This design comes from an exercise in tuning for small area on the open sky130 flow, not from production work. At most, simulation tests tie the RTL to the original design; equivalence was not proved. Not every run is shown, and edits may drop behaviour that the tests do not exercise. For runs 3 and 4, only the layout was checked, not whether the RTL still works. In runs 9 and 12 to 14 the design's own scripts or RTL, not TritonCTS, make the clock network. The flow treats the clock pin as an ideal source. Dropping or thinning the clock tree relies on that and would not hold on a real chip. Power is estimated from default activity; no workload was simulated.

===== design/flow/design.v =====
module vga_sync(
    input logic clk,
    input logic rst,
    output logic h_sync,
    output logic v_sync,
    output logic [9:0] xcounter,
    output logic [9:0] ycounter
  );
  wire x_max = (xcounter == 800);  
  always_ff @(posedge clk) begin
    if (rst)
      xcounter <= 0;
    else if (x_max)
      xcounter <= 0;
    else
      xcounter <= xcounter + 1;
  end
  always_ff @(posedge clk) begin
    if (rst)
      h_sync <= 0;
    else
      h_sync <= (xcounter > (640 + 16)) && (xcounter < (640 + 16 + 96));    
  end
  wire y_max = (ycounter == 525);  
  always_ff @(posedge clk) begin
    if (rst)
      ycounter <= 0;
    else if (x_max) begin
      if (y_max)
        ycounter <= 0;
      else
        ycounter <= ycounter + 1;
    end
  end
  always_ff @(posedge clk) begin
    if (rst)
      v_sync <= 0;
    else
      v_sync <= (ycounter > (480 + 10)) && (ycounter < (480 + 10 + 2));    
  end
endmodule
module box_logic (
    input logic clk,                
    input logic rst,
    input logic box_enable,         
    input logic [9:0] max_x,        
    input logic [9:0] max_y,        
    input logic [9:0] box_width,    
    input logic [9:0] box_height,   
    input logic [9:0] xcounter,     
    input logic [9:0] ycounter,     
    output logic [9:0] box_x_pos,   
    output logic [9:0] box_y_pos,   
    output logic x_dir,             
    output logic y_dir              
);
    always_ff @(posedge clk) begin
        if (rst) begin
            box_x_pos <= 0;
            box_y_pos <= 0;
            x_dir <= 0;
            y_dir <= 0;
        end else if (box_x_pos == 0 && box_y_pos == 0) begin
            box_x_pos <= (max_x - box_width) / 2;
            box_y_pos <= (max_y - box_height) / 2;
            x_dir <= 0;   
            y_dir <= 0;   
        end else begin
            if (ycounter == 0 && xcounter == 0) begin
                if (x_dir == 0) begin   
                    if (box_x_pos + box_width >= max_x)
                        x_dir <= 1;   
                    else
                        box_x_pos <= box_x_pos + 1;
                end else begin   
                    if (box_x_pos <= 0)
                        x_dir <= 0;   
                    else
                        box_x_pos <= box_x_pos - 1;
                end
                if (y_dir == 0) begin   
                    if (box_y_pos + box_height >= max_y)
                        y_dir <= 1;   
                    else
                        box_y_pos <= box_y_pos + 1;
                end else begin   
                    if (box_y_pos <= 0)
                        y_dir <= 0;   
                    else
                        box_y_pos <= box_y_pos - 1;
                end
            end
        end
    end
endmodule
module in_display_area_check (
    input logic clk,              
    input logic rst,
    input logic [9:0] xcounter,  
    input logic [9:0] ycounter,  
    input logic [9:0] max_x,     
    input logic [9:0] max_y,     
    output logic inDisplayArea   
);
    always_ff @(posedge clk) begin
        if (rst)
            inDisplayArea <= 0;
        else if (xcounter < max_x && ycounter < max_y)
            inDisplayArea <= 1;
        else
            inDisplayArea <= 0;
    end
endmodule
module display_generator (
    input logic clk,               
    input logic rst,
    input logic inDisplayArea,     
    input logic gradient,          
    input logic red,               
    input logic green,             
    input logic blue,              
    input logic white,             
    input logic box_enable,        
    input logic [9:0] xcounter,    
    input logic [9:0] ycounter,    
    input logic [9:0] max_x,       
    input logic [9:0] max_y,       
    input logic [9:0] box_x_pos,   
    input logic [9:0] box_y_pos,   
    input logic [9:0] box_width,   
    input logic [9:0] box_height,  
    output logic [7:0] VGA_R,      
    output logic [7:0] VGA_G,      
    output logic [7:0] VGA_B       
);
    always_ff @(posedge clk) begin
        if (rst) begin
            VGA_R <= 8'b00000000;
            VGA_G <= 8'b00000000;
            VGA_B <= 8'b00000000;
        end else if (inDisplayArea) begin
            if ((gradient + red + green + blue + white + box_enable) > 1) begin
                VGA_R <= 8'b00000000;
                VGA_G <= 8'b00000000;
                VGA_B <= 8'b00000000;
            end else begin
                if (gradient) begin
                    VGA_R <= (xcounter * 255) / (max_x - 1);    
                    VGA_G <= 8'b00000000;
                    VGA_B <= (ycounter * 255) / (max_y - 1);   
                end else if (red) begin
                    VGA_R <= 8'b11111111;
                    VGA_G <= 8'b00000000;
                    VGA_B <= 8'b00000000;
                end else if (green) begin
                    VGA_R <= 8'b00000000;
                    VGA_G <= 8'b11111111;
                    VGA_B <= 8'b00000000;
                end else if (blue) begin
                    VGA_R <= 8'b00000000;
                    VGA_G <= 8'b00000000;
                    VGA_B <= 8'b11111111;
                end else if (white) begin
                    VGA_R <= 8'b11111111;
                    VGA_G <= 8'b11111111;
                    VGA_B <= 8'b11111111;
                end else if (box_enable) begin
                    if (xcounter >= box_x_pos && 
                        xcounter < (box_x_pos + box_width) && 
                        ycounter >= box_y_pos && 
                        ycounter < (box_y_pos + box_height)) begin
                        VGA_R <= 8'b11111111;
                        VGA_G <= 8'b00000000;
                        VGA_B <= 8'b11111111;
                    end else begin
                        VGA_R <= 8'b00000000;
                        VGA_G <= 8'b00000000;
                        VGA_B <= 8'b00000000;
                    end
                end
            end
        end else begin
            VGA_R <= 8'b00000000;
            VGA_G <= 8'b00000000;
            VGA_B <= 8'b00000000;
        end
    end
endmodule
module top (
    input logic clk,               
    input logic rst,               
    input logic gradient,          
    input logic red,               
    input logic green,             
    input logic blue,              
    input logic white,             
    input logic box_enable,        
    output logic vga_h_sync,       
    output logic vga_v_sync,       
    output logic [7:0] VGA_R,      
    output logic [7:0] VGA_G,      
    output logic [7:0] VGA_B,      
    output logic vga_sync,         
    output logic vga_display       
);
    logic [9:0] xcounter;   
    logic [9:0] ycounter;   
    logic inDisplayArea;     
    wire [9:0] max_x = 10'd640;      
    wire [9:0] max_y = 10'd480;      
    wire [9:0] box_width = 10'd50;   
    wire [9:0] box_height = 10'd50;  
    logic [9:0] box_x_pos;        
    logic [9:0] box_y_pos;        
    logic x_dir;                  
    logic y_dir;                  
    vga_sync sync_gen (
        .clk(clk),
        .rst(rst), 
        .h_sync(vga_h_sync),
        .v_sync(vga_v_sync),
        .xcounter(xcounter),
        .ycounter(ycounter)
    );
    box_logic box_logic (
        .clk(clk),
        .rst(rst),
        .box_enable(box_enable),
        .max_x(max_x),
        .max_y(max_y),
        .box_width(box_width),
        .box_height(box_height),
        .xcounter(xcounter),
        .ycounter(ycounter),
        .box_x_pos(box_x_pos),
        .box_y_pos(box_y_pos),
        .x_dir(x_dir),
        .y_dir(y_dir)
    );
    in_display_area_check display_area (
        .clk(clk),
        .rst(rst),
        .xcounter(xcounter),
        .ycounter(ycounter),
        .max_x(max_x),
        .max_y(max_y),
        .inDisplayArea(inDisplayArea)
    );
    display_generator color_gen (
        .clk(clk),
        .rst(rst),
        .inDisplayArea(inDisplayArea),
        .gradient(gradient),
        .red(red),
        .green(green),
        .blue(blue),
        .white(white),
        .box_enable(box_enable),
        .xcounter(xcounter),
        .ycounter(ycounter),
        .max_x(max_x),
        .max_y(max_y),
        .box_x_pos(box_x_pos),
        .box_y_pos(box_y_pos),
        .box_width(box_width),
        .box_height(box_height),
        .VGA_R(VGA_R),
        .VGA_G(VGA_G),
        .VGA_B(VGA_B)
    );
    assign vga_sync = vga_h_sync & vga_v_sync;
    assign vga_display = inDisplayArea;
endmodule

===== design/flow/config.mk =====
export PLATFORM = sky130hd
export DESIGN_NAME = top
export DESIGN_NICKNAME = top
export VERILOG_FILES = /design/flow/design.v
export SDC_FILE = /design/flow/constraint.sdc
export NUM_CORES = 4
export LEC_CHECK = 0
export CAP_MARGIN = 20
export CORE_MARGIN = 2
export CORE_UTILIZATION = 40
export SLEW_MARGIN = 20

===== design/flow/run.sh =====
#!/bin/bash
# synth_recipe.tcl (not shown) runs the flow's synth.tcl, then flattens the netlist and writes it again
# the make line also repeats each setting of config.mk as NAME=value (left out here)
make -C /OpenROAD-flow-scripts/flow DESIGN_CONFIG=/design/flow/config.mk WORK_HOME=/design/flow/orfs CLKGATE_MAP_FILE= SYNTH_SCRIPT=/design/flow/synth_recipe.tcl finish

===== design/flow/constraint.sdc =====
create_clock -name core_clock -period 20.0 [get_ports {clk}]
set_input_delay 4.0000 -clock core_clock [delete_from_list [all_inputs] [get_ports {clk}]]
set_output_delay 4.0000 -clock core_clock [all_outputs]
set_load 0.01 [all_outputs]

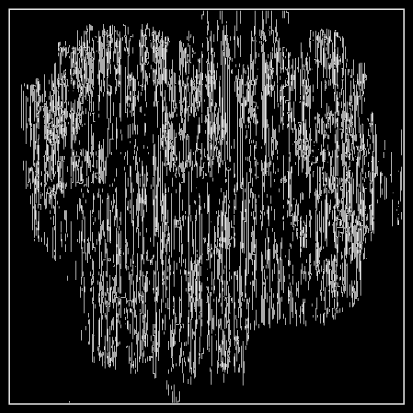
Figure 1: run 1, signal wires on met2.
(2 px per um)
nets with wire on the layer: 1799
share of all routed wire: 48%
wire length on this layer: 18900 um
longest straight run: 62.9 um
main direction: vertical

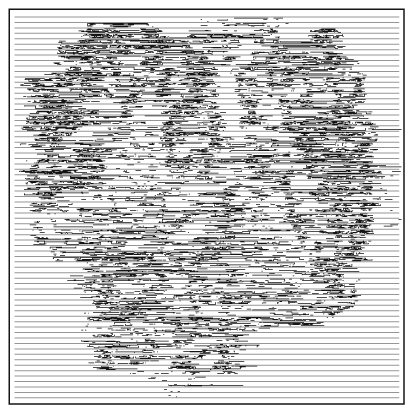
Figure 2: run 1, M1 wires.
(2 px per um) Supply wires on this layer in gray.
longest straight run: 44.2 um
main direction: horizontal
share of all routed wire: 46%

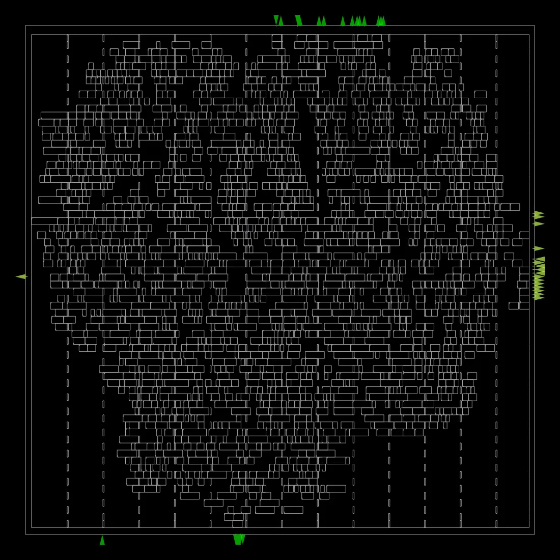
Figure 3: run 1, placed standard cells.
row cnt: 70
Core Box Area: 0.0366 mm2
post-route core utilization: 43.4%
Taps Inserted: 468

[run 1: cell usage after synthesis, drive strengths merged, types with 16 or more instances]
master,n
a21o,37
clkbuf,25
o21a,25
xnor2,100
o21ai,108
ha,169
mux2i,24
a31oi,25
nand4,36
nand3,60
dfxtp,62
and2,22
a21oi,126
fa,84
buf,22
and3,35
nor3,44
xor2,32
nand2b,24
o211ai,30
nand2,123
nor2,163
or3,16
a211oi,20
inv,179
[run 1: power by group through the flow]
stage          combinational (mW)  clock, mW  sequential (mW)
3_3_place_gp                0.313          0            0.160
6_report                    0.320      0.164            0.157
4_1_cts                     0.320      0.169            0.158
3_5_place_dp                0.316          0            0.161
2_1_floorplan               0.236          0            0.151
5_1_grt                     0.364      0.173            0.160
[run 1: worst max-delay path, delay by kind of cell (launching register included)]
| family | cells | cell delay, ns |
|---|---|---|
| AOI/OAI and AO/OA | 17 | 6.03 |
| xor gates and xnor gates | 2 | 0.44 |
| adders and majority gates | 6 | 2.47 |
| DFF | 1 | 0.60 |
| buffers and inverters | 3 | 0.29 |
| muxes | 2 | 1.27 |
| and+or+nand+nor | 8 | 1.96 |
==> summary.md, run 1 <==
| Metric | Value |
|---|---|
| Layout Cell Area excl Fill | `0.0159 mm2` |
| Dominant synthesized flop cell | `dfxtp_1` |
| Clkbuf count | `11` |
| # diodes | `0` |
| Layout non-clock buf frac | `2.58%` |
| Cts bufs inserted | `9` |
| CTS Buffer Depth | `2` |
| Yosys cell types | `approximately 130` |
| Finished Layout Cells | `between 2000 and 2500` |
| Routed Antenna Nets | `0` |
| Synth-to-Final Area Change | `7.00%` |
| GR Util met3 | `approximately 1.4%` |
| Input/output buffers | `35` |
| Fin nets | `about 2200` |
| Largest net degree at the start of global routing | `20` |
| Comb pwr share | `between 40% and 50%` |
| Die Span Y | `197 um` |
| Sink Count | `62` |
| Half-perimeter wire length after placement | `roughly 32000 um` |
| Main combinational cell family by area after synthesis | `compound AO/OA/AOI/OAI gates` |
| Endpoints failing hold | `0` |
| Sequential power share | `about a quarter` |
| Syn Std Cell Area | `~0.015 mm2` |
| CP endpoint | `color_gen.VGA_R[0]$_SDFFE_PP0P_` |
| Synth Area per Inst | `around 7.9 um2` |
| Reg clk slew, reported paths | `approximately 0.060 ns` |
| Vias | `~14000` |
| Register area share after synthesis | `~8.4%` |
| Status | `complete, no violations` |
| Non-Clock Buffer Count | `43` |
| Fraction of area in registers | `under 10%` |
| Worst slew margin | `25.8%` |
| Die area | `around 0.039 mm2` |
| CTS tree | `done` |
| RR Startpoint | `sync_gen.xcounter[0]$_SDFF_PP0_` |
| Initial antenna violation count | `0` |
| CP Launch Point | `sync_gen.xcounter[0]$_SDFF_PP0_` |
| Routed wire length | `39400 um` |
| Met1 wire length | `~18000 um` |
| Via density per instance | `~5.9` |
| R2R cell count | `38` |
| WHS | `a little over 0.5 ns` |
| Max-Cap Viols | `0` |
| CP Data Required Time | `between 20 and 25 ns` |
| Cells after synthesis | `~1900` |
| Ys async rst share | `0%` |
| Final Power | `0.641 mW` |
| Post-synthesis mux area share | `under 10%` |
| Post-cts resize count | `0` |
| First-pass GRT wire length | `between 60000 and 70000 um` |
| Seq. cell area | `about 0.0012 mm2` |
| Skew final | `slightly below 0.01 ns` |
| Most frequent cells in the layout | `179 x inv_1, 169 x ha_1, 163 x nor2_1` |
| Slowest cell on crit path | `a2111oi_0` |
| Met1 Use GR | `roughly 27%` |
| Clk cell area share | `1.95%` |
| Multi-input combinational area share | `roughly four fifths` |
| Filler cells | `roughly 3700` |
| H-Tree Depth | `3` |
| Met2 wire length | `roughly 19000 um` |
| Static Leak | `between 6 and 7 nW` |
| Worst Tran Pin Value | `roughly 1.1 ns` |
| Pre-antenna DRT Iters | `5` |
| Ports | `36` |
| R2R Setup Slk | `between 6 and 7 ns` |
| Area of the multi-input gates | `between 0.01 and 0.015 mm2` |
| Number of DRC markers in iteration 0 | `825` |
| Switching share of total power | `between 40% and 50%` |
| Post-synth top area share | `about 14%` |
| Setup CP Type | `reg -> reg` |
| Post-Synth Simple-Gate Area | `between 20% and 30%` |
| Fin. max-slew vios | `0` |
| Worst-skew pair later-pin latency | `about 0.34 ns` |
| Pint | `between 0.3 and 0.4 mW` |
| Pre-CTS setup slack | `around 6.8 ns` |
| Synth Area in Compound Gates | `27.8%` |
| CP Capture Type | `flip-flop` |
| Layout cells sized above 1 | `under 10%` |
| Clock root cell | `clkbuf_16` |
| Synth Area in XOR/XNOR | `about 8%` |
| Pwr per Cell Area | `about 40 mW/mm2` |
| Post-synth EDFFs | `0` |
| Worst Min Path Start | `color_gen.VGA_R[3]$_SDFFE_PP0P_` |
| #MultiIn Comb | `1595` |
| Final setup fails | `0` |
| Number of sequential cells | `62` |
| Hold buffer count at cts | `0` |
| Inverters | `about 180` |
| Clock share of power | `between 20% and 30%` |
| Startpoint types | `flip-flop` |
| F_max | `around 76 MHz` |
| Critical path's most frequent cell | `ha_1` |
Figure 4. M4 wires (run 1).
(2 px per um) Supply wires on this layer in gray.
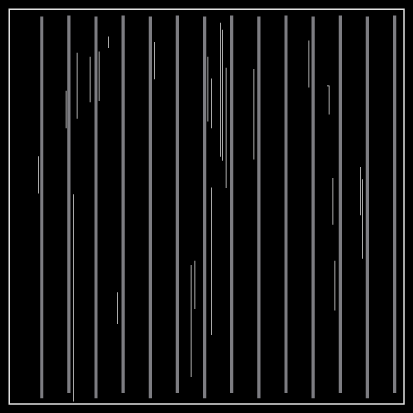

## Run 2: files that changed since run 1, shown whole
==> design/flow/design.v <==
module top (
    input  logic       clk,
    input  logic       rst,
    input  logic       gradient,
    input  logic       red,
    input  logic       green,
    input  logic       blue,
    input  logic       white,
    input  logic       box_enable,
    output logic       vga_h_sync,
    output logic       vga_v_sync,
    output logic [7:0] VGA_R,
    output logic [7:0] VGA_G,
    output logic [7:0] VGA_B,
    output logic       vga_sync,
    output logic       vga_display
);
    logic [7:0] xk;
    logic       xc;
    logic [1:0] xj;
    logic [5:0] yq;
    logic [2:0] ya;
    logic       yb;
    logic [9:0] ux;
    logic [8:0] uy;
    logic       dx, dy;
    logic [7:0] r, b;
    logic       g;
    wire x0   = (xk == 8'd0) && !xc && (xj == 2'd0);      
    wire x1   = (xk == 8'd0) && !xc && (xj == 2'd1);      
    wire xend = (xk == 8'd159) && xc && (xj == 2'd1);     
    wire yend = (yq == 6'd34) && (ya == 3'd7) && yb;      
    wire y0   = (yq == 6'd0) && (ya == 3'd0) && !yb;      
    wire fend = xend && yend;
    wire disp_x = !xk[7] && !x0 && !((xk == 8'd127) && xc && (xj == 2'd2));
    wire disp_y = (yq < 6'd31) || ((yq == 6'd31) && !((ya == 3'd7) && yb));
    wire disp   = disp_x && disp_y;
    wire hs = ((xk > 8'd131) && (xk < 8'd150)) ||
              ((xk == 8'd131) && (xc || (xj != 2'd0))) ||
              ((xk == 8'd150) && !xc && (xj == 2'd0));
    wire vs = (yq == 6'd32) && (ya == 3'd5) && (yb == x0);
    assign vga_h_sync  = hs;
    assign vga_v_sync  = vs;
    assign vga_sync    = hs & vs;
    assign vga_display = disp;
    wire xo3 = (xk == 8'd0) || ((xk >= 8'd43) && (xk <= 8'd85));    
    wire xl2 = (xk >= 8'd43) && (xk <= 8'd84);                      
    wire xlo_end = !xc && (xj == (xo3 ? 2'd2 : 2'd1));
    wire xhi_end =  xc && ((xj == (xl2 ? 2'd1 : 2'd2)) || xend);
    always_ff @(posedge clk) begin
        if (rst || xend) begin
            xk <= 8'd0; xc <= 1'b0; xj <= 2'd0;
        end else if (xlo_end) begin
            xc <= 1'b1; xj <= 2'd0;
        end else if (xhi_end) begin
            xk <= xk + 8'd1; xc <= 1'b0; xj <= 2'd0;
        end else begin
            xj <= xj + 2'd1;
        end
    end
    logic [2:0] ys;    
    always_comb begin
        if (yq <= 6'd4) ys = 3'd0;
        else if (yq <= 6'd8) ys = 3'd1;
        else if (yq <= 6'd13) ys = 3'd2;
        else if (yq <= 6'd17) ys = 3'd3;
        else if (yq <= 6'd22) ys = 3'd4;
        else if (yq <= 6'd26) ys = 3'd5;
        else ys = 3'd6;
    end
    wire ysingle = (yq != 6'd0) && (ya == ys);
    always_ff @(posedge clk) begin
        if (rst) begin
            yq <= 6'd0; ya <= 3'd0; yb <= 1'b0;
        end else if (xend) begin
            if (yend) begin
                yq <= 6'd0; ya <= 3'd0; yb <= 1'b0;
            end else if (!yb && !ysingle) begin
                yb <= 1'b1;
            end else begin
                yb <= 1'b0;
                ya <= ya + 3'd1;
                if (ya == 3'd7) yq <= yq + 6'd1;
            end
        end
    end
    wire xhold = (xk >= 8'd128) && (xk <= 8'd130);
    wire yhold = (yq == 6'd34) && !(ya == 3'd7 && yb);
    wire bx_zero = (ux == 10'd785);
    wire bx_max  = (ux <= 10'd195);           
    wire by_zero = (uy == 9'd511);
    wire by_max  = (uy <= 9'd81);             
    wire recentre = x1 && y0 && (ux == 10'd1) && (uy == 9'd0);
    wire mvx_r = fend && !dx && !bx_max;      
    wire mvx_l = fend &&  dx && !bx_zero;     
    wire mvy_d = fend && !dy && !by_max;
    wire mvy_u = fend &&  dy && !by_zero;
    wire       ux_en = !xhold && !mvx_r;
    wire       ux_up = ux[0] || mvx_l;
    wire [8:0] ux_hi = (ux[9] && ux[8] && ux[4]) ? 9'd0 : ux[9:1] + 9'd1;   
    wire       uy_en = xend && !yhold && !mvy_d;
    wire       uy_up = uy[0] || mvy_u;
    always_ff @(posedge clk) begin
        if (rst) begin
            ux <= 10'd491;            
            uy <= 9'd297;             
            dx <= 1'b0;
            dy <= 1'b0;
        end else if (recentre) begin
            ux <= 10'd493;            
            uy <= 9'd297;
            dx <= 1'b0;
            dy <= 1'b0;
        end else begin
            if (ux_en) ux <= {ux_up ? ux_hi : ux[9:1], ux[0] ^ !mvx_l};
            if (uy_en) uy <= {uy_up ? uy[8:1] + 8'd1 : uy[8:1], uy[0] ^ !mvy_u};
            if (fend && !dx && bx_max) dx <= 1'b1;
            if (fend &&  dx && bx_zero) dx <= 1'b0;
            if (fend && !dy && by_max) dy <= 1'b1;
            if (fend &&  dy && by_zero) dy <= 1'b0;
        end
    end
    wire hit = (ux < 10'd50) && (uy < 9'd50);
    wire [2:0] nsel = gradient + red + green + blue + white + box_enable;
    wire none  = (nsel == 3'd0);
    wire black = rst || !disp || (nsel > 3'd1);
    wire [7:0] r_val = gradient ? {xk[6:0], xc} : ((red || white || (box_enable && hit)) ? 8'hff : 8'h00);
    wire       g_val = green || white;
    wire [7:0] b_val = gradient ? {yq[4:0], ya} : ((blue || white || (box_enable && hit)) ? 8'hff : 8'h00);
    always_ff @(posedge clk) begin
        if (black) begin
            r <= 8'h00; g <= 1'b0; b <= 8'h00;
        end else if (!none) begin
            r <= r_val; g <= g_val; b <= b_val;
        end
    end
    assign VGA_R = r;
    assign VGA_G = {8{g}};
    assign VGA_B = b;
endmodule
==> design/flow/config.mk <==
export PLATFORM = sky130hd
export DESIGN_NAME = top
export DESIGN_NICKNAME = top
export VERILOG_FILES = /design/flow/design.v
export SDC_FILE = /design/flow/constraint.sdc
export NUM_CORES = 4
export LEC_CHECK = 0
export ABC_AREA = 1
export CAP_MARGIN = 20
export CORE_MARGIN = 2
export CORE_UTILIZATION = 40
export SLEW_MARGIN = 20
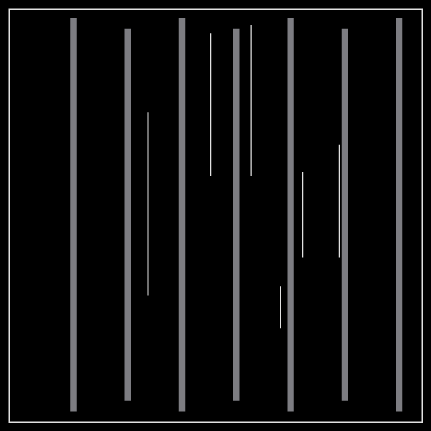
Figure 5: run 2, M4 wires.
(4 px per um) Supply wires on this layer in gray.
share of all routed wire: 1.8%
main direction: vertical
nets with wire on the layer: 5
longest straight run: 45.6 um
wire length on this layer: 178 um

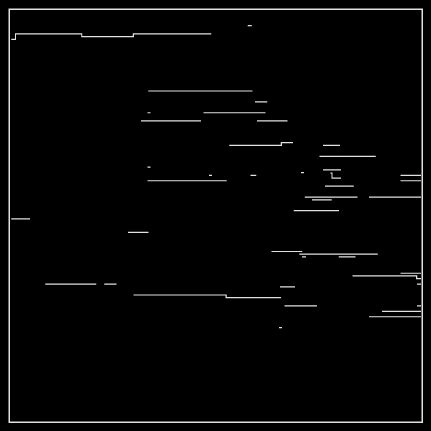
Figure 6: run 2, M3 wires.
(4 px per um)
longest straight run: 25.8 um
share of all routed wire: 4.0%
nets with wire on the layer: 31
main direction: horizontal
wire length on this layer: 390 um

==> run 2 against run 1 <==
  * Worst setup slack improved by 5.6 ns
  * Flip-flop and latch count down 3
  * Still clean
  * Die area shrank 73%
  * Largest power group is now registers
  * Via count decreased by 74%
  * Clock skew increased by 0.0015 ns
  * Fmax grew 74%
==> summary.md, run 2 <==
| Metric | Value |
|---|---|
| Worst-skew pair later-pin latency | `~0.35 ns` |
| CTS Buffer Depth | `2` |
| Tmin final | `approximately 7.6 ns` |
| Hold buffer count at cts | `0` |
| Max reg flops | `10` |
| Pwr per Cell Area | `between 70 and 80 mW/mm2` |
| WHS Endpoint | `xj[0]$_SDFF_PP0_` |
| Sequential power share | `approximately two fifths` |
| Initial antenna violation count | `0` |
| Synth-to-Final Area Change | `15.5%` |
| Seq power | `between 0.1 and 0.15 mW` |
| Largest net degree at the start of global routing | `19` |
| Clock share of power | `36.9%` |
| Ys async rst share | `0%` |
| Cts bufs inserted | `9` |
| First-pass GRT wire length | `between 15000 and 20000 um` |
| Area of the multi-input gates | `0.00227 mm2` |
| Reg clk slew, reported paths | `about 0.070 ns` |
| Register area share after synthesis | `30.2%` |
| P_clk | `roughly 0.12 mW` |
| Clock root cell | `clkbuf_8` |
| Layout Cell Area excl Fill | `about 0.0045 mm2` |
| GR Overflow Total | `0` |
| Top Consumer | `registers` |
| Skew final | `0.0111 ns` |
| Core Box Area | `a little under 0.01 mm2` |
| Max-Cap Viols | `0` |
| Routed wire length | `9720 um` |
| Via density per instance | `around 5.0` |
| Syn Std Cell Area | `0.00391 mm2` |
| Switching share of total power | `a little under a third` |
| H-Tree Depth | `3` |
| Most frequent cells in the layout | `105 x nand2_1, 76 x inv_1, 59 x dfxtp_1` |
| Sink Count | `roughly 60` |
| Endpoints failing hold | `0` |
| Setup CP Type | `in -> reg` |
| Synth area leaders | `dfxtp_1 30%, nand2_1 10%, ha_1 7.4%` |
| Number of DRC markers in iteration 0 | `210` |
| Post-route core utilization | `a little under half` |
| Comb. pwr | `0.0760 mW` |
| Vias | `between 3000 and 4000` |
| Cells after DPL | `roughly 700` |
| R2R Setup Slk | `~17 ns` |
| Die Span Y | `between 100 and 150 um` |
| Final Power | `~0.34 mW` |
| Pint | `0.229 mW` |
| Final WS setup | `between 10 and 15 ns` |
| Row cnt | `36` |
| CP Launch Point | `gradient` |
| Finished Layout Cells | `718` |
| CP Capture Type | `flip-flop` |
| Static Leak | `1.94 nW` |
| R2R cell count | `11` |
| Worst Tran Pin Value | `0.775 ns` |
| Synth Area per Inst | `around 7.1 um2` |
| F_max | `between 100 and 150 MHz` |
| Synth cell count leaders | `105 x nand2_1, 76 x inv_1, 59 x dfxtp_1, 48 x nor2_1, 40 x a21oi_1` |
| Layout cells sized above 1 | `between 10% and 20%` |
| Worst Min Path Start | `xj[0]$_SDFF_PP0_` |
| Final setup fails | `0` |
| RR Startpoint | `xc$_SDFFE_PP0P_` |
| Pre-antenna DRT Iters | `5` |
| WHS | `approximately 0.45 ns` |
| Ports | `36` |
| Most common cell after layout, fill and taps aside | `nand2_1` |
| Cells after synthesis | `553` |
| Pre-CTS setup slack | `12.06 ns` |
| Fin. max-slew vios | `0` |
| Die area | `about 0.011 mm2` |
| Comb pwr share | `22.6%` |
| Worst slew margin | `between 40% and 50%` |
| Seq. cell area | `between 0.001 and 0.0015 mm2` |
| Status | `complete, no violations` |
| Filler cells | `between 900 and 1000` |
| Input/output buffers | `35` |
| Startpoint types | `primary input` |
| Fin nets | `614` |
| Yosys cell types | `between 50 and 60` |
| CTS tree | `done` |
| Reg2reg end | `ux[3]$_SDFFE_PP1P_` |
| Setup bufs post-CTS | `0` |
| DRC Markers | `0` |
| Half-perimeter wire length after placement | `7560 um` |
| CP Data Required Time | `20.27 ns` |
| Count leader, synth | `nand2_1` |
| Post-cts resize count | `0` |
| CP endpoint | `b[4]$_SDFFE_PP0P_` |
| Routed Antenna Nets | `0` |
| Post-synth top area share | `30.2%` |
| Crit path DAT | `7.86 ns` |
| Drt wl/cell | `13.5 um` |
| Post-synth EDFFs | `0` |
| Dominant synthesized flop cell | `dfxtp_1` |
| Die Width | `between 100 and 150 um` |
| # diodes | `0` |
| Syn nets | `587` |
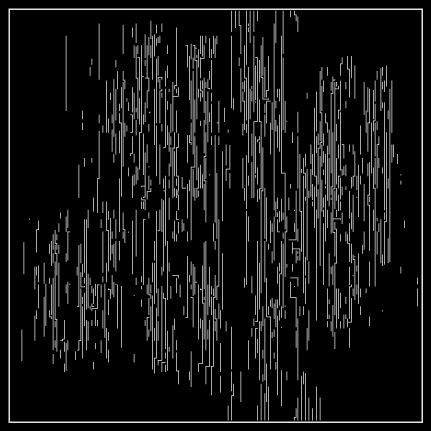
Figure 7: run 2, signal wires on met2.
(4 px per um)
longest straight run: 46.6 um
nets with wire on the layer: 486
wire length on this layer: 4710 um
main direction: vertical

## run 2: layout make-up
class,count,share of cell area [%]
multi-input combinational,388,50.3
sequential,59,26.1
clock inverter,4,1.63
tap,133,3.68
inverter,87,7.26
clock buffer,12,3.21
timing repair buffer,35,7.76
## run 2: kinds of logic (layout without fill, tap and decap cells)
group | after synthesis | count (layout) | synth area share, %
AOI/OAI and AO/OA | 105 | 105 | 15.5
xor gates and xnor gates | 10 | 10 | 2.24
adders and majority gates | 26 | 26 | 8.90
buffers and inverters | 106 | 138 | 11.7
DFF | 59 | 59 | 30.2
and+or+nand+nor | 247 | 247 | 31.5
## run 2: worst max-delay path, stage by stage
cell	delay, ns
clkdlybuf4s50_1	0.78
fa_1	0.69
inv_1	0.05
fa_1	0.47
inv_1	0.04
ha_1	0.18
fa_1	0.43
nor2_1	0.11
inv_1	0.08
nor3_2	0.64
o21ai_0	0.23
a21oi_1	0.16
## run 2: routing by layer
layer,part of all wire [%],GRT usage (%)
met2,48,32.6
met4,1.8,7.89
met1,46,25.7
met3,4.0,3.19
met5,0,0
Figure 8. M1 wires (run 2).
(4 px per um) Supply wires on this layer in gray.
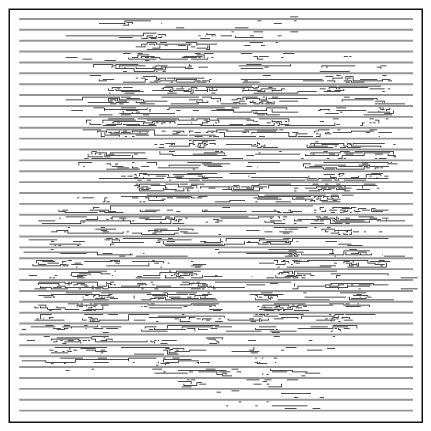

--- run 3 (changed files replaced; the others as in run 2) ---
removed: design/flow/run.sh
==> design/flow/design.v <==
module top (
    input  logic       clk,
    input  logic       rst,
    input  logic       gradient,
    input  logic       red,
    input  logic       green,
    input  logic       blue,
    input  logic       white,
    input  logic       box_enable,
    output logic       vga_h_sync,
    output logic       vga_v_sync,
    output logic [7:0] VGA_R,
    output logic [7:0] VGA_G,
    output logic [7:0] VGA_B,
    output logic       vga_sync,
    output logic       vga_display
);
    logic [7:0] xk;
    logic       xc;
    logic [1:0] xj;
    logic [5:0] yq;
    logic [2:0] ya;
    logic       yb;
    logic [9:0] ux;
    logic [8:0] uy;
    logic       dx, dy;
    logic [7:0] r, b;
    logic       g;
    wire x0   = (xk == 8'd0) && !xc && (xj == 2'd0);      
    wire x1   = (xk == 8'd0) && !xc && (xj == 2'd1);      
    wire xend = (xk == 8'd159) && xc && (xj == 2'd1);     
    wire yend = (yq == 6'd34) && (ya == 3'd7) && yb;      
    wire y0   = (yq == 6'd0) && (ya == 3'd0) && !yb;      
    wire fend = xend && yend;
    wire disp_x = !xk[7] && !x0 && !((xk == 8'd127) && xc && (xj == 2'd2));
    wire disp_y = (yq < 6'd31) || ((yq == 6'd31) && !((ya == 3'd7) && yb));
    wire disp   = disp_x && disp_y;
    wire hs = ((xk > 8'd131) && (xk < 8'd150)) ||
              ((xk == 8'd131) && (xc || (xj != 2'd0))) ||
              ((xk == 8'd150) && !xc && (xj == 2'd0));
    wire vs = (yq == 6'd32) && (ya == 3'd5) && (yb == x0);
    assign vga_h_sync  = hs;
    assign vga_v_sync  = vs;
    assign vga_sync    = hs & vs;
    assign vga_display = disp;
    wire xo3 = (xk == 8'd0) || ((xk >= 8'd43) && (xk <= 8'd85));    
    wire xl2 = (xk >= 8'd43) && (xk <= 8'd84);                      
    wire xlo_end = !xc && (xj == (xo3 ? 2'd2 : 2'd1));
    wire xhi_end =  xc && ((xj == (xl2 ? 2'd1 : 2'd2)) || xend);
    always_ff @(posedge clk) begin
        if (rst || xend) begin
            xk <= 8'd0; xc <= 1'b0; xj <= 2'd0;
        end else if (xlo_end) begin
            xc <= 1'b1; xj <= 2'd0;
        end else if (xhi_end) begin
            xk <= xk + 8'd1; xc <= 1'b0; xj <= 2'd0;
        end else begin
            xj <= xj + 2'd1;
        end
    end
    logic [2:0] ys;    
    always_comb begin
        if (yq <= 6'd4) ys = 3'd0;
        else if (yq <= 6'd8) ys = 3'd1;
        else if (yq <= 6'd13) ys = 3'd2;
        else if (yq <= 6'd17) ys = 3'd3;
        else if (yq <= 6'd22) ys = 3'd4;
        else if (yq <= 6'd26) ys = 3'd5;
        else ys = 3'd6;
    end
    wire ysingle = (yq != 6'd0) && (ya == ys);
    always_ff @(posedge clk) begin
        if (rst) begin
            yq <= 6'd0; ya <= 3'd0; yb <= 1'b0;
        end else if (xend) begin
            if (yend) begin
                yq <= 6'd0; ya <= 3'd0; yb <= 1'b0;
            end else if (!yb && !ysingle) begin
                yb <= 1'b1;
            end else begin
                yb <= 1'b0;
                ya <= ya + 3'd1;
                if (ya == 3'd7) yq <= yq + 6'd1;
            end
        end
    end
    wire xhold = xk[7] && (xk[6:2] == 5'd0) && !(xk[1] && xk[0]);    
    wire yhold = (yq == 6'd34) && !(ya == 3'd7 && yb);
    wire hx  = (ux < 10'd50);
    wire hy  = (uy < 9'd50);
    wire hit = hx && hy;
    wire fx      = (xk == 8'd127) && xc && (xj == 2'd0) && yend;
    wire bx_zero = ux[9] && (ux[6:0] == 7'h7f);           
    wire bx_max  = hx;                                     
    wire fy      = xend && (yq == 6'd31) && (ya == 3'd7) && !yb;
    wire by_zero = uy[8] && uy[7] && uy[6] && (uy[4:0] == 5'h1f);    
    wire by_max  = hy;                                     
    wire recentre = x1 && y0 && (ux[9:7] == 3'd0) && (uy[8:6] == 3'd0);
    wire mvx_r = fx && !dx && !bx_max;        
    wire mvx_l = fx &&  dx && !bx_zero;       
    wire mvy_d = fy && !dy && !by_max;
    wire mvy_u = fy &&  dy && !by_zero;
    wire       ux_en = !xhold && !mvx_r;
    wire       ux_c  = ux_en && (ux[0] || mvx_l);
    wire [8:0] ux_hi = (ux_c && ux[9] && ux[8] && ux[4]) ? 9'd0 : ux[9:1] + {8'd0, ux_c};   
    wire       ux_lo = ux[0] ^ (ux_en && !mvx_l);
    wire       uy_en = xend && !yhold && !mvy_d;
    wire       uy_c  = uy_en && (uy[0] || mvy_u);
    wire [7:0] uy_hi = uy[8:1] + {7'd0, uy_c};
    wire       uy_lo = uy[0] ^ (uy_en && !mvy_u);
    always_ff @(posedge clk) begin
        if (rst) begin
            ux <= 10'd491;            
            uy <= 9'd297;             
            dx <= 1'b0;
            dy <= 1'b0;
        end else if (recentre) begin
            ux <= 10'd493;            
            uy <= 9'd297;
            dx <= 1'b0;
            dy <= 1'b0;
        end else begin
            ux <= {ux_hi, ux_lo};
            uy <= {uy_hi, uy_lo};
            if (fx && (dx ? bx_zero : bx_max)) dx <= !dx;
            if (fy && (dy ? by_zero : by_max)) dy <= !dy;
        end
    end
    wire any2 = (gradient && (red || green || blue || white || box_enable)) ||
                (red && (green || blue || white || box_enable)) ||
                (green && (blue || white || box_enable)) ||
                (blue && (white || box_enable)) ||
                (white && box_enable);
    wire none = !(gradient || red || green || blue || white || box_enable);
    wire live = !rst && disp;
    wire keep = live && none;                  
    wire one  = live && !any2;                 
    wire boxc = box_enable && hit;
    wire g_ok = one && gradient;
    wire r_s  = one && (red || white || boxc);
    wire g_s  = one && (green || white);
    wire b_s  = one && (blue || white || boxc);
    always_ff @(posedge clk) begin
        r <= ({8{keep}} & r) | ({8{g_ok}} & {xk[6:0], xc}) | {8{r_s}};
        g <= (keep & g) | g_s;
        b <= ({8{keep}} & b) | ({8{g_ok}} & {yq[4:0], ya}) | {8{b_s}};
    end
    assign VGA_R = r;
    assign VGA_G = {8{g}};
    assign VGA_B = b;
endmodule
==> design/flow/flow/run.sh <==
#!/bin/bash
# Standard ORFS layout, with three changes that only affect cell area:
#  - synthesis maps the logic with an area-only ABC script (no buffering or
#    upsizing against the clock target; flip-flops are mapped as usual),
#  - ports are buffered with buf_1 cells,
#  - the clock tree uses small buffers and no dummy loads.
set -euo pipefail
W=$(pwd)
S=$W/scripts_area
rm -rf "$S"
cp -r "$FLOW_HOME/scripts" "$S"
cp "$W/flow/abc_area.script" "$S/abc_area.script"

bash standard.sh "SCRIPTS_DIR=$S" synth > "$W/run_synth.log" 2>&1

CTS="-sink_clustering_enable -repair_clock_nets -dont_use_dummy_load -sink_clustering_size 30 -buf_list sky130_fd_sc_hd__clkbuf_4"
bash standard.sh "BUFFER_PORTS_ARGS=-buffer_cell sky130_fd_sc_hd__buf_1" "CTS_ARGS=$CTS" finish > "$W/run_layout.log" 2>&1
==> design/flow/flow/abc_area.script <==
strash
dc2
balance
rewrite
refactor
balance
rewrite
rewrite -z
balance
refactor -z
rewrite -z
balance
dch -f
map -a
topo
==> design/flow/standard.sh <==
#!/bin/bash
# synth_recipe.tcl (not shown) runs the flow's synth.tcl, then flattens the netlist and writes it again
# the make line also repeats each setting of config.mk as NAME=value (left out here)
make -C /OpenROAD-flow-scripts/flow DESIGN_CONFIG=/design/flow/config.mk WORK_HOME=/design/flow/orfs CLKGATE_MAP_FILE= SYNTH_SCRIPT=/design/flow/synth_recipe.tcl "${@:-finish}"
==> design/flow/config.mk <==
export PLATFORM = sky130hd
export DESIGN_NAME = top
export DESIGN_NICKNAME = top
export VERILOG_FILES = /design/flow/design.v
export SDC_FILE = /design/flow/constraint.sdc
export NUM_CORES = 4
export LEC_CHECK = 0
export ABC_AREA = 1
export CAP_MARGIN = 20
export CORE_MARGIN = 2
export CORE_UTILIZATION = 60
export SLEW_MARGIN = 20
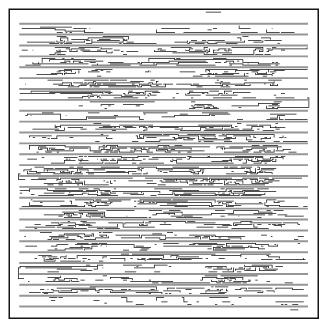
Figure 9: run 3, M1 wires.
(4 px per um) Supply wires on this layer in gray.
share of all routed wire: 49%
main direction: horizontal

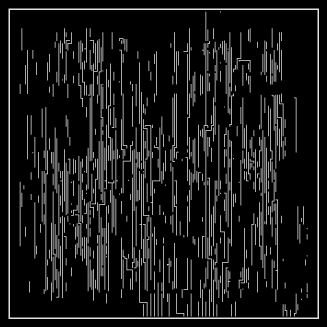
Figure 10: run 3, signal wires on met2.
(4 px per um)
share of all routed wire: 45%
nets with wire on the layer: 391
longest straight run: 34.3 um

==> run 3 against run 2 <==
  * Largest cell class unchanged
  * Worst setup slack improved by 1.3 ns
  * Combinational power is 31% lower
  * Non-clock buffer count rose by 1
  * Utilization increased by 20 points
==> summary.md, run 3 <==
| Metric | Value |
|---|---|
| GR Overflow Total | `0` |
| Initial antenna violation count | `0` |
| CP Launch Point | `xj[0]$_SDFF_PP0_` |
| Skew final | `0.0300 ns` |
| Worst Tran Pin Value | `1.07 ns` |
| Worst Min Path Start | `b[5]$_DFF_P_` |
| Input/output buffers | `35` |
| Most common cell after layout, fill and taps aside | `clkinv_1` |
| Met1 wire length | `roughly 3600 um` |
| Pre-antenna DRT Iters | `5` |
| Sink Count | `59` |
| Synth Area in Compound Gates | `around 21%` |
| Gr busiest metal | `met2` |
| Status | `complete, no violations` |
| DR top layer | `met4` |
| WHS | `about 0.5 ns` |
| Fin nets | `about 500` |
| GR Util met3 | `about 4.2%` |
| Largest net degree at the start of global routing | `19` |
| Cts bufs inserted | `9` |
| Met1 Use GR | `roughly a third` |
| H-Tree Depth | `3` |
| CP Capture Type | `primary output` |
| Register area share after synthesis | `a little under two fifths` |
| Setup CP Type | `reg -> out` |
| Setup bufs post-CTS | `0` |
| Row cnt | `26` |
| Worst-skew pair later-pin latency | `0.40 ns` |
| Endpoints failing hold | `0` |
| R2R cell count | `15` |
| WHS Endpoint | `b[5]$_DFF_P_` |
| Non-Clock Buffer Count | `36` |
| Reg clk slew, reported paths | `approximately 0.08 ns` |
| Area of the multi-input gates | `0.00171 mm2` |
| Seq. cell area | `about 0.0012 mm2` |
| Yosys cell types | `30` |
| DRC Markers | `0` |
| Met2 wire length | `3270 um` |
| Fin. max-slew vios | `0` |
| CP Data Required Time | `roughly 16 ns` |
| Startpoint types | `flip-flop` |
| Worst slew margin | `28.6%` |
| Layout cells sized above 1 | `3.23%` |
| F_max | `between 150 and 200 MHz` |
| RR Startpoint | `xk[1]$_SDFFE_PP0P_` |
| Most frequent cells in the layout | `64 x clkinv_1, 59 x dfxtp_1, 58 x nor2_1` |
| Syn Std Cell Area | `0.00319 mm2` |
| Routed wire length | `~7300 um` |
| CTS tree | `done` |
| Max-Cap Viols | `0` |
| Die Span Y | `about 77 um` |
| Layout non-clock buf frac | `4.06%` |
| Main combinational cell family by area after synthesis | `simple AND/OR/NAND/NOR gates` |
| Pre-CTS setup slack | `around 14 ns` |
| Dominant synthesized flop cell | `dfxtp_1` |
| Met3 WL | `between 300 and 400 um` |
| R2R Setup Slk | `between 15 and 20 ns` |
| Vias | `3000` |
| Synth-to-Final Area Change | `7.50%` |
| Inverters | `64` |
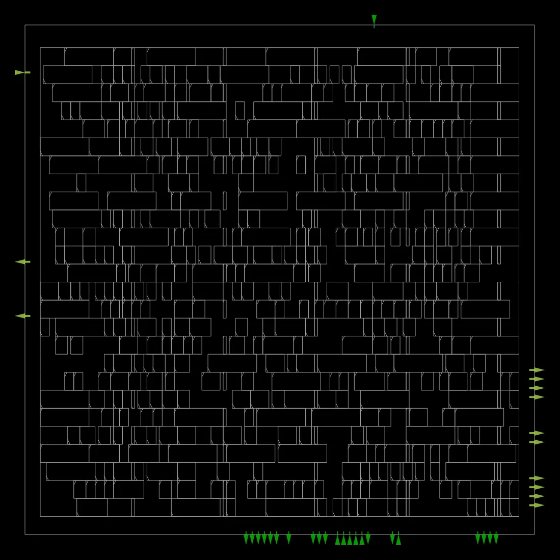
Figure 11: run 3, placed standard cells.
post-route core utilization: 67.1%
Taps Inserted: 70
number of sequential cells: 59

[run 3: cell types whose count changed after synthesis, moves of 5 or more]
cell | before | now
nor2_2 | 5 | 0
o21ai_1 | 11 | 0
nand2_1 | 105 | 35
inv_2 | 10 | 0
a211oi_1 | 1 | 7
nor3_1 | 13 | 20
nor2_4 | 6 | 0
a21oi_1 | 40 | 28
o211ai_1 | 4 | 18
nand2_2 | 6 | 0
o31ai_1 | 1 | 6
clkinv_1 | 0 | 64
nor2_1 | 48 | 58
inv_1 | 76 | 0
[run 3: critical path, stage by stage (launching register included)]
cell and delay, ns:
dfxtp_1 0.36, clkinv_1 0.09, ha_1 0.15, clkinv_1 0.11
nor2_1 0.20, nand2_1 0.07, nand3_1 0.07, a21oi_1 0.07
nor4_1 0.41, and2_2 0.24, buf_1 0.15
[run 3: power by group]
part           internal [mW]  leakage (nW)  total [mW]  switching [mW]
logic                 0.0181         0.692      0.0528          0.0347
registers              0.123         0.478       0.129         0.00623
clock network         0.0209        0.0414      0.0581          0.0372
Figure 12. M3 wires (run 3).
(4 px per um)
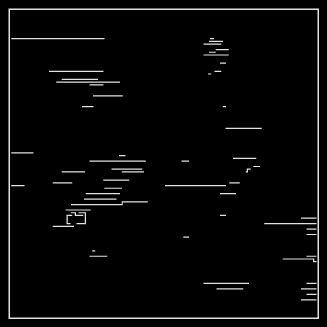

==> inputs of run 4 (changes only) <==
==> design/flow/flow/run.sh (replaced) <==
#!/bin/bash
# Standard ORFS layout, with changes that only affect cell area:
#  - synthesis maps the logic with an area-only ABC script (no buffering or
#    upsizing against the clock target) and leaves adders to ABC instead of
#    mapping them to half/full-adder cells first; flip-flops are mapped as usual,
#  - ports are buffered with buf_1 cells,
#  - the clock tree uses few, larger clusters and no dummy loads.
set -euo pipefail
W=$(pwd)
S=$W/scripts_area
rm -rf "$S"
cp -r "$FLOW_HOME/scripts" "$S"
cp "$W/flow/abc_area.script" "$S/abc_area.script"

bash standard.sh "SCRIPTS_DIR=$S" "ADDER_MAP_FILE=" synth > "$W/run_synth.log" 2>&1

CTS="-sink_clustering_enable -repair_clock_nets -dont_use_dummy_load -sink_clustering_size 30 -sink_clustering_max_diameter 100 -buf_list sky130_fd_sc_hd__clkbuf_8"
bash standard.sh "BUFFER_PORTS_ARGS=-buffer_cell sky130_fd_sc_hd__buf_1" "CTS_ARGS=$CTS" finish > "$W/run_layout.log" 2>&1
--- a/design/flow/config.mk
+++ b/design/flow/config.mk
@@ -10,3 +10,3 @@
 export CORE_MARGIN = 2
-export CORE_UTILIZATION = 60
+export CORE_UTILIZATION = 75
 export SLEW_MARGIN = 20
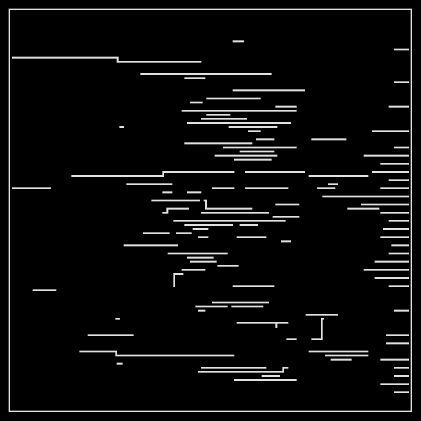
Figure 13: run 4, M3 wires.
(6 px per um)
nets with wire on the layer: 91
longest straight run: 21.6 um

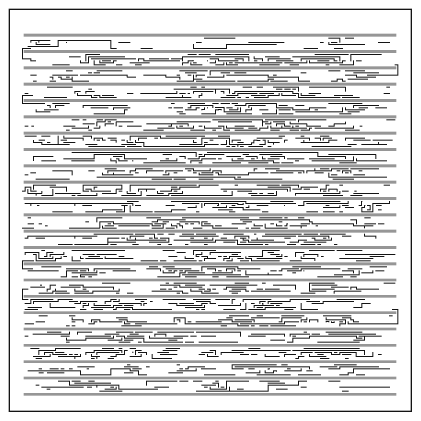
Figure 14: run 4, M1 wires.
(6 px per um) Supply wires on this layer in gray.
longest straight run: 23.0 um
nets with wire on the layer: 446
wire length on this layer: 3040 um
main direction: horizontal
share of all routed wire: 43%

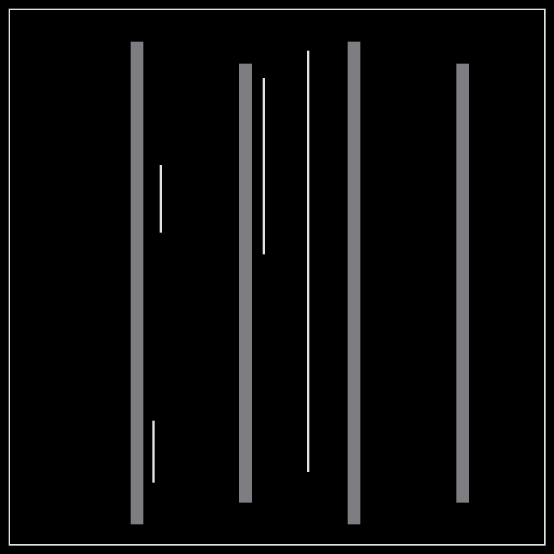
Figure 15: run 4, M4 wires.
(8 px per um) Supply wires on this layer in gray.
share of all routed wire: 1.3%
wire length on this layer: 89.8 um

==> run 4 against run 3 <==
  * Total power shrank 7.4%
  * Clock-buffer cell count is the same
  * Cell count shrank 2.6%
  * Hold slack lost 0.0084 ns
  * Routed wire length shrank 2.8%
  * Register-to-register slack lost 0.96 ns
  * Flip-flop and latch count is the same
  * Worst setup slack lost 0.66 ns
  * Critical path type unchanged
==> summary.md, run 4 <==
| Metric | Value |
|---|---|
| Met1 Use GR | `42.9%` |
| Endpoints failing hold | `0` |
| Max reg flops | `10` |
| Fin nets | `about 480` |
| Met2 wire length | `between 3000 and 4000 um` |
| Synth-to-Final Area Change | `8.64%` |
| Static Leak | `about 1.1 nW` |
| R2R Setup Slk | `approximately 16 ns` |
| Number of DRC markers in iteration 0 | `244` |
| Gr busiest metal | `met2` |
| Syn Std Cell Area | `0.00296 mm2` |
| Syn nets | `about 440` |
| Vias | `roughly 3100` |
| Tmin final | `around 7 ns` |
| # diodes | `0` |
| Met1 wire length | `between 3000 and 4000 um` |
| CP Data Required Time | `16.00 ns` |
| Ys async rst share | `0%` |
| Synth cell count leaders | `97 x clkinv_1, 80 x nor2_1, 59 x dfxtp_1, 46 x nand2_1, 31 x o21ai_0` |
| Worst Min Path Start | `xj[0]$_SDFF_PP0_` |
| Switching share of total power | `between 20% and 30%` |
| Post-route core utilization | `86.4%` |
| F_max | `around 140 MHz` |
| Pint | `about 0.17 mW` |
| Register area share after synthesis | `between 30 and 40%` |
| Slowest cell on crit path | `dfxtp_1` |
| Reg2reg end | `ux[8]$_SDFF_PP1_` |
| Post-synth top area share | `approximately two fifths` |
| Worst-skew pair later-pin latency | `roughly 0.34 ns` |
| Via density per instance | `5.99` |
| Worst Tran Pin Value | `0.930 ns` |
| WHS | `between 0.4 and 0.5 ns` |
| Pre-CTS setup slack | `roughly 13 ns` |
| Worst slew margin | `~37%` |
| Top Consumer | `registers` |
| Final WS setup | `approximately 13 ns` |
| Post-cts resize count | `0` |
| Drt wl/cell | `around 14 um` |
| Synth Area per Inst | `between 6 and 7 um2` |
| Slowest stage delay, CP | `0.37 ns` |
| CP Launch Point | `xk[0]$_SDFFE_PP0P_` |
| Comb. pwr | `0.0196 mW` |
| Routed wire length | `~7100 um` |
| Input/output buffers | `35` |
| Final Power | `about 0.22 mW` |
| Row cnt | `22` |
| Initial antenna violation count | `0` |
| Setup bufs post-CTS | `0` |
| Die Width | `66.8 um` |
| Skew final | `around 0.011 ns` |
| Dominant synthesized flop cell | `dfxtp_1` |
| P_clk | `approximately 0.08 mW` |
| Half-perimeter wire length after placement | `5310 um` |
| Critical path's most frequent cell | `nor2_1` |
| Met3 WL | `roughly 680 um` |
| Finished Layout Cells | `520` |
| Pre-antenna DRT Iters | `5` |
| First-pass GRT wire length | `around 12000 um` |
| Cells after synthesis | `436` |
| Reg clk slew, reported paths | `around 0.060 ns` |
| Comb pwr share | `8.8%` |
| Status | `complete, no violations` |
| H-Tree Depth | `3` |
| Count leader, synth | `clkinv_1` |
| Layout cells sized above 1 | `between 2 and 2.5%` |
| Crit path DAT | `a little under 3 ns` |
| Largest net degree at the start of global routing | `18` |
| Most frequent cells in the layout | `97 x clkinv_1, 80 x nor2_1, 59 x dfxtp_1` |
| Area of the multi-input gates | `approximately 0.0014 mm2` |
| Most common cell after layout, fill and taps aside | `clkinv_1` |
| Seq. cell area | `0.00118 mm2` |
| Ports | `36` |
| Cell Chain, Critical Path | `clkinv_1 -> nor2_1 -> clkinv_1 -> nor2_1 -> nand2_1 -> nor2_1 -> clkinv_1 -> nor3_1 -> a21oi_1 -> o21ai_0 -> nand2_1 -> nor2_1 -> nand2_1 -> nor2_1 -> a221oi_1 -> buf_1` |
| Cells after DPL | `around 500` |
| Sequential power share | `between 50% and 60%` |
| CTS tree | `done` |
| RR Startpoint | `ya[1]$_SDFFE_PP0P_` |
| CP endpoint | `vga_display` |
==> run 4: changes by cell type after synthesis, sizes merged, moves of 5 or more <==
| cell | previous run | this run |
|---|---|---|
| o221ai | 1 | 16 |
| nand3 | 30 | 7 |
| clkinv | 64 | 97 |
| o21ai | 26 | 31 |
| nand2 | 35 | 46 |
| ha | 21 | 0 |
| o211ai | 18 | 3 |
| a211oi | 7 | 0 |
| nor2 | 58 | 80 |
==> run 4: worst max-delay path: cells and delay by family (launching register included) <==
kind | cells | cell delay, ns
and+or+nand+nor | 9 | 1.41
buffers and inverters | 4 | 0.53
DFF | 1 | 0.37
AOI/OAI and AO/OA | 3 | 0.34
==> run 4: layout make-up <==
type | instances | area share [%]
Tap cell | 48 | 1.87
Clock buffer | 9 | 3.86
Sequential cell | 59 | 36.8
Timing Repair Buffer | 35 | 4.09
Inverter | 97 | 11.3
Multi-Input combinational cell | 272 | 42.0
==> run 4: kinds of logic after synthesis <==
family                   after synthesis  share of synthesized area (%)
buffers and inverters                105                           14.4
XOR/XNOR                               1                          0.296
AND/OR/NAND/NOR                      174                           24.9
AO/OA/AOI/OAI                         96                           20.1
adder cells (fa/ha/maj)                1                          0.339
flip-flops                            59                           40.0
Figure 16. Signal wires on met2 (run 4).
(6 px per um)
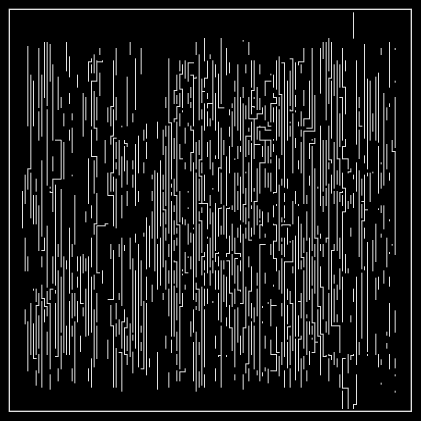

==> inputs of run 5 (changes only) <==
--- a/design/flow/design.v
+++ b/design/flow/design.v
@@ -17,3 +17,3 @@
 );
-    logic [7:0] xk;
+    logic [6:0] xk;
     logic       xc;
@@ -28,14 +28,13 @@
     logic       g;
-    wire x0   = (xk == 8'd0) && !xc && (xj == 2'd0);      
-    wire x1   = (xk == 8'd0) && !xc && (xj == 2'd1);      
-    wire xend = (xk == 8'd159) && xc && (xj == 2'd1);     
-    wire yend = (yq == 6'd34) && (ya == 3'd7) && yb;      
-    wire y0   = (yq == 6'd0) && (ya == 3'd0) && !yb;      
-    wire fend = xend && yend;
-    wire disp_x = !xk[7] && !x0 && !((xk == 8'd127) && xc && (xj == 2'd2));
+    wire       blank = (xj == 2'd3);
+    wire [7:0] xbl   = {xk, xc};                           
+    wire x0   = (xk == 7'd0) && !xc && (xj == 2'd0);       
+    wire x1   = (xk == 7'd0) && !xc && (xj == 2'd1);       
+    wire xend = blank && xk[6] && (xk[3:0] == 4'hf);       
+    wire yend = (yq == 6'd34) && (ya == 3'd7) && yb;       
+    wire y0   = (yq == 6'd0) && (ya == 3'd0) && !yb;       
+    wire disp_x = !blank && !x0 && !((xk == 7'd127) && xc && (xj == 2'd2));
     wire disp_y = (yq < 6'd31) || ((yq == 6'd31) && !((ya == 3'd7) && yb));
     wire disp   = disp_x && disp_y;
-    wire hs = ((xk > 8'd131) && (xk < 8'd150)) ||
-              ((xk == 8'd131) && (xc || (xj != 2'd0))) ||
-              ((xk == 8'd150) && !xc && (xj == 2'd0));
+    wire hs = blank && (xbl >= 8'd16) && (xbl <= 8'd110);
     wire vs = (yq == 6'd32) && (ya == 3'd5) && (yb == x0);
@@ -45,9 +44,12 @@
     assign vga_display = disp;
-    wire xo3 = (xk == 8'd0) || ((xk >= 8'd43) && (xk <= 8'd85));    
-    wire xl2 = (xk >= 8'd43) && (xk <= 8'd84);                      
+    wire xo3 = (xk == 7'd0) || ((xk >= 7'd43) && (xk <= 7'd85));    
+    wire xl2 = (xk >= 7'd43) && (xk <= 7'd84);                      
     wire xlo_end = !xc && (xj == (xo3 ? 2'd2 : 2'd1));
-    wire xhi_end =  xc && ((xj == (xl2 ? 2'd1 : 2'd2)) || xend);
+    wire xhi_end =  xc && (xj == (xl2 ? 2'd1 : 2'd2));
+    wire [6:0] xk_inc = xk + {6'd0, blank ? xc : 1'b1};
     always_ff @(posedge clk) begin
         if (rst || xend) begin
-            xk <= 8'd0; xc <= 1'b0; xj <= 2'd0;
+            xk <= 7'd0; xc <= 1'b0; xj <= 2'd0;
+        end else if (blank) begin
+            xk <= xk_inc; xc <= !xc;
         end else if (xlo_end) begin
@@ -55,3 +57,3 @@
         end else if (xhi_end) begin
-            xk <= xk + 8'd1; xc <= 1'b0; xj <= 2'd0;
+            xk <= xk_inc; xc <= 1'b0; xj <= (xk == 7'd127) ? 2'd3 : 2'd0;
         end else begin
@@ -86,3 +88,3 @@
     end
-    wire xhold = xk[7] && (xk[6:2] == 5'd0) && !(xk[1] && xk[0]);    
+    wire xhold = blank && (xbl < 8'd15);                   
     wire yhold = (yq == 6'd34) && !(ya == 3'd7 && yb);
@@ -91,3 +93,3 @@
     wire hit = hx && hy;
-    wire fx      = (xk == 8'd127) && xc && (xj == 2'd0) && yend;
+    wire fx      = (xk == 7'd127) && xc && (xj == 2'd0) && yend;
     wire bx_zero = ux[9] && (ux[6:0] == 7'h7f);           
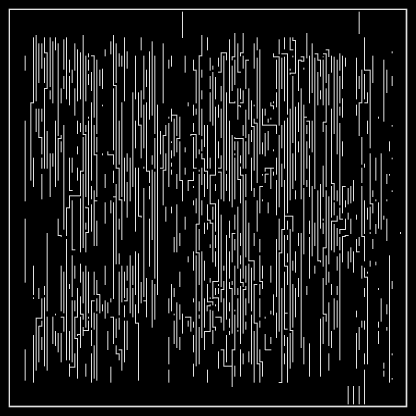
Figure 17: run 5, signal wires on met2.
(6 px per um)
share of all routed wire: 47%
main direction: vertical

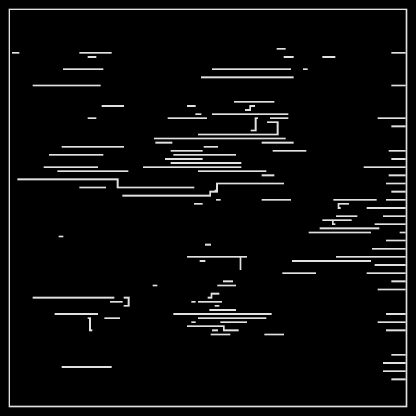
Figure 18: run 5, M3 wires.
(6 px per um)
nets with wire on the layer: 85
main direction: horizontal
wire length on this layer: 595 um
longest straight run: 21.6 um
share of all routed wire: 8.5%

==> run 5 against run 4 <==
  * Largest power group unchanged
  * Clock-buffer cell count unchanged
  * Area after synthesis down 2.5%
  * Still clean on timing, DRC and antenna
  * Critical path type unchanged
  * Total power up 14%
  * Clock skew up 0.0061 ns
==> summary.md, run 5 <==
| Metric | Value |
|---|---|
| Filler cells | `247` |
| Pre-CTS setup slack | `between 10 and 15 ns` |
| Dominant synthesized flop cell | `dfxtp_1` |
| Met2 wire length | `3290 um` |
| CTS Buffer Depth | `2` |
| Levels on crit path | `8` |
| # diodes | `0` |
| Fin nets | `464` |
| CTS tree | `done` |
| Count leader, synth | `nor2_1` |
| Syn nets | `about 430` |
| CP endpoint | `vga_display` |
| CP Launch Point | `yq[1]$_SDFFE_PP0P_` |
| DR top layer | `met4` |
| First-pass GRT wire length | `between 10000 and 15000 um` |
| Met1 wire length | `2900 um` |
| F_max | `between 150 and 200 MHz` |
| Final WS setup | `about 14 ns` |
| Pwr per Cell Area | `between 80 and 90 mW/mm2` |
| Ys async rst share | `0%` |
| Max reg flops | `10` |
| Reg clk slew, reported paths | `~0.05 ns` |
| Ports | `36` |
| Via density per instance | `6.05` |
| Clock share of power | `between 30% and 40%` |
| Cell Chain, Critical Path | `clkinv_1 -> nor2_1 -> clkinv_1 -> nor2_1 -> nand2_1 -> nor4_1 -> a2111oi_0 -> buf_1` |
| GR Overflow Total | `0` |
| Worst-skew pair later-pin latency | `0.35 ns` |
| Switching share of total power | `between 30% and 40%` |
| CP Capture Type | `primary output` |
| Initial Utilization | `78.1%` |
| Tmin final | `about 6.4 ns` |
| Static Leak | `1.06 nW` |
| Die Width | `about 66 um` |
| R2R cell count | `20` |
| Startpoint types | `flip-flop` |
| Worst Tran Pin Value | `around 1 ns` |
| Status | `complete, no violations` |
| Sequential power share | `50.7%` |
| Met2 GRT Util | `between 50% and 60%` |
| Seq. cell area | `between 0.001 and 0.0015 mm2` |
| Routed Antenna Nets | `0` |
| WHS Endpoint | `r[5]$_DFF_P_` |
| Fin. max-slew vios | `0` |
| Met1 Use GR | `between 40 and 50%` |
| Initial antenna violation count | `0` |
| Synth cell count leaders | `82 x nor2_1, 72 x clkinv_1, 58 x dfxtp_1, 41 x nand2_1, 33 x o21ai_0` |
| Crit path DAT | `approximately 2.4 ns` |
| Cell accounting for the most synthesized area | `dfxtp_1` |
| Number of DRC markers in iteration 0 | `around 290` |
| DRC Markers | `0` |
| Drt wl/cell | `approximately 14 um` |
| Input/output buffers | `35` |
| Register area share after synthesis | `40.3%` |
| GR Util met3 | `under 10%` |
| Period utilization | `32.0%` |
| Layout cells sized above 1 | `between 2 and 2.5%` |
| Most common cell after layout, fill and taps aside | `nor2_1` |
| Comb pwr share | `between 15 and 20%` |
| Synth-to-Final Area Change | `8.86%` |
| Synth Area per Inst | `approximately 6.9 um2` |
| CP Data Required Time | `between 15 and 20 ns` |
| RR Startpoint | `yq[1]$_SDFFE_PP0P_` |
| Pre-antenna DRT Iters | `6` |
| Cells after synthesis | `around 420` |
| Worst slew margin | `between 30% and 40%` |
| Post-synth top area share | `roughly 40%` |
| Slowest stage delay, CP | `between 0.4 and 0.5 ns` |
| Synth area leaders | `dfxtp_1 40%, nor2_1 11%, clkinv_1 9.4%` |
| Half-perimeter wire length after placement | `between 5000 and 6000 um` |
| Skew final | `roughly 0.017 ns` |
| Syn Std Cell Area | `between 0.002 and 0.003 mm2` |
| Setup bufs post-CTS | `0` |
| Pint | `~0.18 mW` |
| Met3 WL | `595 um` |
| Vias | `3036` |
| CP delay by family, top | `simple AND/OR/NAND/NOR gates` |
| Setup CP Type | `reg -> out` |
| Die area | `between 0.004 and 0.005 mm2` |
| Routed wire length | `approximately 7000 um` |
| Post-cts resize count | `0` |
| Final setup fails | `0` |
| Hold buffer count at cts | `0` |
| Clock root cell | `clkbuf_8` |
| Reg2reg end | `uy[8]$_SDFF_PP1_` |
| Post-synth EDFFs | `0` |
| Yosys cell types | `26` |
| Largest net degree at the start of global routing | `19` |
| R2R Setup Slk | `approximately 17 ns` |
| Most frequent cells in the layout | `82 x nor2_1, 72 x clkinv_1, 58 x dfxtp_1` |
| Max-Cap Viols | `0` |
| Slowest cell on crit path | `nor4_1` |
| H-Tree Depth | `3` |
| Die Span Y | `roughly 66 um` |
| Worst path bufs/invs | `3` |
| Sink Count | `58` |
| Endpoints failing hold | `0` |
| Gr busiest metal | `met2` |
| Area of the multi-input gates | `around 0.0014 mm2` |
| Worst Min Path Start | `r[5]$_DFF_P_` |
| Cts bufs inserted | `9` |
| Sw power | `just under 0.08 mW` |
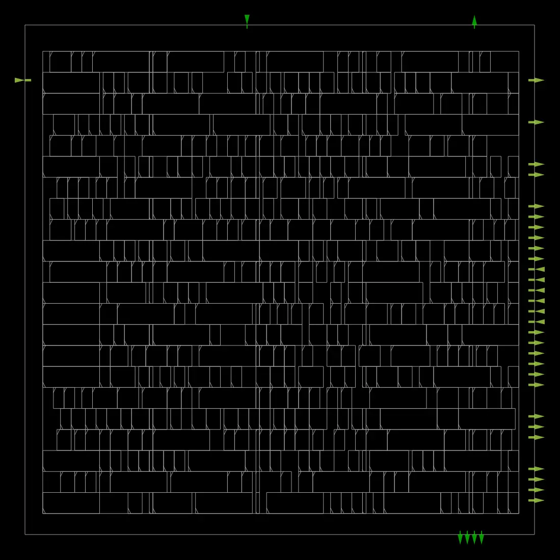
Figure 19: run 5, placed standard cells.
Core Box Area: 0.00369 mm2
Taps Inserted: 48
row cnt: 22
number of sequential cells: 58

## run 5: per-stage QoR
stage	power [mW]	instance area (um2)	util [%]	std cells	hold WS (ns)
6_report	0.255	3140	85.0	502	0.500
5_1_grt	0.265	3140	85.0	502	0.524
4_1_cts	0.253	3140	85.0	502	0.504
3_5_place_dp	0.176	3010	81.6	493	0.493
3_3_place_gp	0.174	3010	81.6	493	0.482
2_1_floorplan	0.164	2880	-	418	0.462
## run 5: power by group through the flow
stage / sequential (mW) / clock, mW / combinational, mW
floorplan: 0.130 / 0 / 0.0340
CTS: 0.129 / 0.0780 / 0.0465
detailed placement: 0.131 / 0 / 0.0451
global route: 0.129 / 0.0826 / 0.0533
global placement: 0.131 / 0 / 0.0438
finish: 0.129 / 0.0785 / 0.0471
## run 5: cell type report
cell class	instances	share of cell area (%)
Tap cell	48	1.92
Clock buffer	9	3.95
Inverter	72	8.62
Multi-Input combinational cell	280	44.3
Timing Repair Buffer	35	4.19
Sequential cell	58	37.0
## run 5: cells by family after synthesis
group | Yosys count | share of synthesized area (%)
AOI/OAI and AO/OA | 89 | 19.1
xor gates and xnor gates | 3 | 0.912
buffers and inverters | 80 | 11.5
DFF | 58 | 40.3
and+or+nand+nor | 188 | 28.2
Figure 20. M4 wires (run 5).
(8 px per um) Supply wires on this layer in gray.
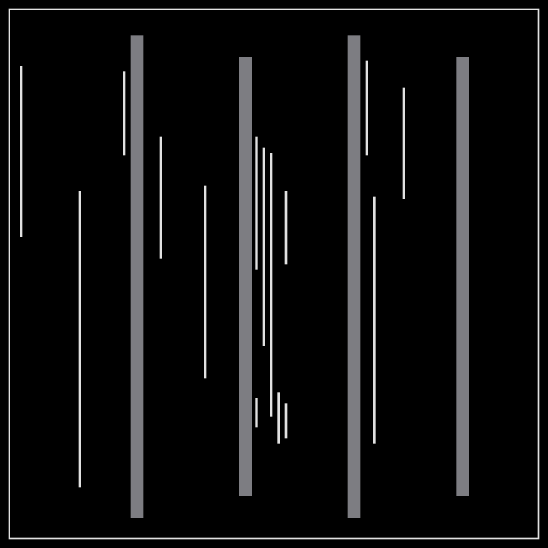

==> inputs of run 6 (changes only) <==
--- a/design/flow/flow/run.sh
+++ b/design/flow/flow/run.sh
@@ -16,3 +16,3 @@
 
-CTS="-sink_clustering_enable -repair_clock_nets -dont_use_dummy_load -sink_clustering_size 30 -sink_clustering_max_diameter 100 -buf_list sky130_fd_sc_hd__clkbuf_8"
+CTS="-sink_clustering_enable -repair_clock_nets -dont_use_dummy_load -buf_list sky130_fd_sc_hd__clkbuf_4"
 bash standard.sh "BUFFER_PORTS_ARGS=-buffer_cell sky130_fd_sc_hd__buf_1" "CTS_ARGS=$CTS" finish > "$W/run_layout.log" 2>&1
==> design/flow/flow/abc_area.script (replaced) <==
strash
dc2
balance
 rewrite
 refactor
 balance
 rewrite
 rewrite -z
 balance
 refactor -z
 rewrite -z
 balance
balance
 rewrite
 refactor
 balance
 rewrite
 rewrite -z
 balance
 refactor -z
 rewrite -z
 balance
dch -f
amap
topo
--- a/design/flow/config.mk
+++ b/design/flow/config.mk
@@ -10,3 +10,3 @@
 export CORE_MARGIN = 2
-export CORE_UTILIZATION = 75
+export CORE_UTILIZATION = 80
 export SLEW_MARGIN = 20
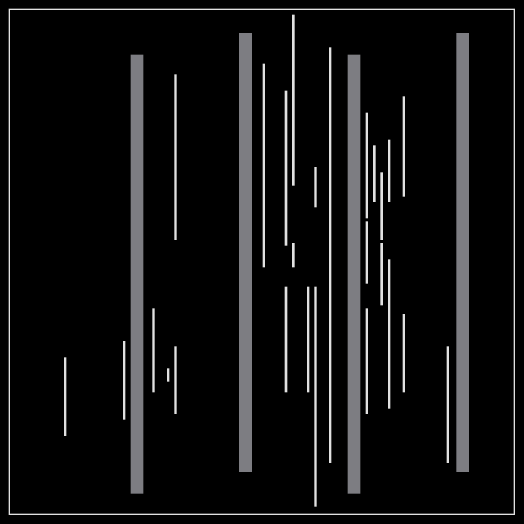
Figure 21: run 6, M4 wires.
(8 px per um) Supply wires on this layer in gray.
main direction: vertical
longest straight run: 51.7 um

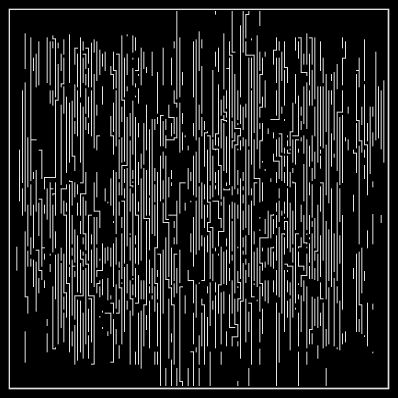
Figure 22: run 6, signal wires on met2.
(6 px per um)
share of all routed wire: 48%
nets with wire on the layer: 383
wire length on this layer: 3610 um
main direction: vertical

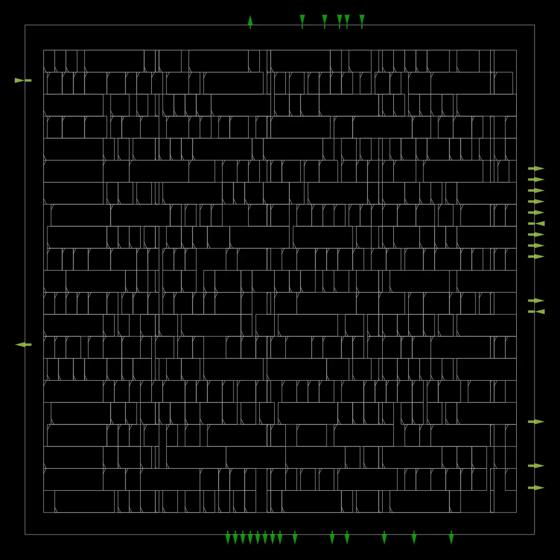
Figure 23: run 6, placed standard cells.
row cnt: 21
fraction of area in registers: 39.0%
Taps Inserted: 46

==> run 6 against run 5 <==
  * Still clean on timing, DRC and antenna
  * Via count up 0.46%
  * Sequential share of layout area up 2.0 points
  * Final area down 5.1%
  * Critical endpoint unchanged
  * First-iteration DRC count up 63%
  * Hold slack worse by 0.029 ns
  * Worst setup slack worse by 1.3 ns
  * Register-to-register slack worse by 0.80 ns
  * Sequential power about the same
  * Total power down 8.0%
  * Largest cell class unchanged
  * Clock-buffer cell count unchanged
  * Utilization up 4.2 points
  * Area after synthesis down 3.5%
==> summary.md, run 6 <==
| Metric | Value |
|---|---|
| Final Wtd Congestion | `approximately 1.0` |
| Worst path bufs/invs | `3` |
| Pre-CTS setup slack | `about 13 ns` |
| Syn nets | `around 400` |
| Status | `complete, no violations` |
| Final Power | `approximately 0.23 mW` |
| Dominant synthesized flop cell | `dfxtp_1` |
| Fin nets | `between 400 and 500` |
| H-Tree Depth | `3` |
| CP delay by family, top | `simple AND/OR/NAND/NOR gates` |
| Synth cell count leaders | `67 x nor2_1, 58 x clkinv_1, 58 x dfxtp_1, 34 x nand2_1, 33 x o21ai_0` |
| Die Span Y | `around 63 um` |
| Critical path's most frequent cell | `nor2_1` |
| Met3 WL | `between 700 and 800 um` |
| Comb pwr share | `about a fifth` |
| Via density per instance | `around 6.5` |
| Fin. max-slew vios | `0` |
| Input/output buffers | `35` |
| Ports | `36` |
| Yosys cell types | `30` |
| Sw power | `roughly 0.075 mW` |
| DR top layer | `met4` |
| CTS Buffer Depth | `2` |
| Hold buffer count at cts | `0` |
| Half-perimeter wire length after placement | `about 5500 um` |
| # diodes | `0` |
| Reg clk slew, reported paths | `roughly 0.07 ns` |
| Reg2reg end | `b[2]$_DFF_P_` |
| Finished Layout Cells | `about 470` |
| Core Box Area | `approximately 0.0033 mm2` |
| Cell Chain, Critical Path | `clkinv_1 -> nor2_1 -> o21ai_0 -> a21oi_1 -> o22ai_1 -> nor3_1 -> nor2_1 -> nor2_1 -> nand2_1 -> nand2_1 -> nand2_1 -> nor2_1 -> nand2_1 -> nor2_1 -> nand2_1 -> nor2_1 -> clkinv_1 -> nor2_1 -> nor3_1 -> and3_1 -> buf_1` |
| Startpoint types | `flip-flop` |
| Comb. pwr | `~0.048 mW` |
| Gr busiest metal | `met2` |
| Synth Area per Inst | `7.20 um2` |
| WHS | `between 0.4 and 0.5 ns` |
| Met2 GRT Util | `between 60 and 70%` |
| Switching share of total power | `approximately 32%` |
| Post-synth top area share | `41.8%` |
| R2R cell count | `24` |
| Met1 Use GR | `a little under half` |
| Endpoints failing hold | `0` |
| Levels on crit path | `21` |
| CP Capture Type | `primary output` |
| CP endpoint | `vga_display` |
| Clock share of power | `24.7%` |
| Most frequent cells in the layout | `67 x nor2_1, 58 x clkinv_1, 58 x dfxtp_1` |
| Cells after synthesis | `approximately 390` |
| Post-cts resize count | `0` |
| Skew final | `between 0.02 and 0.025 ns` |
| Pre-antenna DRT Iters | `7` |
| Vias | `3050` |
| Period utilization | `between 30% and 40%` |
| Worst-skew pair later-pin latency | `roughly 0.40 ns` |
| Largest net degree at the start of global routing | `17` |
| P_clk | `slightly below 0.06 mW` |
| DRC Markers | `0` |
| R2R Setup Slk | `~16 ns` |
| Placed cell area | `between 0.002 and 0.003 mm2` |
| Ys async rst share | `0%` |
| Die area | `between 0.003 and 0.004 mm2` |
| First-pass GRT wire length | `12500 um` |
| CP Data Required Time | `between 15 and 20 ns` |
| Setup bufs post-CTS | `0` |
| Final setup fails | `0` |
| Routed Antenna Nets | `0` |
| Crit path DAT | `around 3.7 ns` |
| Slowest cell on crit path | `dfxtp_1` |
| Cell accounting for the most synthesized area | `dfxtp_1` |
| Top Consumer | `registers` |
| Layout cells sized above 1 | `about 2.1%` |
| Post-route core utilization | `approximately 90%` |
| CTS tree | `done` |
| Static Leak | `0.961 nW` |
| Clock root cell | `clkbuf_4` |
| Post-synth EDFFs | `0` |
| Register area share after synthesis | `between 40% and 50%` |
| Syn Std Cell Area | `between 0.002 and 0.003 mm2` |
| Sequential power share | `~55%` |
| Number of DRC markers in iteration 0 | `470` |
| GR Util met3 | `10.8%` |
| Count leader, synth | `nor2_1` |
| Worst slew margin | `40.2%` |
| Initial antenna violation count | `0` |
| Pint | `between 0.15 and 0.2 mW` |
| Tmin final | `a little under 8 ns` |
| Met2 wire length | `~3600 um` |
| Max-Cap Viols | `0` |
| Max reg flops | `10` |
| Cells after DPL | `459` |
| Synth-to-Final Area Change | `7.07%` |
[run 6: worst min-delay path by stage]
stage / startpoint / to / slack (ns) / depth (start not counted)
2_1_floorplan: xk[1]$_SDFFE_PP0P_ / xk[1]$_SDFFE_PP0P_ / 0.45 / 1
5_1_grt: b[3]$_DFF_P_ / b[3]$_DFF_P_ / 0.51 / 2
3_3_place_gp: b[6]$_DFF_P_ / b[6]$_DFF_P_ / 0.45 / 2
3_5_place_dp: b[3]$_DFF_P_ / b[3]$_DFF_P_ / 0.46 / 2
4_1_cts: r[3]$_DFF_P_ / r[3]$_DFF_P_ / 0.48 / 2
6_report: r[3]$_DFF_P_ / r[3]$_DFF_P_ / 0.47 / 2
[run 6: logic make-up after synthesis]
| kind of cell | count (synthesis) | share of synthesized area [%] |
|---|---|---|
| compound gates | 100 | 22.1 |
| buf+inv | 66 | 9.99 |
| flops | 58 | 41.8 |
| simple gates | 162 | 26.1 |
[run 6: final cells by class]
cell class / instances / area [um2]
clock buffers: 9 / 67.6
multi-input cells: 262 / 1340
flip-flops and latches: 58 / 1160
fillers: 182 / 360
repair buffers: 35 / 131
well taps: 46 / 57.6
inverters: 58 / 218
==> inputs of run 7 (changes only) <==
==> design/flow/flow/run.sh (replaced) <==
#!/bin/bash
# Standard ORFS layout, with changes that only affect cell area:
#  - synthesis maps the logic with an area-only ABC script (no buffering or
#    upsizing against the clock target) and leaves adders to ABC instead of
#    mapping them to half/full-adder cells first; flip-flops are mapped as usual,
#  - ports are buffered with buf_1 cells,
#  - the clock is distributed by four clkbuf_8 (flow/clockbuf.tcl) instead of
#    an H-tree; the rest of the CTS step (legalisation, repair) is unchanged.
set -euo pipefail
W=$(pwd)
S=$W/scripts_area
rm -rf "$S"
cp -r "$FLOW_HOME/scripts" "$S"
cp "$W/flow/abc_area.script" "$S/abc_area.script"
sed -i "s#^log_cmd clock_tree_synthesis .*#source $W/flow/clockbuf.tcl#" "$S/cts.tcl"
grep -q "flow/clockbuf.tcl" "$S/cts.tcl"

bash standard.sh "SCRIPTS_DIR=$S" "ADDER_MAP_FILE=" synth > "$W/run_synth.log" 2>&1
export FLOW_CLKBUF=sky130_fd_sc_hd__clkbuf_8
bash standard.sh "SCRIPTS_DIR=$S" "BUFFER_PORTS_ARGS=-buffer_cell sky130_fd_sc_hd__buf_1" finish > "$W/run_layout.log" 2>&1
==> design/flow/flow/clockbuf.tcl (new file) <==
# Clock distribution for this small design: the flip-flops are split into
# four groups by placement (above/below the median y, then left/right of each
# half's median x); each group is driven by one clock buffer placed at its
# centre, and the clock port drives the four buffers. Used in place of
# clock_tree_synthesis by cts.tcl.
set bufcell $::env(FLOW_CLKBUF)
set block [ord::get_db_block]
set port_net [[$block findBTerm clk] getNet]
$port_net setSigType CLOCK
set master [[ord::get_db] findMaster $bufcell]
set sinks {}
foreach it [$port_net getITerms] {
  set loc [[$it getInst] getLocation]
  lappend sinks [list [lindex $loc 0] [lindex $loc 1] $it]
}
proc halves {l idx} {
  set s [lsort -integer -index $idx $l]
  set h [expr {[llength $s] / 2}]
  return [list [lrange $s 0 [expr {$h - 1}]] [lrange $s $h end]]
}
set groups {}
foreach half [halves $sinks 1] {
  foreach q [halves $half 0] { lappend groups $q }
}
set k 0
foreach g $groups {
  set buf [odb::dbInst_create $block $master clkbuf_leaf_$k]
  set net [odb::dbNet_create $block clk_leaf_$k]
  $net setSigType CLOCK
  set sx 0; set sy 0
  foreach s $g {
    incr sx [lindex $s 0]; incr sy [lindex $s 1]
    set it [lindex $s 2]
    $it disconnect
    $it connect $net
  }
  set n [llength $g]
  [$buf findITerm A] connect $port_net
  [$buf findITerm X] connect $net
  $buf setLocation [expr {$sx / $n}] [expr {$sy / $n}]
  $buf setPlacementStatus PLACED
  puts "clockbuf: $bufcell clkbuf_leaf_$k drives $n clock pins"
  incr k
}
set_propagated_clock [all_clocks]
--- a/design/flow/config.mk
+++ b/design/flow/config.mk
@@ -10,3 +10,3 @@
 export CORE_MARGIN = 2
-export CORE_UTILIZATION = 80
+export CORE_UTILIZATION = 88
 export SLEW_MARGIN = 20
==> run 7 against run 6 <==
  * The flow now stops in global placement without I/O
  * Area after synthesis unchanged
  * Synthesized cell count unchanged
==> summary.md, run 7 <==
| Metric | Value |
|---|---|
| Synth Area per Inst | `just over 7 um2` |
| Yosys reg bits | `58` |
| Die Width | `around 60 um` |
| Main combinational cell family by area after synthesis | `simple AND/OR/NAND/NOR gates` |
| Post-synth top area share | `approximately two fifths` |
| Failing step | `global placement without I/O` |
| Cell accounting for the most synthesized area | `dfxtp_1` |
| Post-Synth Simple-Gate Area | `between 20% and 30%` |
| Row cnt | `20` |
| Dominant synthesized flop cell | `dfxtp_1` |
| Synth area leaders | `dfxtp_1 42%, nor2_1 9.0%, clkinv_1 7.8%` |
| Synth Area in XOR/XNOR | `0%` |
| Ys async rst share | `0%` |
| Synth Area in Compound Gates | `22.1%` |
| Syn nets | `roughly 390` |
| Error | `[ERROR GPL-0301] Utilization 108.097 % exceeds 100%.` |
| Yosys cell types | `30` |
| Register area share after synthesis | `41.8%` |
| Status | `aborted with a tool error` |
| Synth cell count leaders | `67 x nor2_1, 58 x clkinv_1, 58 x dfxtp_1, 34 x nand2_1, 33 x o21ai_0` |
| Post-synthesis adder-cell area fraction | `0%` |
| Cells after synthesis | `around 390` |
| Die Span Y | `~60 um` |
| Synthesis Warnings | `1` |
| Post-synthesis mux area share | `0%` |
| Count leader, synth | `nor2_1` |
| Syn Std Cell Area | `approximately 0.0028 mm2` |
| Post-synth EDFFs | `0` |
| Initial Utilization | `roughly 92%` |
==> run 7: cell counts after synthesis <==
Identical to the previous run, type by type.
==> run 7: kinds of logic after synthesis <==
kind of cell,count (synthesis)
AOI/OAI and AO/OA,100
buffers and inverters,66
DFF,58
and+or+nand+nor,162
==> inputs of run 8 (changes only) <==
--- a/design/flow/config.mk
+++ b/design/flow/config.mk
@@ -10,3 +10,3 @@
 export CORE_MARGIN = 2
-export CORE_UTILIZATION = 88
+export CORE_UTILIZATION = 82
 export SLEW_MARGIN = 20
==> run 8 against run 7 <==
  * The flow stops in global placement
  * Area after synthesis did not move
  * Synthesized cell count unchanged
==> summary.md, run 8 <==
| Metric | Value |
|---|---|
| Status | `aborted with a tool error` |
| Failing step | `global placement` |
| Error | `[ERROR GPL-0301] Utilization 101.589 % exceeds 100%.` |
| Cells after synthesis | `386` |
| Cell accounting for the most synthesized area | `dfxtp_1` |
| Syn Std Cell Area | `~0.0028 mm2` |
| Dominant synthesized flop cell | `dfxtp_1` |
| Register area share after synthesis | `roughly two fifths` |
| Synth cell count leaders | `67 x nor2_1, 58 x clkinv_1, 58 x dfxtp_1, 34 x nand2_1, 33 x o21ai_0` |
| Post-synth EDFFs | `0` |
| Ys async rst share | `0%` |
| Initial Utilization | `between 80 and 90%` |
| Synth area leaders | `dfxtp_1 42%, nor2_1 9.0%, clkinv_1 7.8%` |
| Syn nets | `394` |
| Synth Area per Inst | `around 7 um2` |
| Row cnt | `21` |
| Ports | `36` |
| Die Span Y | `approximately 62 um` |
| Post-synth top area share | `a little over two fifths` |
| Yosys reg bits | `just under 60` |
| Yosys cell types | `30` |
| Die Width | `~62 um` |
| Synthesis Warnings | `1` |
| Count leader, synth | `nor2_1` |
| Input/output buffers | `35` |
-- run 8: cell families after synthesis --
group,share of synthesized area [%]
AND/OR/NAND/NOR,26.1
AO/OA/AOI/OAI,22.1
buffers and inverters,9.99
flip-flops,41.8
==> inputs of run 9 (changes only) <==
--- a/design/flow/config.mk
+++ b/design/flow/config.mk
@@ -10,3 +10,3 @@
 export CORE_MARGIN = 2
-export CORE_UTILIZATION = 82
+export CORE_UTILIZATION = 80
 export SLEW_MARGIN = 20
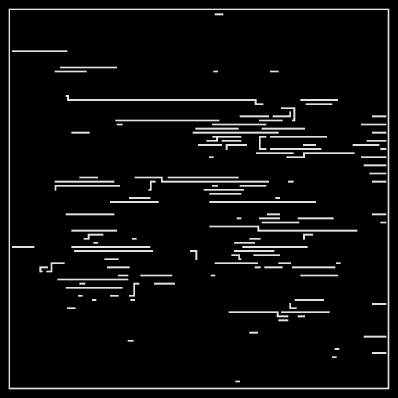
Figure 24: run 9, M3 wires.
(6 px per um)
longest straight run: 31.3 um
wire length on this layer: 572 um
share of all routed wire: 7.9%

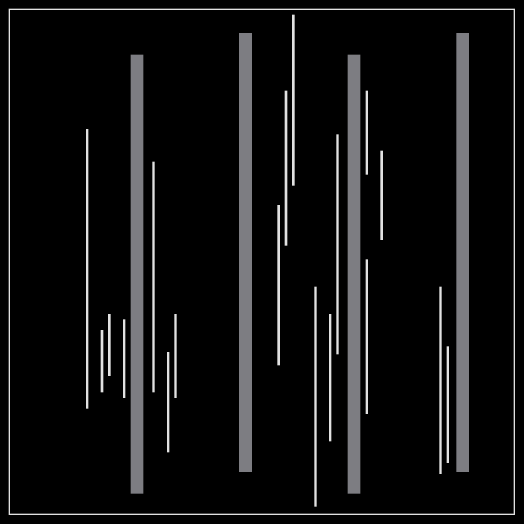
Figure 25: run 9, M4 wires.
(8 px per um) Supply wires on this layer in gray.
main direction: vertical
wire length on this layer: 318 um
longest straight run: 34.7 um
nets with wire on the layer: 17

==> run 9 against run 8 <==
  * The run now finishes clean
  * Synthesized cell count unchanged
  * Area after synthesis unchanged
==> summary.md, run 9 <==
| Metric | Value |
|---|---|
| Status | `complete, no violations` |
| Pre-antenna DRT Iters | `8` |
| Ports | `36` |
| Max-Cap Viols | `0` |
| Met1 wire length | `2830 um` |
| Routed Antenna Nets | `0` |
| Synth cell count leaders | `67 x nor2_1, 58 x clkinv_1, 58 x dfxtp_1, 34 x nand2_1, 33 x o21ai_0` |
| CP Data Required Time | `16.00 ns` |
| Layout Cell Area excl Fill | `about 0.0030 mm2` |
| Pre-CTS setup slack | `12.87 ns` |
| Skew final | `about 0.015 ns` |
| Static Leak | `roughly 0.95 nW` |
| Seq. cell area | `0.00116 mm2` |
| Post-cts resize count | `0` |
| Met1 Use GR | `46.9%` |
| Count leader, synth | `nor2_1` |
| Setup CP Type | `reg -> out` |
| Largest net degree at the start of global routing | `17` |
| CP Capture Type | `primary output` |
| Finished Layout Cells | `roughly 460` |
| Final Wtd Congestion | `just over 1` |
| Placed cell area | `about 0.0029 mm2` |
| DRC Markers | `0` |
| Layout cells sized above 1 | `less than 1%` |
| Met3 WL | `~570 um` |
| Syn nets | `394` |
| Synth area leaders | `dfxtp_1 42%, nor2_1 9.0%, clkinv_1 7.8%` |
| Yosys cell types | `30` |
| WHS Endpoint | `r[3]$_DFF_P_` |
| Worst Min Path Start | `r[3]$_DFF_P_` |
| Pwr per Cell Area | `between 70 and 80 mW/mm2` |
| Worst-skew pair later-pin latency | `between 0.15 and 0.2 ns` |
| Critical path's most frequent cell | `nor2_1` |
| Worst path bufs/invs | `3` |
| Cell Chain, Critical Path | `clkinv_1 -> nor2_1 -> o21ai_0 -> a21oi_1 -> o22ai_1 -> nor3_1 -> nor2_1 -> nor2_1 -> nand2_1 -> nand2_1 -> nand2_1 -> nor2_1 -> nand2_1 -> nor2_1 -> nand2_1 -> nor2_1 -> clkinv_1 -> nor2_1 -> nor3_1 -> and3_1 -> buf_1` |
| Tmin final | `approximately 7.5 ns` |
| RR Startpoint | `xk[1]$_SDFFE_PP0P_` |
| Final WS setup | `~12 ns` |
| Synth Area per Inst | `7.20 um2` |
| CP delay by family, top | `simple AND/OR/NAND/NOR gates` |
| Worst Hold Depth | `2` |
| Yosys reg bits | `58` |
| Reg clk slew, reported paths | `around 0.080 ns` |
| Drt wl/cell | `around 16 um` |
| Half-perimeter wire length after placement | `~5500 um` |
| Via density per instance | `~6.5` |
| R2R cell count | `24` |
| Ys async rst share | `0%` |
| Cells after synthesis | `roughly 390` |
| Synth-to-Final Area Change | `6.62%` |
| Period utilization | `between 30% and 40%` |
| Die Span Y | `63.0 um` |
| Startpoint types | `flip-flop` |
| Fin. max-slew vios | `0` |
| Hold buffer count at cts | `0` |
| Setup bufs post-CTS | `0` |
| GR Overflow Total | `0` |
| Gr busiest metal | `met2` |
| Setup TNS Final | `0 ns` |
| Met2 wire length | `3530 um` |
| Filler cells | `195` |
| Worst slew margin | `a little over two fifths` |
| Core Box Area | `between 0.003 and 0.004 mm2` |
| DR top layer | `met4` |
| Routed wire length | `7240 um` |
| Initial Utilization | `83.3%` |
| F_max | `about 130 MHz` |
| Fin nets | `between 400 and 500` |
| Syn Std Cell Area | `around 0.0028 mm2` |
| R2R Setup Slk | `15.68 ns` |
| Slowest stage delay, CP | `0.39 ns` |
| Row cnt | `21` |
| WHS | `between 0.4 and 0.5 ns` |
| Reg2reg end | `r[2]$_DFF_P_` |
| Final Power | `0.224 mW` |
| Area of the multi-input gates | `approximately 0.0013 mm2` |
| Vias | `around 3000` |
| Slowest cell on crit path | `dfxtp_1` |
| Post-synth top area share | `between 40% and 50%` |
| Post-synth EDFFs | `0` |
| Worst Tran Pin Value | `about 0.87 ns` |
| Crit path DAT | `approximately 3.5 ns` |
| Die Width | `63.0 um` |
| Met2 GRT Util | `between 60% and 70%` |
| Endpoints failing hold | `0` |
| First-pass GRT wire length | `~12000 um` |
| Max reg flops | `10` |
| Final setup fails | `0` |
| Post-route core utilization | `roughly 89%` |
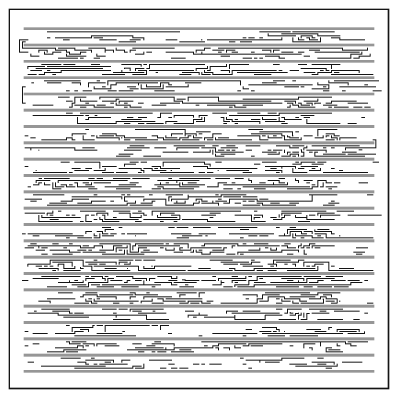
Figure 26: run 9, M1 wires.
(6 px per um) Supply wires on this layer in gray.
main direction: horizontal
longest straight run: 23.9 um

==> run 9: logic make-up after synthesis <==
group                  after synthesis  synth area share [%]
AND/OR/NAND/NOR                    162                  26.1
flip-flops                          58                  41.8
buffers and inverters               66                  9.99
AO/OA/AOI/OAI                      100                  22.1
==> run 9: worst max path at each step <==
stage	startpoint	slack, ns	end
2_1_floorplan	xk[1]$_SDFFE_PP0P_	13.43	vga_display
3_3_place_gp	xk[1]$_SDFFE_PP0P_	13.08	vga_display
3_5_place_dp	xk[1]$_SDFFE_PP0P_	12.87	vga_display
4_1_cts	xk[1]$_SDFFE_PP0P_	12.59	vga_display
5_1_grt	xk[1]$_SDFFE_PP0P_	12.11	vga_display
6_report	xk[1]$_SDFFE_PP0P_	12.48	vga_display
==> run 9: cell type report <==
type                    count  area share [%]
multi-input cells         262            45.3
repair buffers             35            4.43
well taps                  46            1.94
flip-flops and latches     58            39.2
inverters                  58            7.34
plain buffers               4            1.86
==> run 9: power by group <==
part / total (mW) / switching, mW / leakage, nW / internal [mW]
sequential: 0.129 / 0.00593 / 0.470 / 0.123
combinational: 0.0481 / 0.0327 / 0.450 / 0.0154
clock: 0.0470 / 0.0286 / 0.0288 / 0.0185
==> inputs of run 10 (changes only) <==
--- a/design/flow/design.v
+++ b/design/flow/design.v
@@ -88,3 +88,2 @@
     end
-    wire xhold = blank && (xbl < 8'd15);                   
     wire yhold = (yq == 6'd34) && !(ya == 3'd7 && yb);
@@ -104,5 +103,6 @@
     wire mvy_u = fy &&  dy && !by_zero;
-    wire       ux_en = !xhold && !mvx_r;
+    wire       ux_en = !mvx_r;
     wire       ux_c  = ux_en && (ux[0] || mvx_l);
-    wire [8:0] ux_hi = (ux_c && ux[9] && ux[8] && ux[4]) ? 9'd0 : ux[9:1] + {8'd0, ux_c};   
+    wire       ux_wrap = ux[9] && ux[8] && ux[5];                
+    wire [8:0] ux_hi = ux[9:1] + {8'd0, ux_c};
     wire       ux_lo = ux[0] ^ (ux_en && !mvx_l);
@@ -114,3 +114,3 @@
         if (rst) begin
-            ux <= 10'd491;            
+            ux <= 10'd506;            
             uy <= 9'd297;             
@@ -119,3 +119,3 @@
         end else if (recentre) begin
-            ux <= 10'd493;            
+            ux <= 10'd508;            
             uy <= 9'd297;
@@ -124,3 +124,3 @@
         end else begin
-            ux <= {ux_hi, ux_lo};
+            ux <= ux_wrap ? 10'd0 : {ux_hi, ux_lo};
             uy <= {uy_hi, uy_lo};
--- a/design/flow/config.mk
+++ b/design/flow/config.mk
@@ -9,2 +9,4 @@
 export CAP_MARGIN = 20
+export CELL_PAD_IN_SITES_DETAIL_PLACEMENT = 0
+export CELL_PAD_IN_SITES_GLOBAL_PLACEMENT = 0
 export CORE_MARGIN = 2
==> run 10 against run 9 <==
  * The run now fails in global placement
  * Synthesized cell count down 1.6%
  * Area after synthesis up 0.14%
==> summary.md, run 10 <==
| Metric | Value |
|---|---|
| Synth Area in Compound Gates | `between 20% and 30%` |
| Synth area leaders | `dfxtp_1 42%, nor2_1 8.9%, clkinv_1 8.5%` |
| Synth Area in XOR/XNOR | `0%` |
| Synthesis Warnings | `1` |
| Post-synthesis adder-cell area fraction | `0%` |
| Failing step | `global placement` |
| Synth Area per Inst | `about 7.3 um2` |
| Cell accounting for the most synthesized area | `dfxtp_1` |
| Post-synth top area share | `a little over two fifths` |
| Syn nets | `388` |
| Post-synthesis mux area share | `0%` |
| Die Width | `roughly 63 um` |
| Ports | `36` |
| Dominant synthesized flop cell | `dfxtp_1` |
| Ys async rst share | `0%` |
| Main combinational cell family by area after synthesis | `compound AO/OA/AOI/OAI gates` |
| Die Span Y | `around 63 um` |
| Count leader, synth | `nor2_1` |
| Syn Std Cell Area | `0.00278 mm2` |
| Row cnt | `21` |
| Post-synth EDFFs | `0` |
| Synth cell count leaders | `66 x nor2_1, 63 x clkinv_1, 58 x dfxtp_1, 35 x nand2_1, 27 x o21ai_0` |
| Initial Utilization | `between 80% and 90%` |
| Yosys reg bits | `between 50 and 60` |
| Cells after synthesis | `380` |
| Yosys cell types | `34` |
| Post-Synth Simple-Gate Area | `23.8%` |
| Error | `[ERROR GPL-0301] Utilization 100.154 % exceeds 100%.` |
| Register area share after synthesis | `a little over two fifths` |
| Input/output buffers | `35` |
| Status | `aborted with a tool error` |
## run 10: cell count changes after synthesis, moves of 2 or more
cell       before  now
a2111oi_0       0    2
a21oi_1        27   18
clkinv_1       58   63
nand3_1        12   14
nand4_1         6   10
nor4_1          8    4
o21ai_0        33   27
o221ai_1        5    9
o32a_1          0    2
o32ai_1         3    1
or2_0           6    1
or3_1           7    3
## run 10: logic make-up after synthesis
logic type	Yosys count
and+or+nand+nor	152
AOI/OAI and AO/OA	99
buffers and inverters	71
DFF	58
==> inputs of run 11 (changes only) <==
--- a/design/flow/config.mk
+++ b/design/flow/config.mk
@@ -9,4 +9,2 @@
 export CAP_MARGIN = 20
-export CELL_PAD_IN_SITES_DETAIL_PLACEMENT = 0
-export CELL_PAD_IN_SITES_GLOBAL_PLACEMENT = 0
 export CORE_MARGIN = 2
==> run 11 against run 10 <==
  * Synthesized cell count unchanged
  * Area after synthesis is the same
  * The flow again stops in global placement
==> summary.md, run 11 <==
| Metric | Value |
|---|---|
| Status | `aborted with a tool error` |
| Failing step | `global placement` |
| Error | `[ERROR GPL-0301] Utilization 100.154 % exceeds 100%.` |
| Synth cell count leaders | `66 x nor2_1, 63 x clkinv_1, 58 x dfxtp_1, 35 x nand2_1, 27 x o21ai_0` |
| Yosys cell types | `34` |
| Syn Std Cell Area | `~0.0028 mm2` |
| Synth area leaders | `dfxtp_1 42%, nor2_1 8.9%, clkinv_1 8.5%` |
| Dominant synthesized flop cell | `dfxtp_1` |
| Synthesis Warnings | `1` |
| Cells after synthesis | `380` |
| Input/output buffers | `35` |
| Synth Area per Inst | `7.33 um2` |
| Post-synth top area share | `about two fifths` |
| Die Span Y | `around 63 um` |
| Post-synth EDFFs | `0` |
| Initial Utilization | `~83%` |
| Register area share after synthesis | `41.7%` |
| Syn nets | `about 390` |
| Cell accounting for the most synthesized area | `dfxtp_1` |
| Yosys reg bits | `slightly below 60` |
| Row cnt | `21` |
| Ys async rst share | `0%` |
| Count leader, synth | `nor2_1` |
| Ports | `36` |
| Die Width | `about 63 um` |
==> run 11: cell families after synthesis <==
kind of cell    after synthesis  synth area share [%]
simple gates                152                  23.8
compound gates               99                  23.8
buf+inv                      71                  10.7
flops                        58                  41.7
==> inputs of run 12 (changes only) <==
--- a/design/flow/config.mk
+++ b/design/flow/config.mk
@@ -10,3 +10,3 @@
 export CORE_MARGIN = 2
-export CORE_UTILIZATION = 80
+export CORE_UTILIZATION = 75
 export SLEW_MARGIN = 20
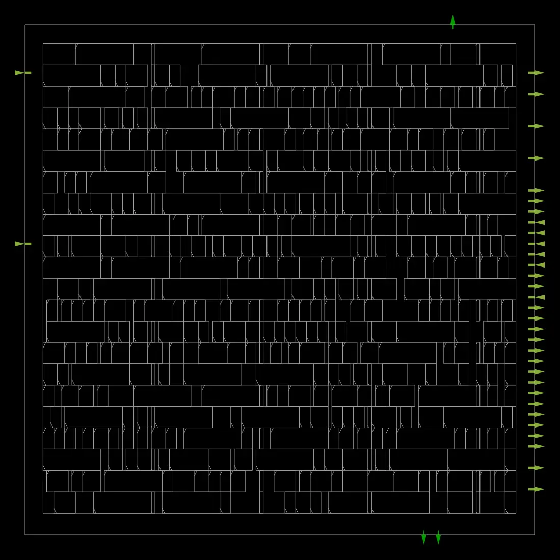
Figure 27: run 12, placed standard cells.
Filler cells: 264
Finished Layout Cells: 459
post-route core utilization: 82.4%
row cnt: 22
fraction of area in registers: 39.1%

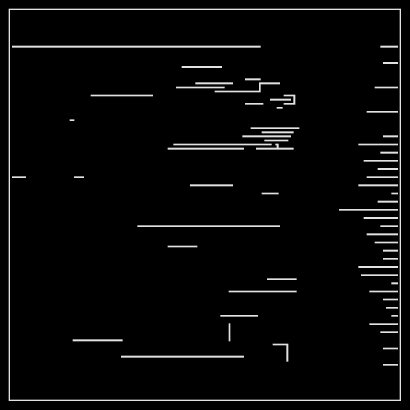
Figure 28: run 12, M3 wires.
(6 px per um)
main direction: horizontal
longest straight run: 41.2 um
wire length on this layer: 368 um

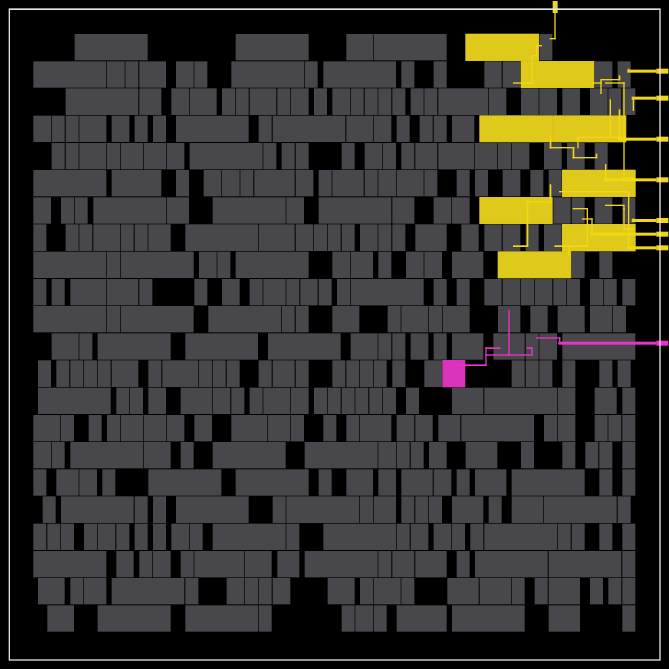
Figure 29: run 12, wires at chosen ports, followed through buffers.
(10 px per um)
[magenta] vga_display | bits: 1 | direction: output | edge: east | end cells: 1 | wire: 28.4 um
[yellow] VGA_B | bits: 8 | direction: output | edge: 7 east, 1 north | end cells: 8 | wire: 112 um

==> run 12 against run 11 <==
  * The run now finishes clean
  * Synthesized cell count stayed put
  * Area after synthesis stayed put
==> summary.md, run 12 <==
| Metric | Value |
|---|---|
| Via density per instance | `between 6 and 7` |
| Tmin final | `about 6.3 ns` |
| Static Leak | `roughly 0.97 nW` |
| Core Box Area | `approximately 0.0036 mm2` |
| Post-synth EDFFs | `0` |
| WHS Endpoint | `b[1]$_DFF_P_` |
| Count leader, synth | `nor2_1` |
| GR Overflow Total | `0` |
| Yosys cell types | `34` |
| Pre-antenna DRT Iters | `5` |
| R2R Setup Slk | `between 15 and 20 ns` |
| Synth Area per Inst | `around 7.3 um2` |
| Endpoints failing hold | `0` |
| Final WS setup | `roughly 14 ns` |
| Die Span Y | `approximately 65 um` |
| R2R cell count | `16` |
| Layout Cell Area excl Fill | `0.00297 mm2` |
| Synth area leaders | `dfxtp_1 42%, nor2_1 8.9%, clkinv_1 8.5%` |
| Fin nets | `~420` |
| Crit path DAT | `approximately 2.4 ns` |
| Setup bufs post-CTS | `0` |
| CP Launch Point | `xk[5]$_SDFFE_PP0P_` |
| Routed wire length | `about 6200 um` |
| Cells after DPL | `455` |
| Initial Utilization | `between 70% and 80%` |
| # diodes | `0` |
| Cell accounting for the most synthesized area | `dfxtp_1` |
| Max-Cap Viols | `0` |
| Sw power | `approximately 0.062 mW` |
| Crit path max fanout | `8` |
| Comb. pwr | `~0.039 mW` |
| CP Data Required Time | `approximately 16 ns` |
| Reg with most FFs | `ux` |
| Startpoint types | `flip-flop` |
| Layout cells sized above 1 | `less than 1%` |
| Most frequent cells in the layout | `66 x nor2_1, 63 x clkinv_1, 58 x dfxtp_1` |
| Syn Std Cell Area | `between 0.002 and 0.003 mm2` |
| RSZ-0062 raised after global routing | `false` |
| Max reg flops | `10` |
| Sequential power share | `about three fifths` |
| Clock share of power | `between 20% and 30%` |
| Reg clk slew, reported paths | `0.10 ns` |
| Final Power | `0.215 mW` |
| Half-perimeter wire length after placement | `between 4000 and 5000 um` |
| Cells after synthesis | `380` |
| Yosys reg bits | `58` |
| Seq. cell area | `~0.0012 mm2` |
| Die Width | `~65 um` |
| Area of the multi-input gates | `roughly 0.0013 mm2` |
| Fin. max-slew vios | `0` |
| Setup TNS Final | `0 ns` |
| Comb pwr share | `between 10% and 20%` |
| Dominant synthesized flop cell | `dfxtp_1` |
| Slowest cell on crit path | `a2111oi_0` |
| Synth cell count leaders | `66 x nor2_1, 63 x clkinv_1, 58 x dfxtp_1, 35 x nand2_1, 27 x o21ai_0` |
| Most common cell after layout, fill and taps aside | `nor2_1` |
| Worst Tran Pin Value | `0.712 ns` |
| Seq power | `roughly 0.13 mW` |
| Drt wl/cell | `approximately 14 um` |
| Post-synth top area share | `41.7%` |
| Reg2reg end | `ux[8]$_SDFF_PP1_` |
| DRC Markers | `0` |
| Pre-CTS setup slack | `13.95 ns` |
| Slowest stage delay, CP | `0.53 ns` |
| Post-cts resize count | `0` |
| F_max | `approximately 160 MHz` |
| Cell Chain, Critical Path | `clkinv_1 -> nand3_1 -> nor3_1 -> nand4_1 -> nor3_1 -> nor2_1 -> a2111oi_0 -> nor2b_1 -> buf_1` |
| Pwr per Cell Area | `between 70 and 80 mW/mm2` |
| Worst slew margin | `between 50% and 60%` |
| Switching share of total power | `around 29%` |
| Hold buffer count at cts | `0` |
| Worst-skew pair later-pin latency | `0.15 ns` |
| Vias | `about 2800` |
| Setup CP Type | `reg -> out` |
| Max IR drop VDD | `0.0552 mV` |
| Top Consumer | `registers` |
| Ys async rst share | `0%` |
| Synth-to-Final Area Change | `6.70%` |
| Die area | `around 0.0042 mm2` |
| Initial antenna violation count | `0` |
| Input/output buffers | `35` |
| Final setup fails | `0` |
| First-pass GRT wire length | `between 10000 and 15000 um` |
| Final Wtd Congestion | `around 0.87` |
| Worst Hold Depth | `2` |
| Routed Antenna Nets | `0` |
| P_clk | `approximately 0.048 mW` |
| GRT Util Overall | `around 30%` |
| Status | `complete, no violations` |
| RR Startpoint | `xk[0]$_SDFFE_PP0P_` |
| CP endpoint | `vga_sync` |
| Largest net degree at the start of global routing | `17` |
| Pint | `roughly 0.15 mW` |
| Register area share after synthesis | `between 40% and 50%` |
| Number of DRC markers in iteration 0 | `212` |
| CP Capture Type | `primary output` |
| Placed cell area | `0.00292 mm2` |
| WHS | `approximately 0.48 ns` |
| Period utilization | `between 30% and 40%` |
| Synthesis Warnings | `1` |
| Skew final | `about 0.010 ns` |
| Worst Min Path Start | `b[1]$_DFF_P_` |
| Syn nets | `around 390` |
| Ports | `36` |
| Critical path's most frequent cell | `nor3_1` |
| Vias in the first global route | `around 2400` |
==> run 12: cell counts after synthesis <==
No cell type changed its count.
==> run 12: logic make-up after synthesis <==
kind of cell / count (synthesis) / synth area share, %
AND/OR/NAND/NOR: 152 / 23.8
buffers and inverters: 71 / 10.7
flip-flops: 58 / 41.7
AO/OA/AOI/OAI: 99 / 23.8
==> run 12: routing by layer <==
layer / track usage [%] / part of all wire [%] / vias to the layer above
met5: 0 / 0 / -
met4: 4.26 / 1.0 / 0
met3: 2.08 / 5.9 / 5
met2: 54.5 / 47 / 94
met1: 40.0 / 46 / 1285
li1: - / - / 1403
==> run 12: area by class of cell <==
class | instances | share of cell area, %
repair buffers | 35 | 4.42
well taps | 48 | 2.02
flip-flops and latches | 58 | 39.1
inverters | 63 | 7.96
plain buffers | 4 | 1.85
multi-input cells | 251 | 44.7
==> run 12: worst max-delay path, delay by kind of cell (launching register included) <==
kind	cells	cell delay (ns)
flops	1	0.33
compound gates	1	0.53
buf+inv	2	0.28
simple gates	6	1.05
Figure 30. Signal wires on met2 (run 12).
(6 px per um)
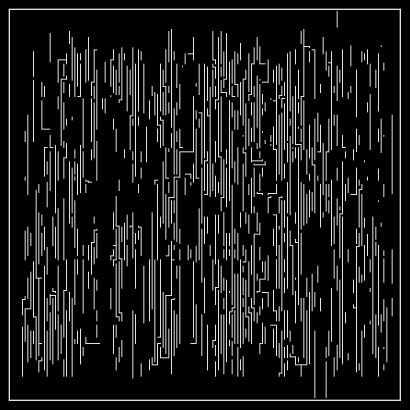

==> inputs of run 13 (changes only) <==
--- a/design/flow/flow/run.sh
+++ b/design/flow/flow/run.sh
@@ -2,5 +2,7 @@
 # Standard ORFS layout, with changes that only affect cell area:
-#  - synthesis maps the logic with an area-only ABC script (no buffering or
+#  - synthesis maps the logic with area-only ABC scripts (no buffering or
 #    upsizing against the clock target) and leaves adders to ABC instead of
-#    mapping them to half/full-adder cells first; flip-flops are mapped as usual,
+#    mapping them to half/full-adder cells first; flip-flops are mapped as
+#    usual. It is run once per script in flow/abc_*.script and the script
+#    giving the smallest netlist is used for the layout,
 #  - ports are buffered with buf_1 cells,
@@ -13,7 +15,25 @@
 cp -r "$FLOW_HOME/scripts" "$S"
-cp "$W/flow/abc_area.script" "$S/abc_area.script"
 sed -i "s#^log_cmd clock_tree_synthesis .*#source $W/flow/clockbuf.tcl#" "$S/cts.tcl"
 grep -q "flow/clockbuf.tcl" "$S/cts.tcl"
+STAT=$W/orfs/reports/sky130hd/top/base/synth_stat.txt
 
+best=""
+best_area=""
+for f in "$W"/flow/abc_*.script; do
+  name=$(basename "$f" .script)
+  rm -rf "$W/orfs"
+  cp "$f" "$S/abc_area.script"
+  bash standard.sh "SCRIPTS_DIR=$S" "ADDER_MAP_FILE=" synth > "$W/run_synth_$name.log" 2>&1
+  area=$(awk '/Chip area for module/ {print $NF}' "$STAT")
+  echo "$name $area" >> "$W/run_synth_areas.log"
+  if [[ -z "$best" ]] || awk -v a="$area" -v b="$best_area" 'BEGIN{exit !(a < b)}'; then
+    best=$f; best_area=$area
+  fi
+done
+echo "using $(basename "$best") ($best_area)" >> "$W/run_synth_areas.log"
+
+rm -rf "$W/orfs"
+cp "$best" "$S/abc_area.script"
 bash standard.sh "SCRIPTS_DIR=$S" "ADDER_MAP_FILE=" synth > "$W/run_synth.log" 2>&1
+
 export FLOW_CLKBUF=sky130_fd_sc_hd__clkbuf_8
==> design/flow/flow/abc_m1.script (new file) <==
strash
dc2
balance
 rewrite
 refactor
 balance
 rewrite
 rewrite -z
 balance
 refactor -z
 rewrite -z
 balance
balance
 rewrite
 refactor
 balance
 rewrite
 rewrite -z
 balance
 refactor -z
 rewrite -z
 balance
dch -f
amap
topo
==> design/flow/flow/abc_m6.script (new file) <==
strash
dc2
balance
 rewrite
 refactor
 balance
 rewrite
 rewrite -z
 balance
 refactor -z
 rewrite -z
 balance
balance
 rewrite
 refactor
 balance
 rewrite
 rewrite -z
 balance
 refactor -z
 rewrite -z
 balance
balance
 rewrite
 refactor
 balance
 rewrite
 rewrite -z
 balance
 refactor -z
 rewrite -z
 balance
dch -f
amap
topo
==> design/flow/flow/abc_m7.script (new file) <==
strash
dc2
balance
 rewrite
 refactor
 balance
 rewrite
 rewrite -z
 balance
 refactor -z
 rewrite -z
 balance
dc2
balance
 rewrite
 refactor
 balance
 rewrite
 rewrite -z
 balance
 refactor -z
 rewrite -z
 balance
dch -f
amap
topo
==> design/flow/flow/abc_n4.script (new file) <==
strash
dc2
balance
 rewrite
 refactor
 balance
 rewrite
 rewrite -z
 balance
 refactor -z
 rewrite -z
 balance
balance
 rewrite
 refactor
 balance
 rewrite
 rewrite -z
 balance
 refactor -z
 rewrite -z
 balance
&get -n
&dch -f
&nf
&put
==> design/flow/flow/abc_s3.script (new file) <==
strash
dc2
balance
 rewrite
 refactor
 balance
 rewrite
 rewrite -z
 balance
 refactor -z
 rewrite -z
 balance
dch -f
map -a
topo
--- a/design/flow/config.mk
+++ b/design/flow/config.mk
@@ -10,3 +10,3 @@
 export CORE_MARGIN = 2
-export CORE_UTILIZATION = 75
+export CORE_UTILIZATION = 76
 export SLEW_MARGIN = 20
removed: design/flow/flow/abc_area.script
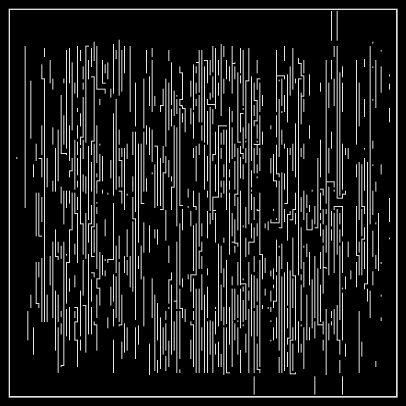
Figure 31: run 13, signal wires on met2.
(6 px per um)
share of all routed wire: 48%
main direction: vertical
nets with wire on the layer: 365
wire length on this layer: 3080 um
longest straight run: 40.5 um

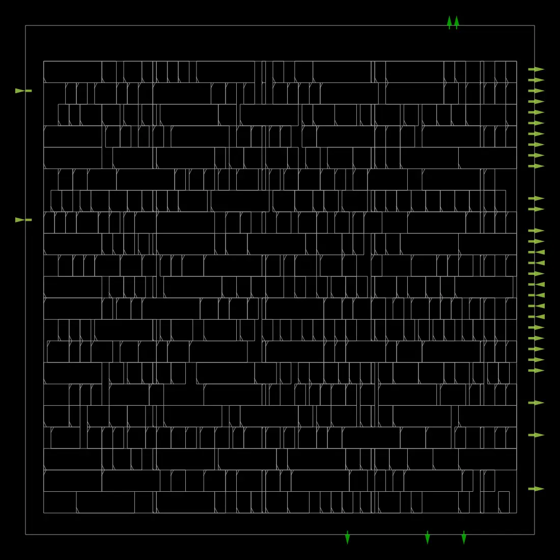
Figure 32: run 13, placed standard cells.
fraction of area in registers: 39.3%
post-route core utilization: 86.4%

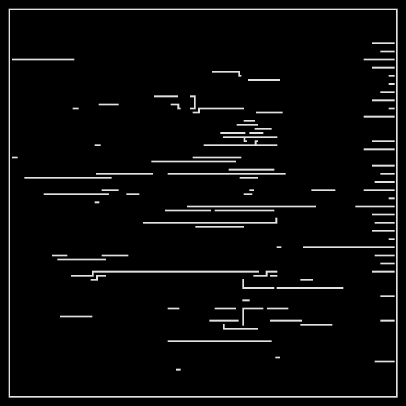
Figure 33: run 13, M3 wires.
(6 px per um)
nets with wire on the layer: 76
share of all routed wire: 7.4%
wire length on this layer: 474 um
main direction: horizontal
longest straight run: 27.6 um

==> run 13 against run 12 <==
  * Sequential share of layout area up 0.23 points
  * Worst setup slack gained 0.18 ns
  * Hold slack improved by 0.0059 ns
  * Total power grew 0.76%
  * Via count up 1.6%
  * Cell count decreased by 1.1%
  * Die area shrank 1.7%
  * Sequential power barely moved
  * Critical path depth decreased by 3
==> summary.md, run 13 <==
| Metric | Value |
|---|---|
| First-pass GRT wire length | `11100 um` |
| Synth Area in Compound Gates | `approximately 25%` |
| Slowest stage delay, CP | `approximately 0.57 ns` |
| Initial antenna violation count | `0` |
| Fin. max-slew vios | `0` |
| Filler cells | `200` |
| Post-cts resize count | `0` |
| GR Overflow Total | `0` |
| Cells after DPL | `between 400 and 500` |
| F_max | `162 MHz` |
| Endpoints failing hold | `0` |
| Yosys cell types | `30` |
| Synth Area per Inst | `between 7 and 8 um2` |
| Post-synthesis adder-cell area fraction | `0%` |
| Vias | `between 2000 and 3000` |
| Largest net degree at the start of global routing | `17` |
| Syn Std Cell Area | `between 0.002 and 0.003 mm2` |
| Ports | `36` |
| Layout Cell Area excl Fill | `0.00295 mm2` |
| Setup bufs post-CTS | `0` |
| Dominant synthesized flop cell | `dfxtp_1` |
| Sw power | `between 0.06 and 0.07 mW` |
| Synth Area in XOR/XNOR | `0%` |
| Vias in the first global route | `between 2000 and 3000` |
| Pre-antenna DRT Iters | `6` |
| Most frequent cells in the layout | `60 x clkinv_1, 59 x nor2_1, 58 x dfxtp_1` |
| Tmin final | `a little over 6 ns` |
| Final Wtd Congestion | `0.896` |
| Final WS setup | `13.84 ns` |
| Comb pwr share | `19.3%` |
| Synth cell count leaders | `60 x clkinv_1, 59 x nor2_1, 58 x dfxtp_1, 37 x nand2_1, 34 x o21ai_0` |
| Worst slew margin | `45.5%` |
| DRC Markers | `0` |
| Max-Cap Viols | `0` |
| # diodes | `0` |
| Clock share of power | `between 20% and 30%` |
| Post-Synth Simple-Gate Area | `between 20% and 30%` |
| Final setup fails | `0` |
| Initial Utilization | `between 80% and 90%` |
| Final Power | `approximately 0.22 mW` |
| Sequential power share | `about 59%` |
| Ys async rst share | `0%` |
| Via density per instance | `~6.2` |
| RSZ-0062 raised after global routing | `false` |
| Die Span Y | `approximately 64 um` |
| Max IR drop VDD | `between 0.06 and 0.07 mV` |
| Layout cells sized above 1 | `0.980%` |
| Most common cell after layout, fill and taps aside | `clkinv_1` |
| P_clk | `around 0.047 mW` |
| GRT Util Overall | `32.0%` |
| Worst Hold Depth | `2` |
| Startpoint types | `flip-flop` |
| Row cnt | `21` |
| Count leader, synth | `clkinv_1` |
| Post-synth top area share | `41.9%` |
| Setup CP Type | `reg -> out` |
| Finished Layout Cells | `454` |
| Max reg flops | `10` |
| CP Data Required Time | `16.00 ns` |
| Synthesis Warnings | `1` |
| Period utilization | `just over 30%` |
| Hold buffer count at cts | `0` |
| Die Width | `roughly 64 um` |
| Syn nets | `385` |
| Area of the multi-input gates | `0.00132 mm2` |
| Reg clk slew, reported paths | `approximately 0.090 ns` |
| CP Capture Type | `primary output` |
| WHS | `roughly 0.48 ns` |
| Half-perimeter wire length after placement | `between 4000 and 5000 um` |
| Number of DRC markers in iteration 0 | `235` |
| Top Consumer | `registers` |
| Die area | `roughly 0.0041 mm2` |
| Status | `complete, no violations` |
| Routed wire length | `about 6400 um` |
| Synth-to-Final Area Change | `6.64%` |
| R2R cell count | `12` |
| R2R Setup Slk | `approximately 16 ns` |
| Worst Tran Pin Value | `between 0.8 and 0.9 ns` |
| CP delay by family, top | `simple AND/OR/NAND/NOR gates` |
| Worst path bufs/invs | `2` |
| Seq power | `~0.13 mW` |
| Crit path DAT | `~2.2 ns` |
| Routed Antenna Nets | `0` |
| Pre-CTS setup slack | `between 10 and 15 ns` |
| Core Box Area | `roughly 0.0034 mm2` |
| Levels on crit path | `6` |
| Drt wl/cell | `14.0 um` |
| Placed cell area | `roughly 0.0029 mm2` |
| Cells after synthesis | `around 380` |
| Switching share of total power | `approximately 29%` |
| Pint | `0.153 mW` |
| Pwr per Cell Area | `73.3 mW/mm2` |
| Post-synth EDFFs | `0` |
| Static Leak | `0.943 nW` |
| Cell accounting for the most synthesized area | `dfxtp_1` |
| Seq. cell area | `between 0.001 and 0.0015 mm2` |
| Main combinational cell family by area after synthesis | `compound AO/OA/AOI/OAI gates` |
| Cell Chain, Critical Path | `clkinv_1 -> or4_1 -> or3_1 -> o21ai_0 -> a31oi_1 -> buf_1` |
| Crit path max fanout | `8` |
| Skew final | `0.0142 ns` |
| Register area share after synthesis | `between 40% and 50%` |
[run 13: changes by cell type in the layout (fill, tap and decap cells not counted), sizes merged, moves of 3 or more]
cell    previous run  this run
or3                3         6
a21oi             18        23
o21ai             27        34
nor3              16        13
nand3             14         9
nor2              66        59
clkinv            63        60
[run 13: layer usage]
metal	part of all wire [%]	wire, um	GRT usage, %	vias to the layer above
li1	-	-	-	1392
met1	42	2690	41.7	1282
met2	48	3080	57.8	139
met3	7.4	474	1.76	19
met4	2.1	133	8.51	0
met5	0	0	0	-
[run 13: worst paths after layout]
| kind | start | end |
|---|---|---|
| setup / recovery | yq[3]$_SDFFE_PP0P_ | vga_display |
| hold / removal | b[7]$_DFF_P_ | b[7]$_DFF_P_ |
| setup reg to reg | yq[5]$_SDFFE_PP0P_ | ux[8]$_SDFF_PP1_ |
| hold reg to reg | b[7]$_DFF_P_ | b[7]$_DFF_P_ |
[run 13: cell type report]
type                    instances  share of cell area (%)
multi-input cells             251                    44.8
flip-flops and latches         58                    39.3
inverters                      60                    7.63
repair buffers                 35                    4.45
well taps                      46                    1.95
plain buffers                   4                    1.86
Figure 34. M1 wires (run 13).
(6 px per um) Supply wires on this layer in gray.
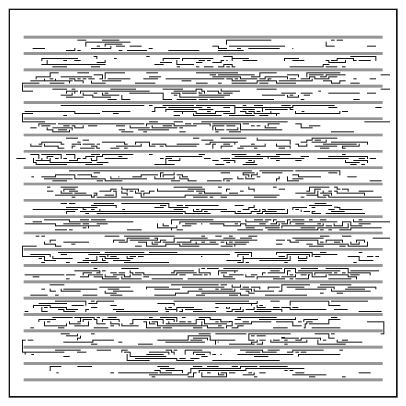

==> inputs of run 14 (changes only) <==
==> design/flow/flow/abc_q1.script (new file) <==
strash
dc2
resub -K 6
 rewrite
 resub -K 6 -N 2
 refactor
 resub -K 8
 balance
 resub -K 8 -N 2
 rewrite
 resub -K 10
 rewrite -z
 resub -K 10 -N 2
 balance
 resub -K 12
 refactor -z
 resub -K 12 -N 2
 rewrite -z
 balance
dch -f
amap
topo
==> design/flow/flow/abc_q5.script (new file) <==
strash
dc2
balance
 rewrite
 refactor
 balance
 rewrite
 rewrite -z
 balance
 refactor -z
 rewrite -z
 balance
dc2
dch -f
amap
topo
==> design/flow/flow/abc_q7.script (new file) <==
strash
dc2
resub -K 6
 rewrite
 resub -K 6 -N 2
 refactor
 resub -K 8
 balance
 resub -K 8 -N 2
 rewrite
 resub -K 10
 rewrite -z
 resub -K 10 -N 2
 balance
 resub -K 12
 refactor -z
 resub -K 12 -N 2
 rewrite -z
 balance
resub -K 6
 rewrite
 resub -K 6 -N 2
 refactor
 resub -K 8
 balance
 resub -K 8 -N 2
 rewrite
 resub -K 10
 rewrite -z
 resub -K 10 -N 2
 balance
 resub -K 12
 refactor -z
 resub -K 12 -N 2
 rewrite -z
 balance
dch -f
amap
topo
==> design/flow/flow/abc_q9.script (new file) <==
strash
dc2
resub -K 6
 rewrite
 resub -K 6 -N 2
 refactor
 resub -K 8
 balance
 resub -K 8 -N 2
 rewrite
 resub -K 10
 rewrite -z
 resub -K 10 -N 2
 balance
 resub -K 12
 refactor -z
 resub -K 12 -N 2
 rewrite -z
 balance
dc2
resub -K 6
 rewrite
 resub -K 6 -N 2
 refactor
 resub -K 8
 balance
 resub -K 8 -N 2
 rewrite
 resub -K 10
 rewrite -z
 resub -K 10 -N 2
 balance
 resub -K 12
 refactor -z
 resub -K 12 -N 2
 rewrite -z
 balance
dch -f
amap
topo
removed: design/flow/flow/abc_n4.script
removed: design/flow/flow/abc_s3.script
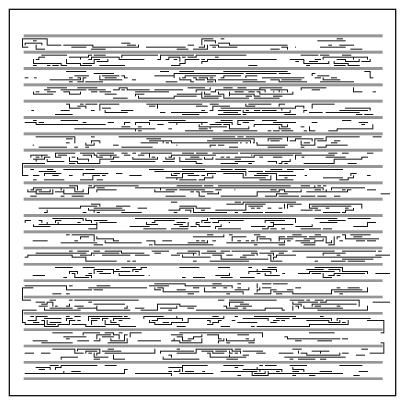
Figure 35: run 14, M1 wires.
(6 px per um) Supply wires on this layer in gray.
share of all routed wire: 43%
main direction: horizontal
wire length on this layer: 2670 um
nets with wire on the layer: 383

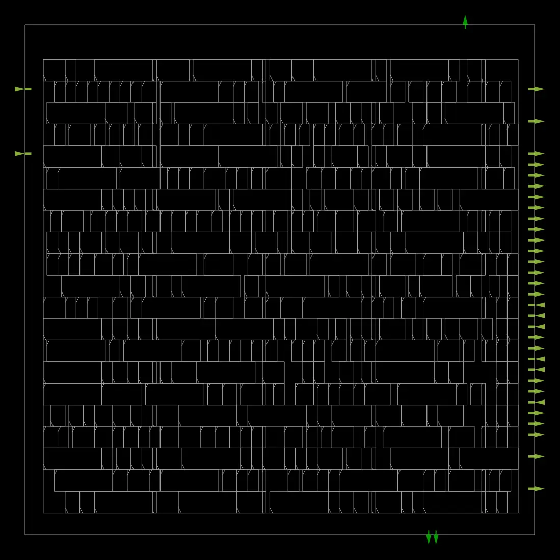
Figure 36: run 14, placed standard cells.
Filler cells: 233
row cnt: 21
Finished Layout Cells: 451
Core Box Area: 0.00342 mm2
fraction of area in registers: 39.6%

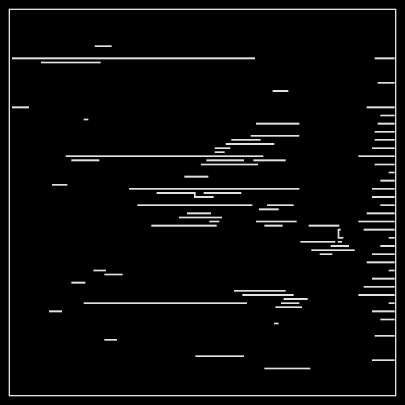
Figure 37: run 14, M3 wires.
(6 px per um)
longest straight run: 40.2 um
nets with wire on the layer: 76
share of all routed wire: 7.4%
wire length on this layer: 454 um
main direction: horizontal

==> run 14 against run 13 <==
  * Synthesized cell count down 0.80%
  * Global-route usage down 1.9 points
  * First-iteration DRC count down 23%
  * Sequential share of layout area up 0.25 points
  * Cell count down 0.66%
  * Clock skew about the same
  * Register-to-register slack better by 0.08 ns
  * Flip-flop and latch count unchanged
  * Routed wire length down 3.3%
  * Combinational power down 9.6%
  * Area after synthesis down 0.68%
  * Critical path depth up 1
==> summary.md, run 14 <==
| Metric | Value |
|---|---|
| Post-synth top area share | `42.2%` |
| Met1 wire length | `2670 um` |
| Reg clk slew, reported paths | `approximately 0.1 ns` |
| Reg2reg end | `uy[8]$_SDFF_PP1_` |
| Synth Area per Inst | `about 7.4 um2` |
| Fin nets | `a little over 400` |
| Fin. max-slew vios | `0` |
| GRT Util Overall | `about 30%` |
| WHS Endpoint | `b[7]$_DFF_P_` |
| Status | `complete, no violations` |
| Post-synth EDFFs | `0` |
| CP endpoint | `vga_display` |
| Most common cell after layout, fill and taps aside | `clkinv_1` |
| R2R cell count | `16` |
| Met1 Use GR | `roughly two fifths` |
| Worst Min Path Start | `b[7]$_DFF_P_` |
| GR Overflow Total | `0` |
| Synth cell count leaders | `62 x clkinv_1, 60 x nor2_1, 58 x dfxtp_1, 35 x o21ai_0, 34 x nand2_1` |
| Gr busiest metal | `met2` |
| Initial Utilization | `80.5%` |
| Dominant synthesized flop cell | `dfxtp_1` |
| Ys async rst share | `0%` |
| Half-perimeter wire length after placement | `~4700 um` |
| Final WS setup | `around 14 ns` |
| First-pass GRT wire length | `10400 um` |
| RR Startpoint | `yq[1]$_SDFFE_PP0P_` |
| Synthesis Warnings | `1` |
| Met2 wire length | `about 3000 um` |
| Max IR drop VDD | `about 0.07 mV` |
| Synth area leaders | `dfxtp_1 42%, clkinv_1 8.5%, nor2_1 8.2%` |
| Largest net degree at the start of global routing | `17` |
| Input/output buffers | `35` |
| Ports | `36` |
| Period utilization | `29.9%` |
| Tmin final | `approximately 6.0 ns` |
| CP Launch Point | `yq[1]$_SDFFE_PP0P_` |
| Via density per instance | `approximately 6.2` |
-- run 14: cell types whose count changed in the layout (fill, tap and decap cells not counted), moves of 3 or more --
cell      before  now
a211oi_1      16   12
nand2_1       37   34
o31ai_1        0    3
nor2b_1        0    3
nor4_1         4    1
-- run 14: logic make-up after synthesis --
logic type             after synthesis
and+or+nand+nor                    139
buffers and inverters               70
DFF                                 58
AOI/OAI and AO/OA                  107
-- run 14: where the power goes --
part           total [mW]  internal [mW]  switching [mW]
Sequential          0.128          0.122         0.00628
Clock              0.0470         0.0185          0.0285
Combinational      0.0378         0.0123          0.0254
Total               0.213          0.152          0.0602
-- run 14: per-stage QoR --
| stage | area [um2] | std cells | utilization [%] |
|---|---|---|---|
| after floorplan | 2750 | 374 | - |
| after global placement | 2880 | 447 | 84.3 |
| after detailed placement | 2880 | 447 | 84.3 |
| after CTS | 2930 | 451 | 85.9 |
| after global routing | 2930 | 451 | 85.9 |
| final | 2930 | 451 | 85.9 |
-- run 14: cell type report --
class                   count  area (um2)  area share, %
multi-input cells         246        1300           44.2
flip-flops and latches     58        1160           39.6
inverters                  62         233           7.93
repair buffers             35         131           4.48
well taps                  46        57.6           1.96
plain buffers               4        55.1           1.88

==> screenshots <==
Placed standard cells.
image #1
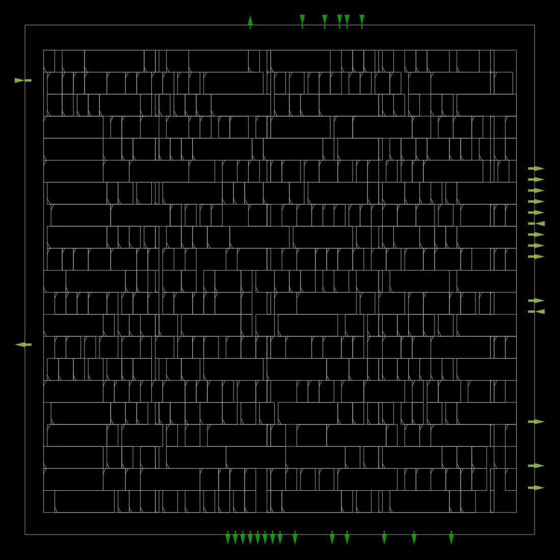
image #2
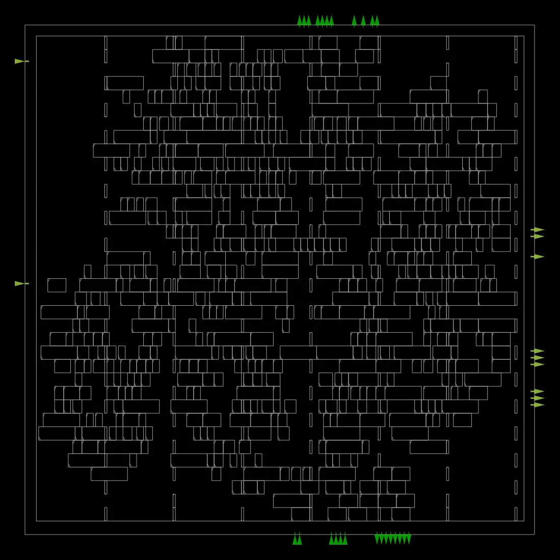
image #3
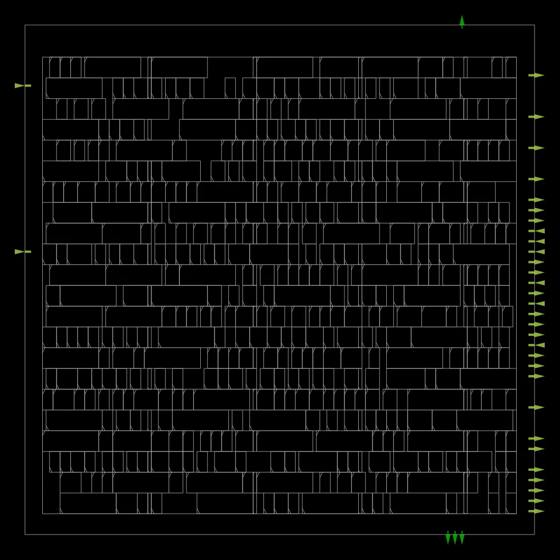
Of these, lowest utilization: image #2
Of these, most cells: image #2
- image #2 = run 2
- image #1 = run 9
- image #3 = run 4

==> afterwards: timing with drivers on the ports <==
The results above use ideal ports. As a check the final layouts listed here were re-extracted and re-timed, cells and wires unchanged.
Step 1 (the two cells are an assumption about what drives the block):
set clk [get_ports {clk}]
set_driving_cell -lib_cell sky130_fd_sc_hd__clkbuf_16 $clk
set_driving_cell -lib_cell sky130_fd_sc_hd__buf_2 [delete_from_list [all_inputs] $clk]
Step 2 also shifts input and output timing later by t, the mid clock arrival at the registers, as if the neighbouring blocks saw the same clock.
a / b / c = no drivers / after step 1 / after step 2; a / b = the first two.
| run | shift t [ns] | setup WS [ns] | clock arrival spread, ns |
|---|---|---|---|
| run 1 | 0.388 | 6.815 / 6.815 / 6.815 | 0.010 / 0.010 |
| run 2 | 0.371 | 12.411 / 12.417 / 12.045 | 0.012 / 0.011 |
| run 3 | 0.415 | 13.685 / 13.657 / 14.072 | 0.030 / 0.030 |
| run 4 | 0.359 | 13.030 / 13.002 / 13.361 | 0.011 / 0.012 |
| run 5 | 0.364 | 13.604 / 13.577 / 13.942 | 0.017 / 0.017 |
| run 6 | 0.417 | 12.297 / 12.270 / 12.687 | 0.023 / 0.023 |
| run 9 | 0.206 | 12.483 / 12.425 / 12.631 | 0.014 / 0.015 |
| run 12 | 0.205 | 13.654 / 13.598 / 13.802 | 0.010 / 0.011 |
| run 13 | 0.202 | 13.837 / 13.783 / 13.944 | 0.014 / 0.015 |
| run 14 | 0.203 | 14.012 / 13.956 / 13.908 | 0.015 / 0.014 |
After both steps setup and hold are still met in every run listed. The setup slack of run 2, which loses most, moves by +0.006 ns with the drivers and by -0.366 ns with both steps.
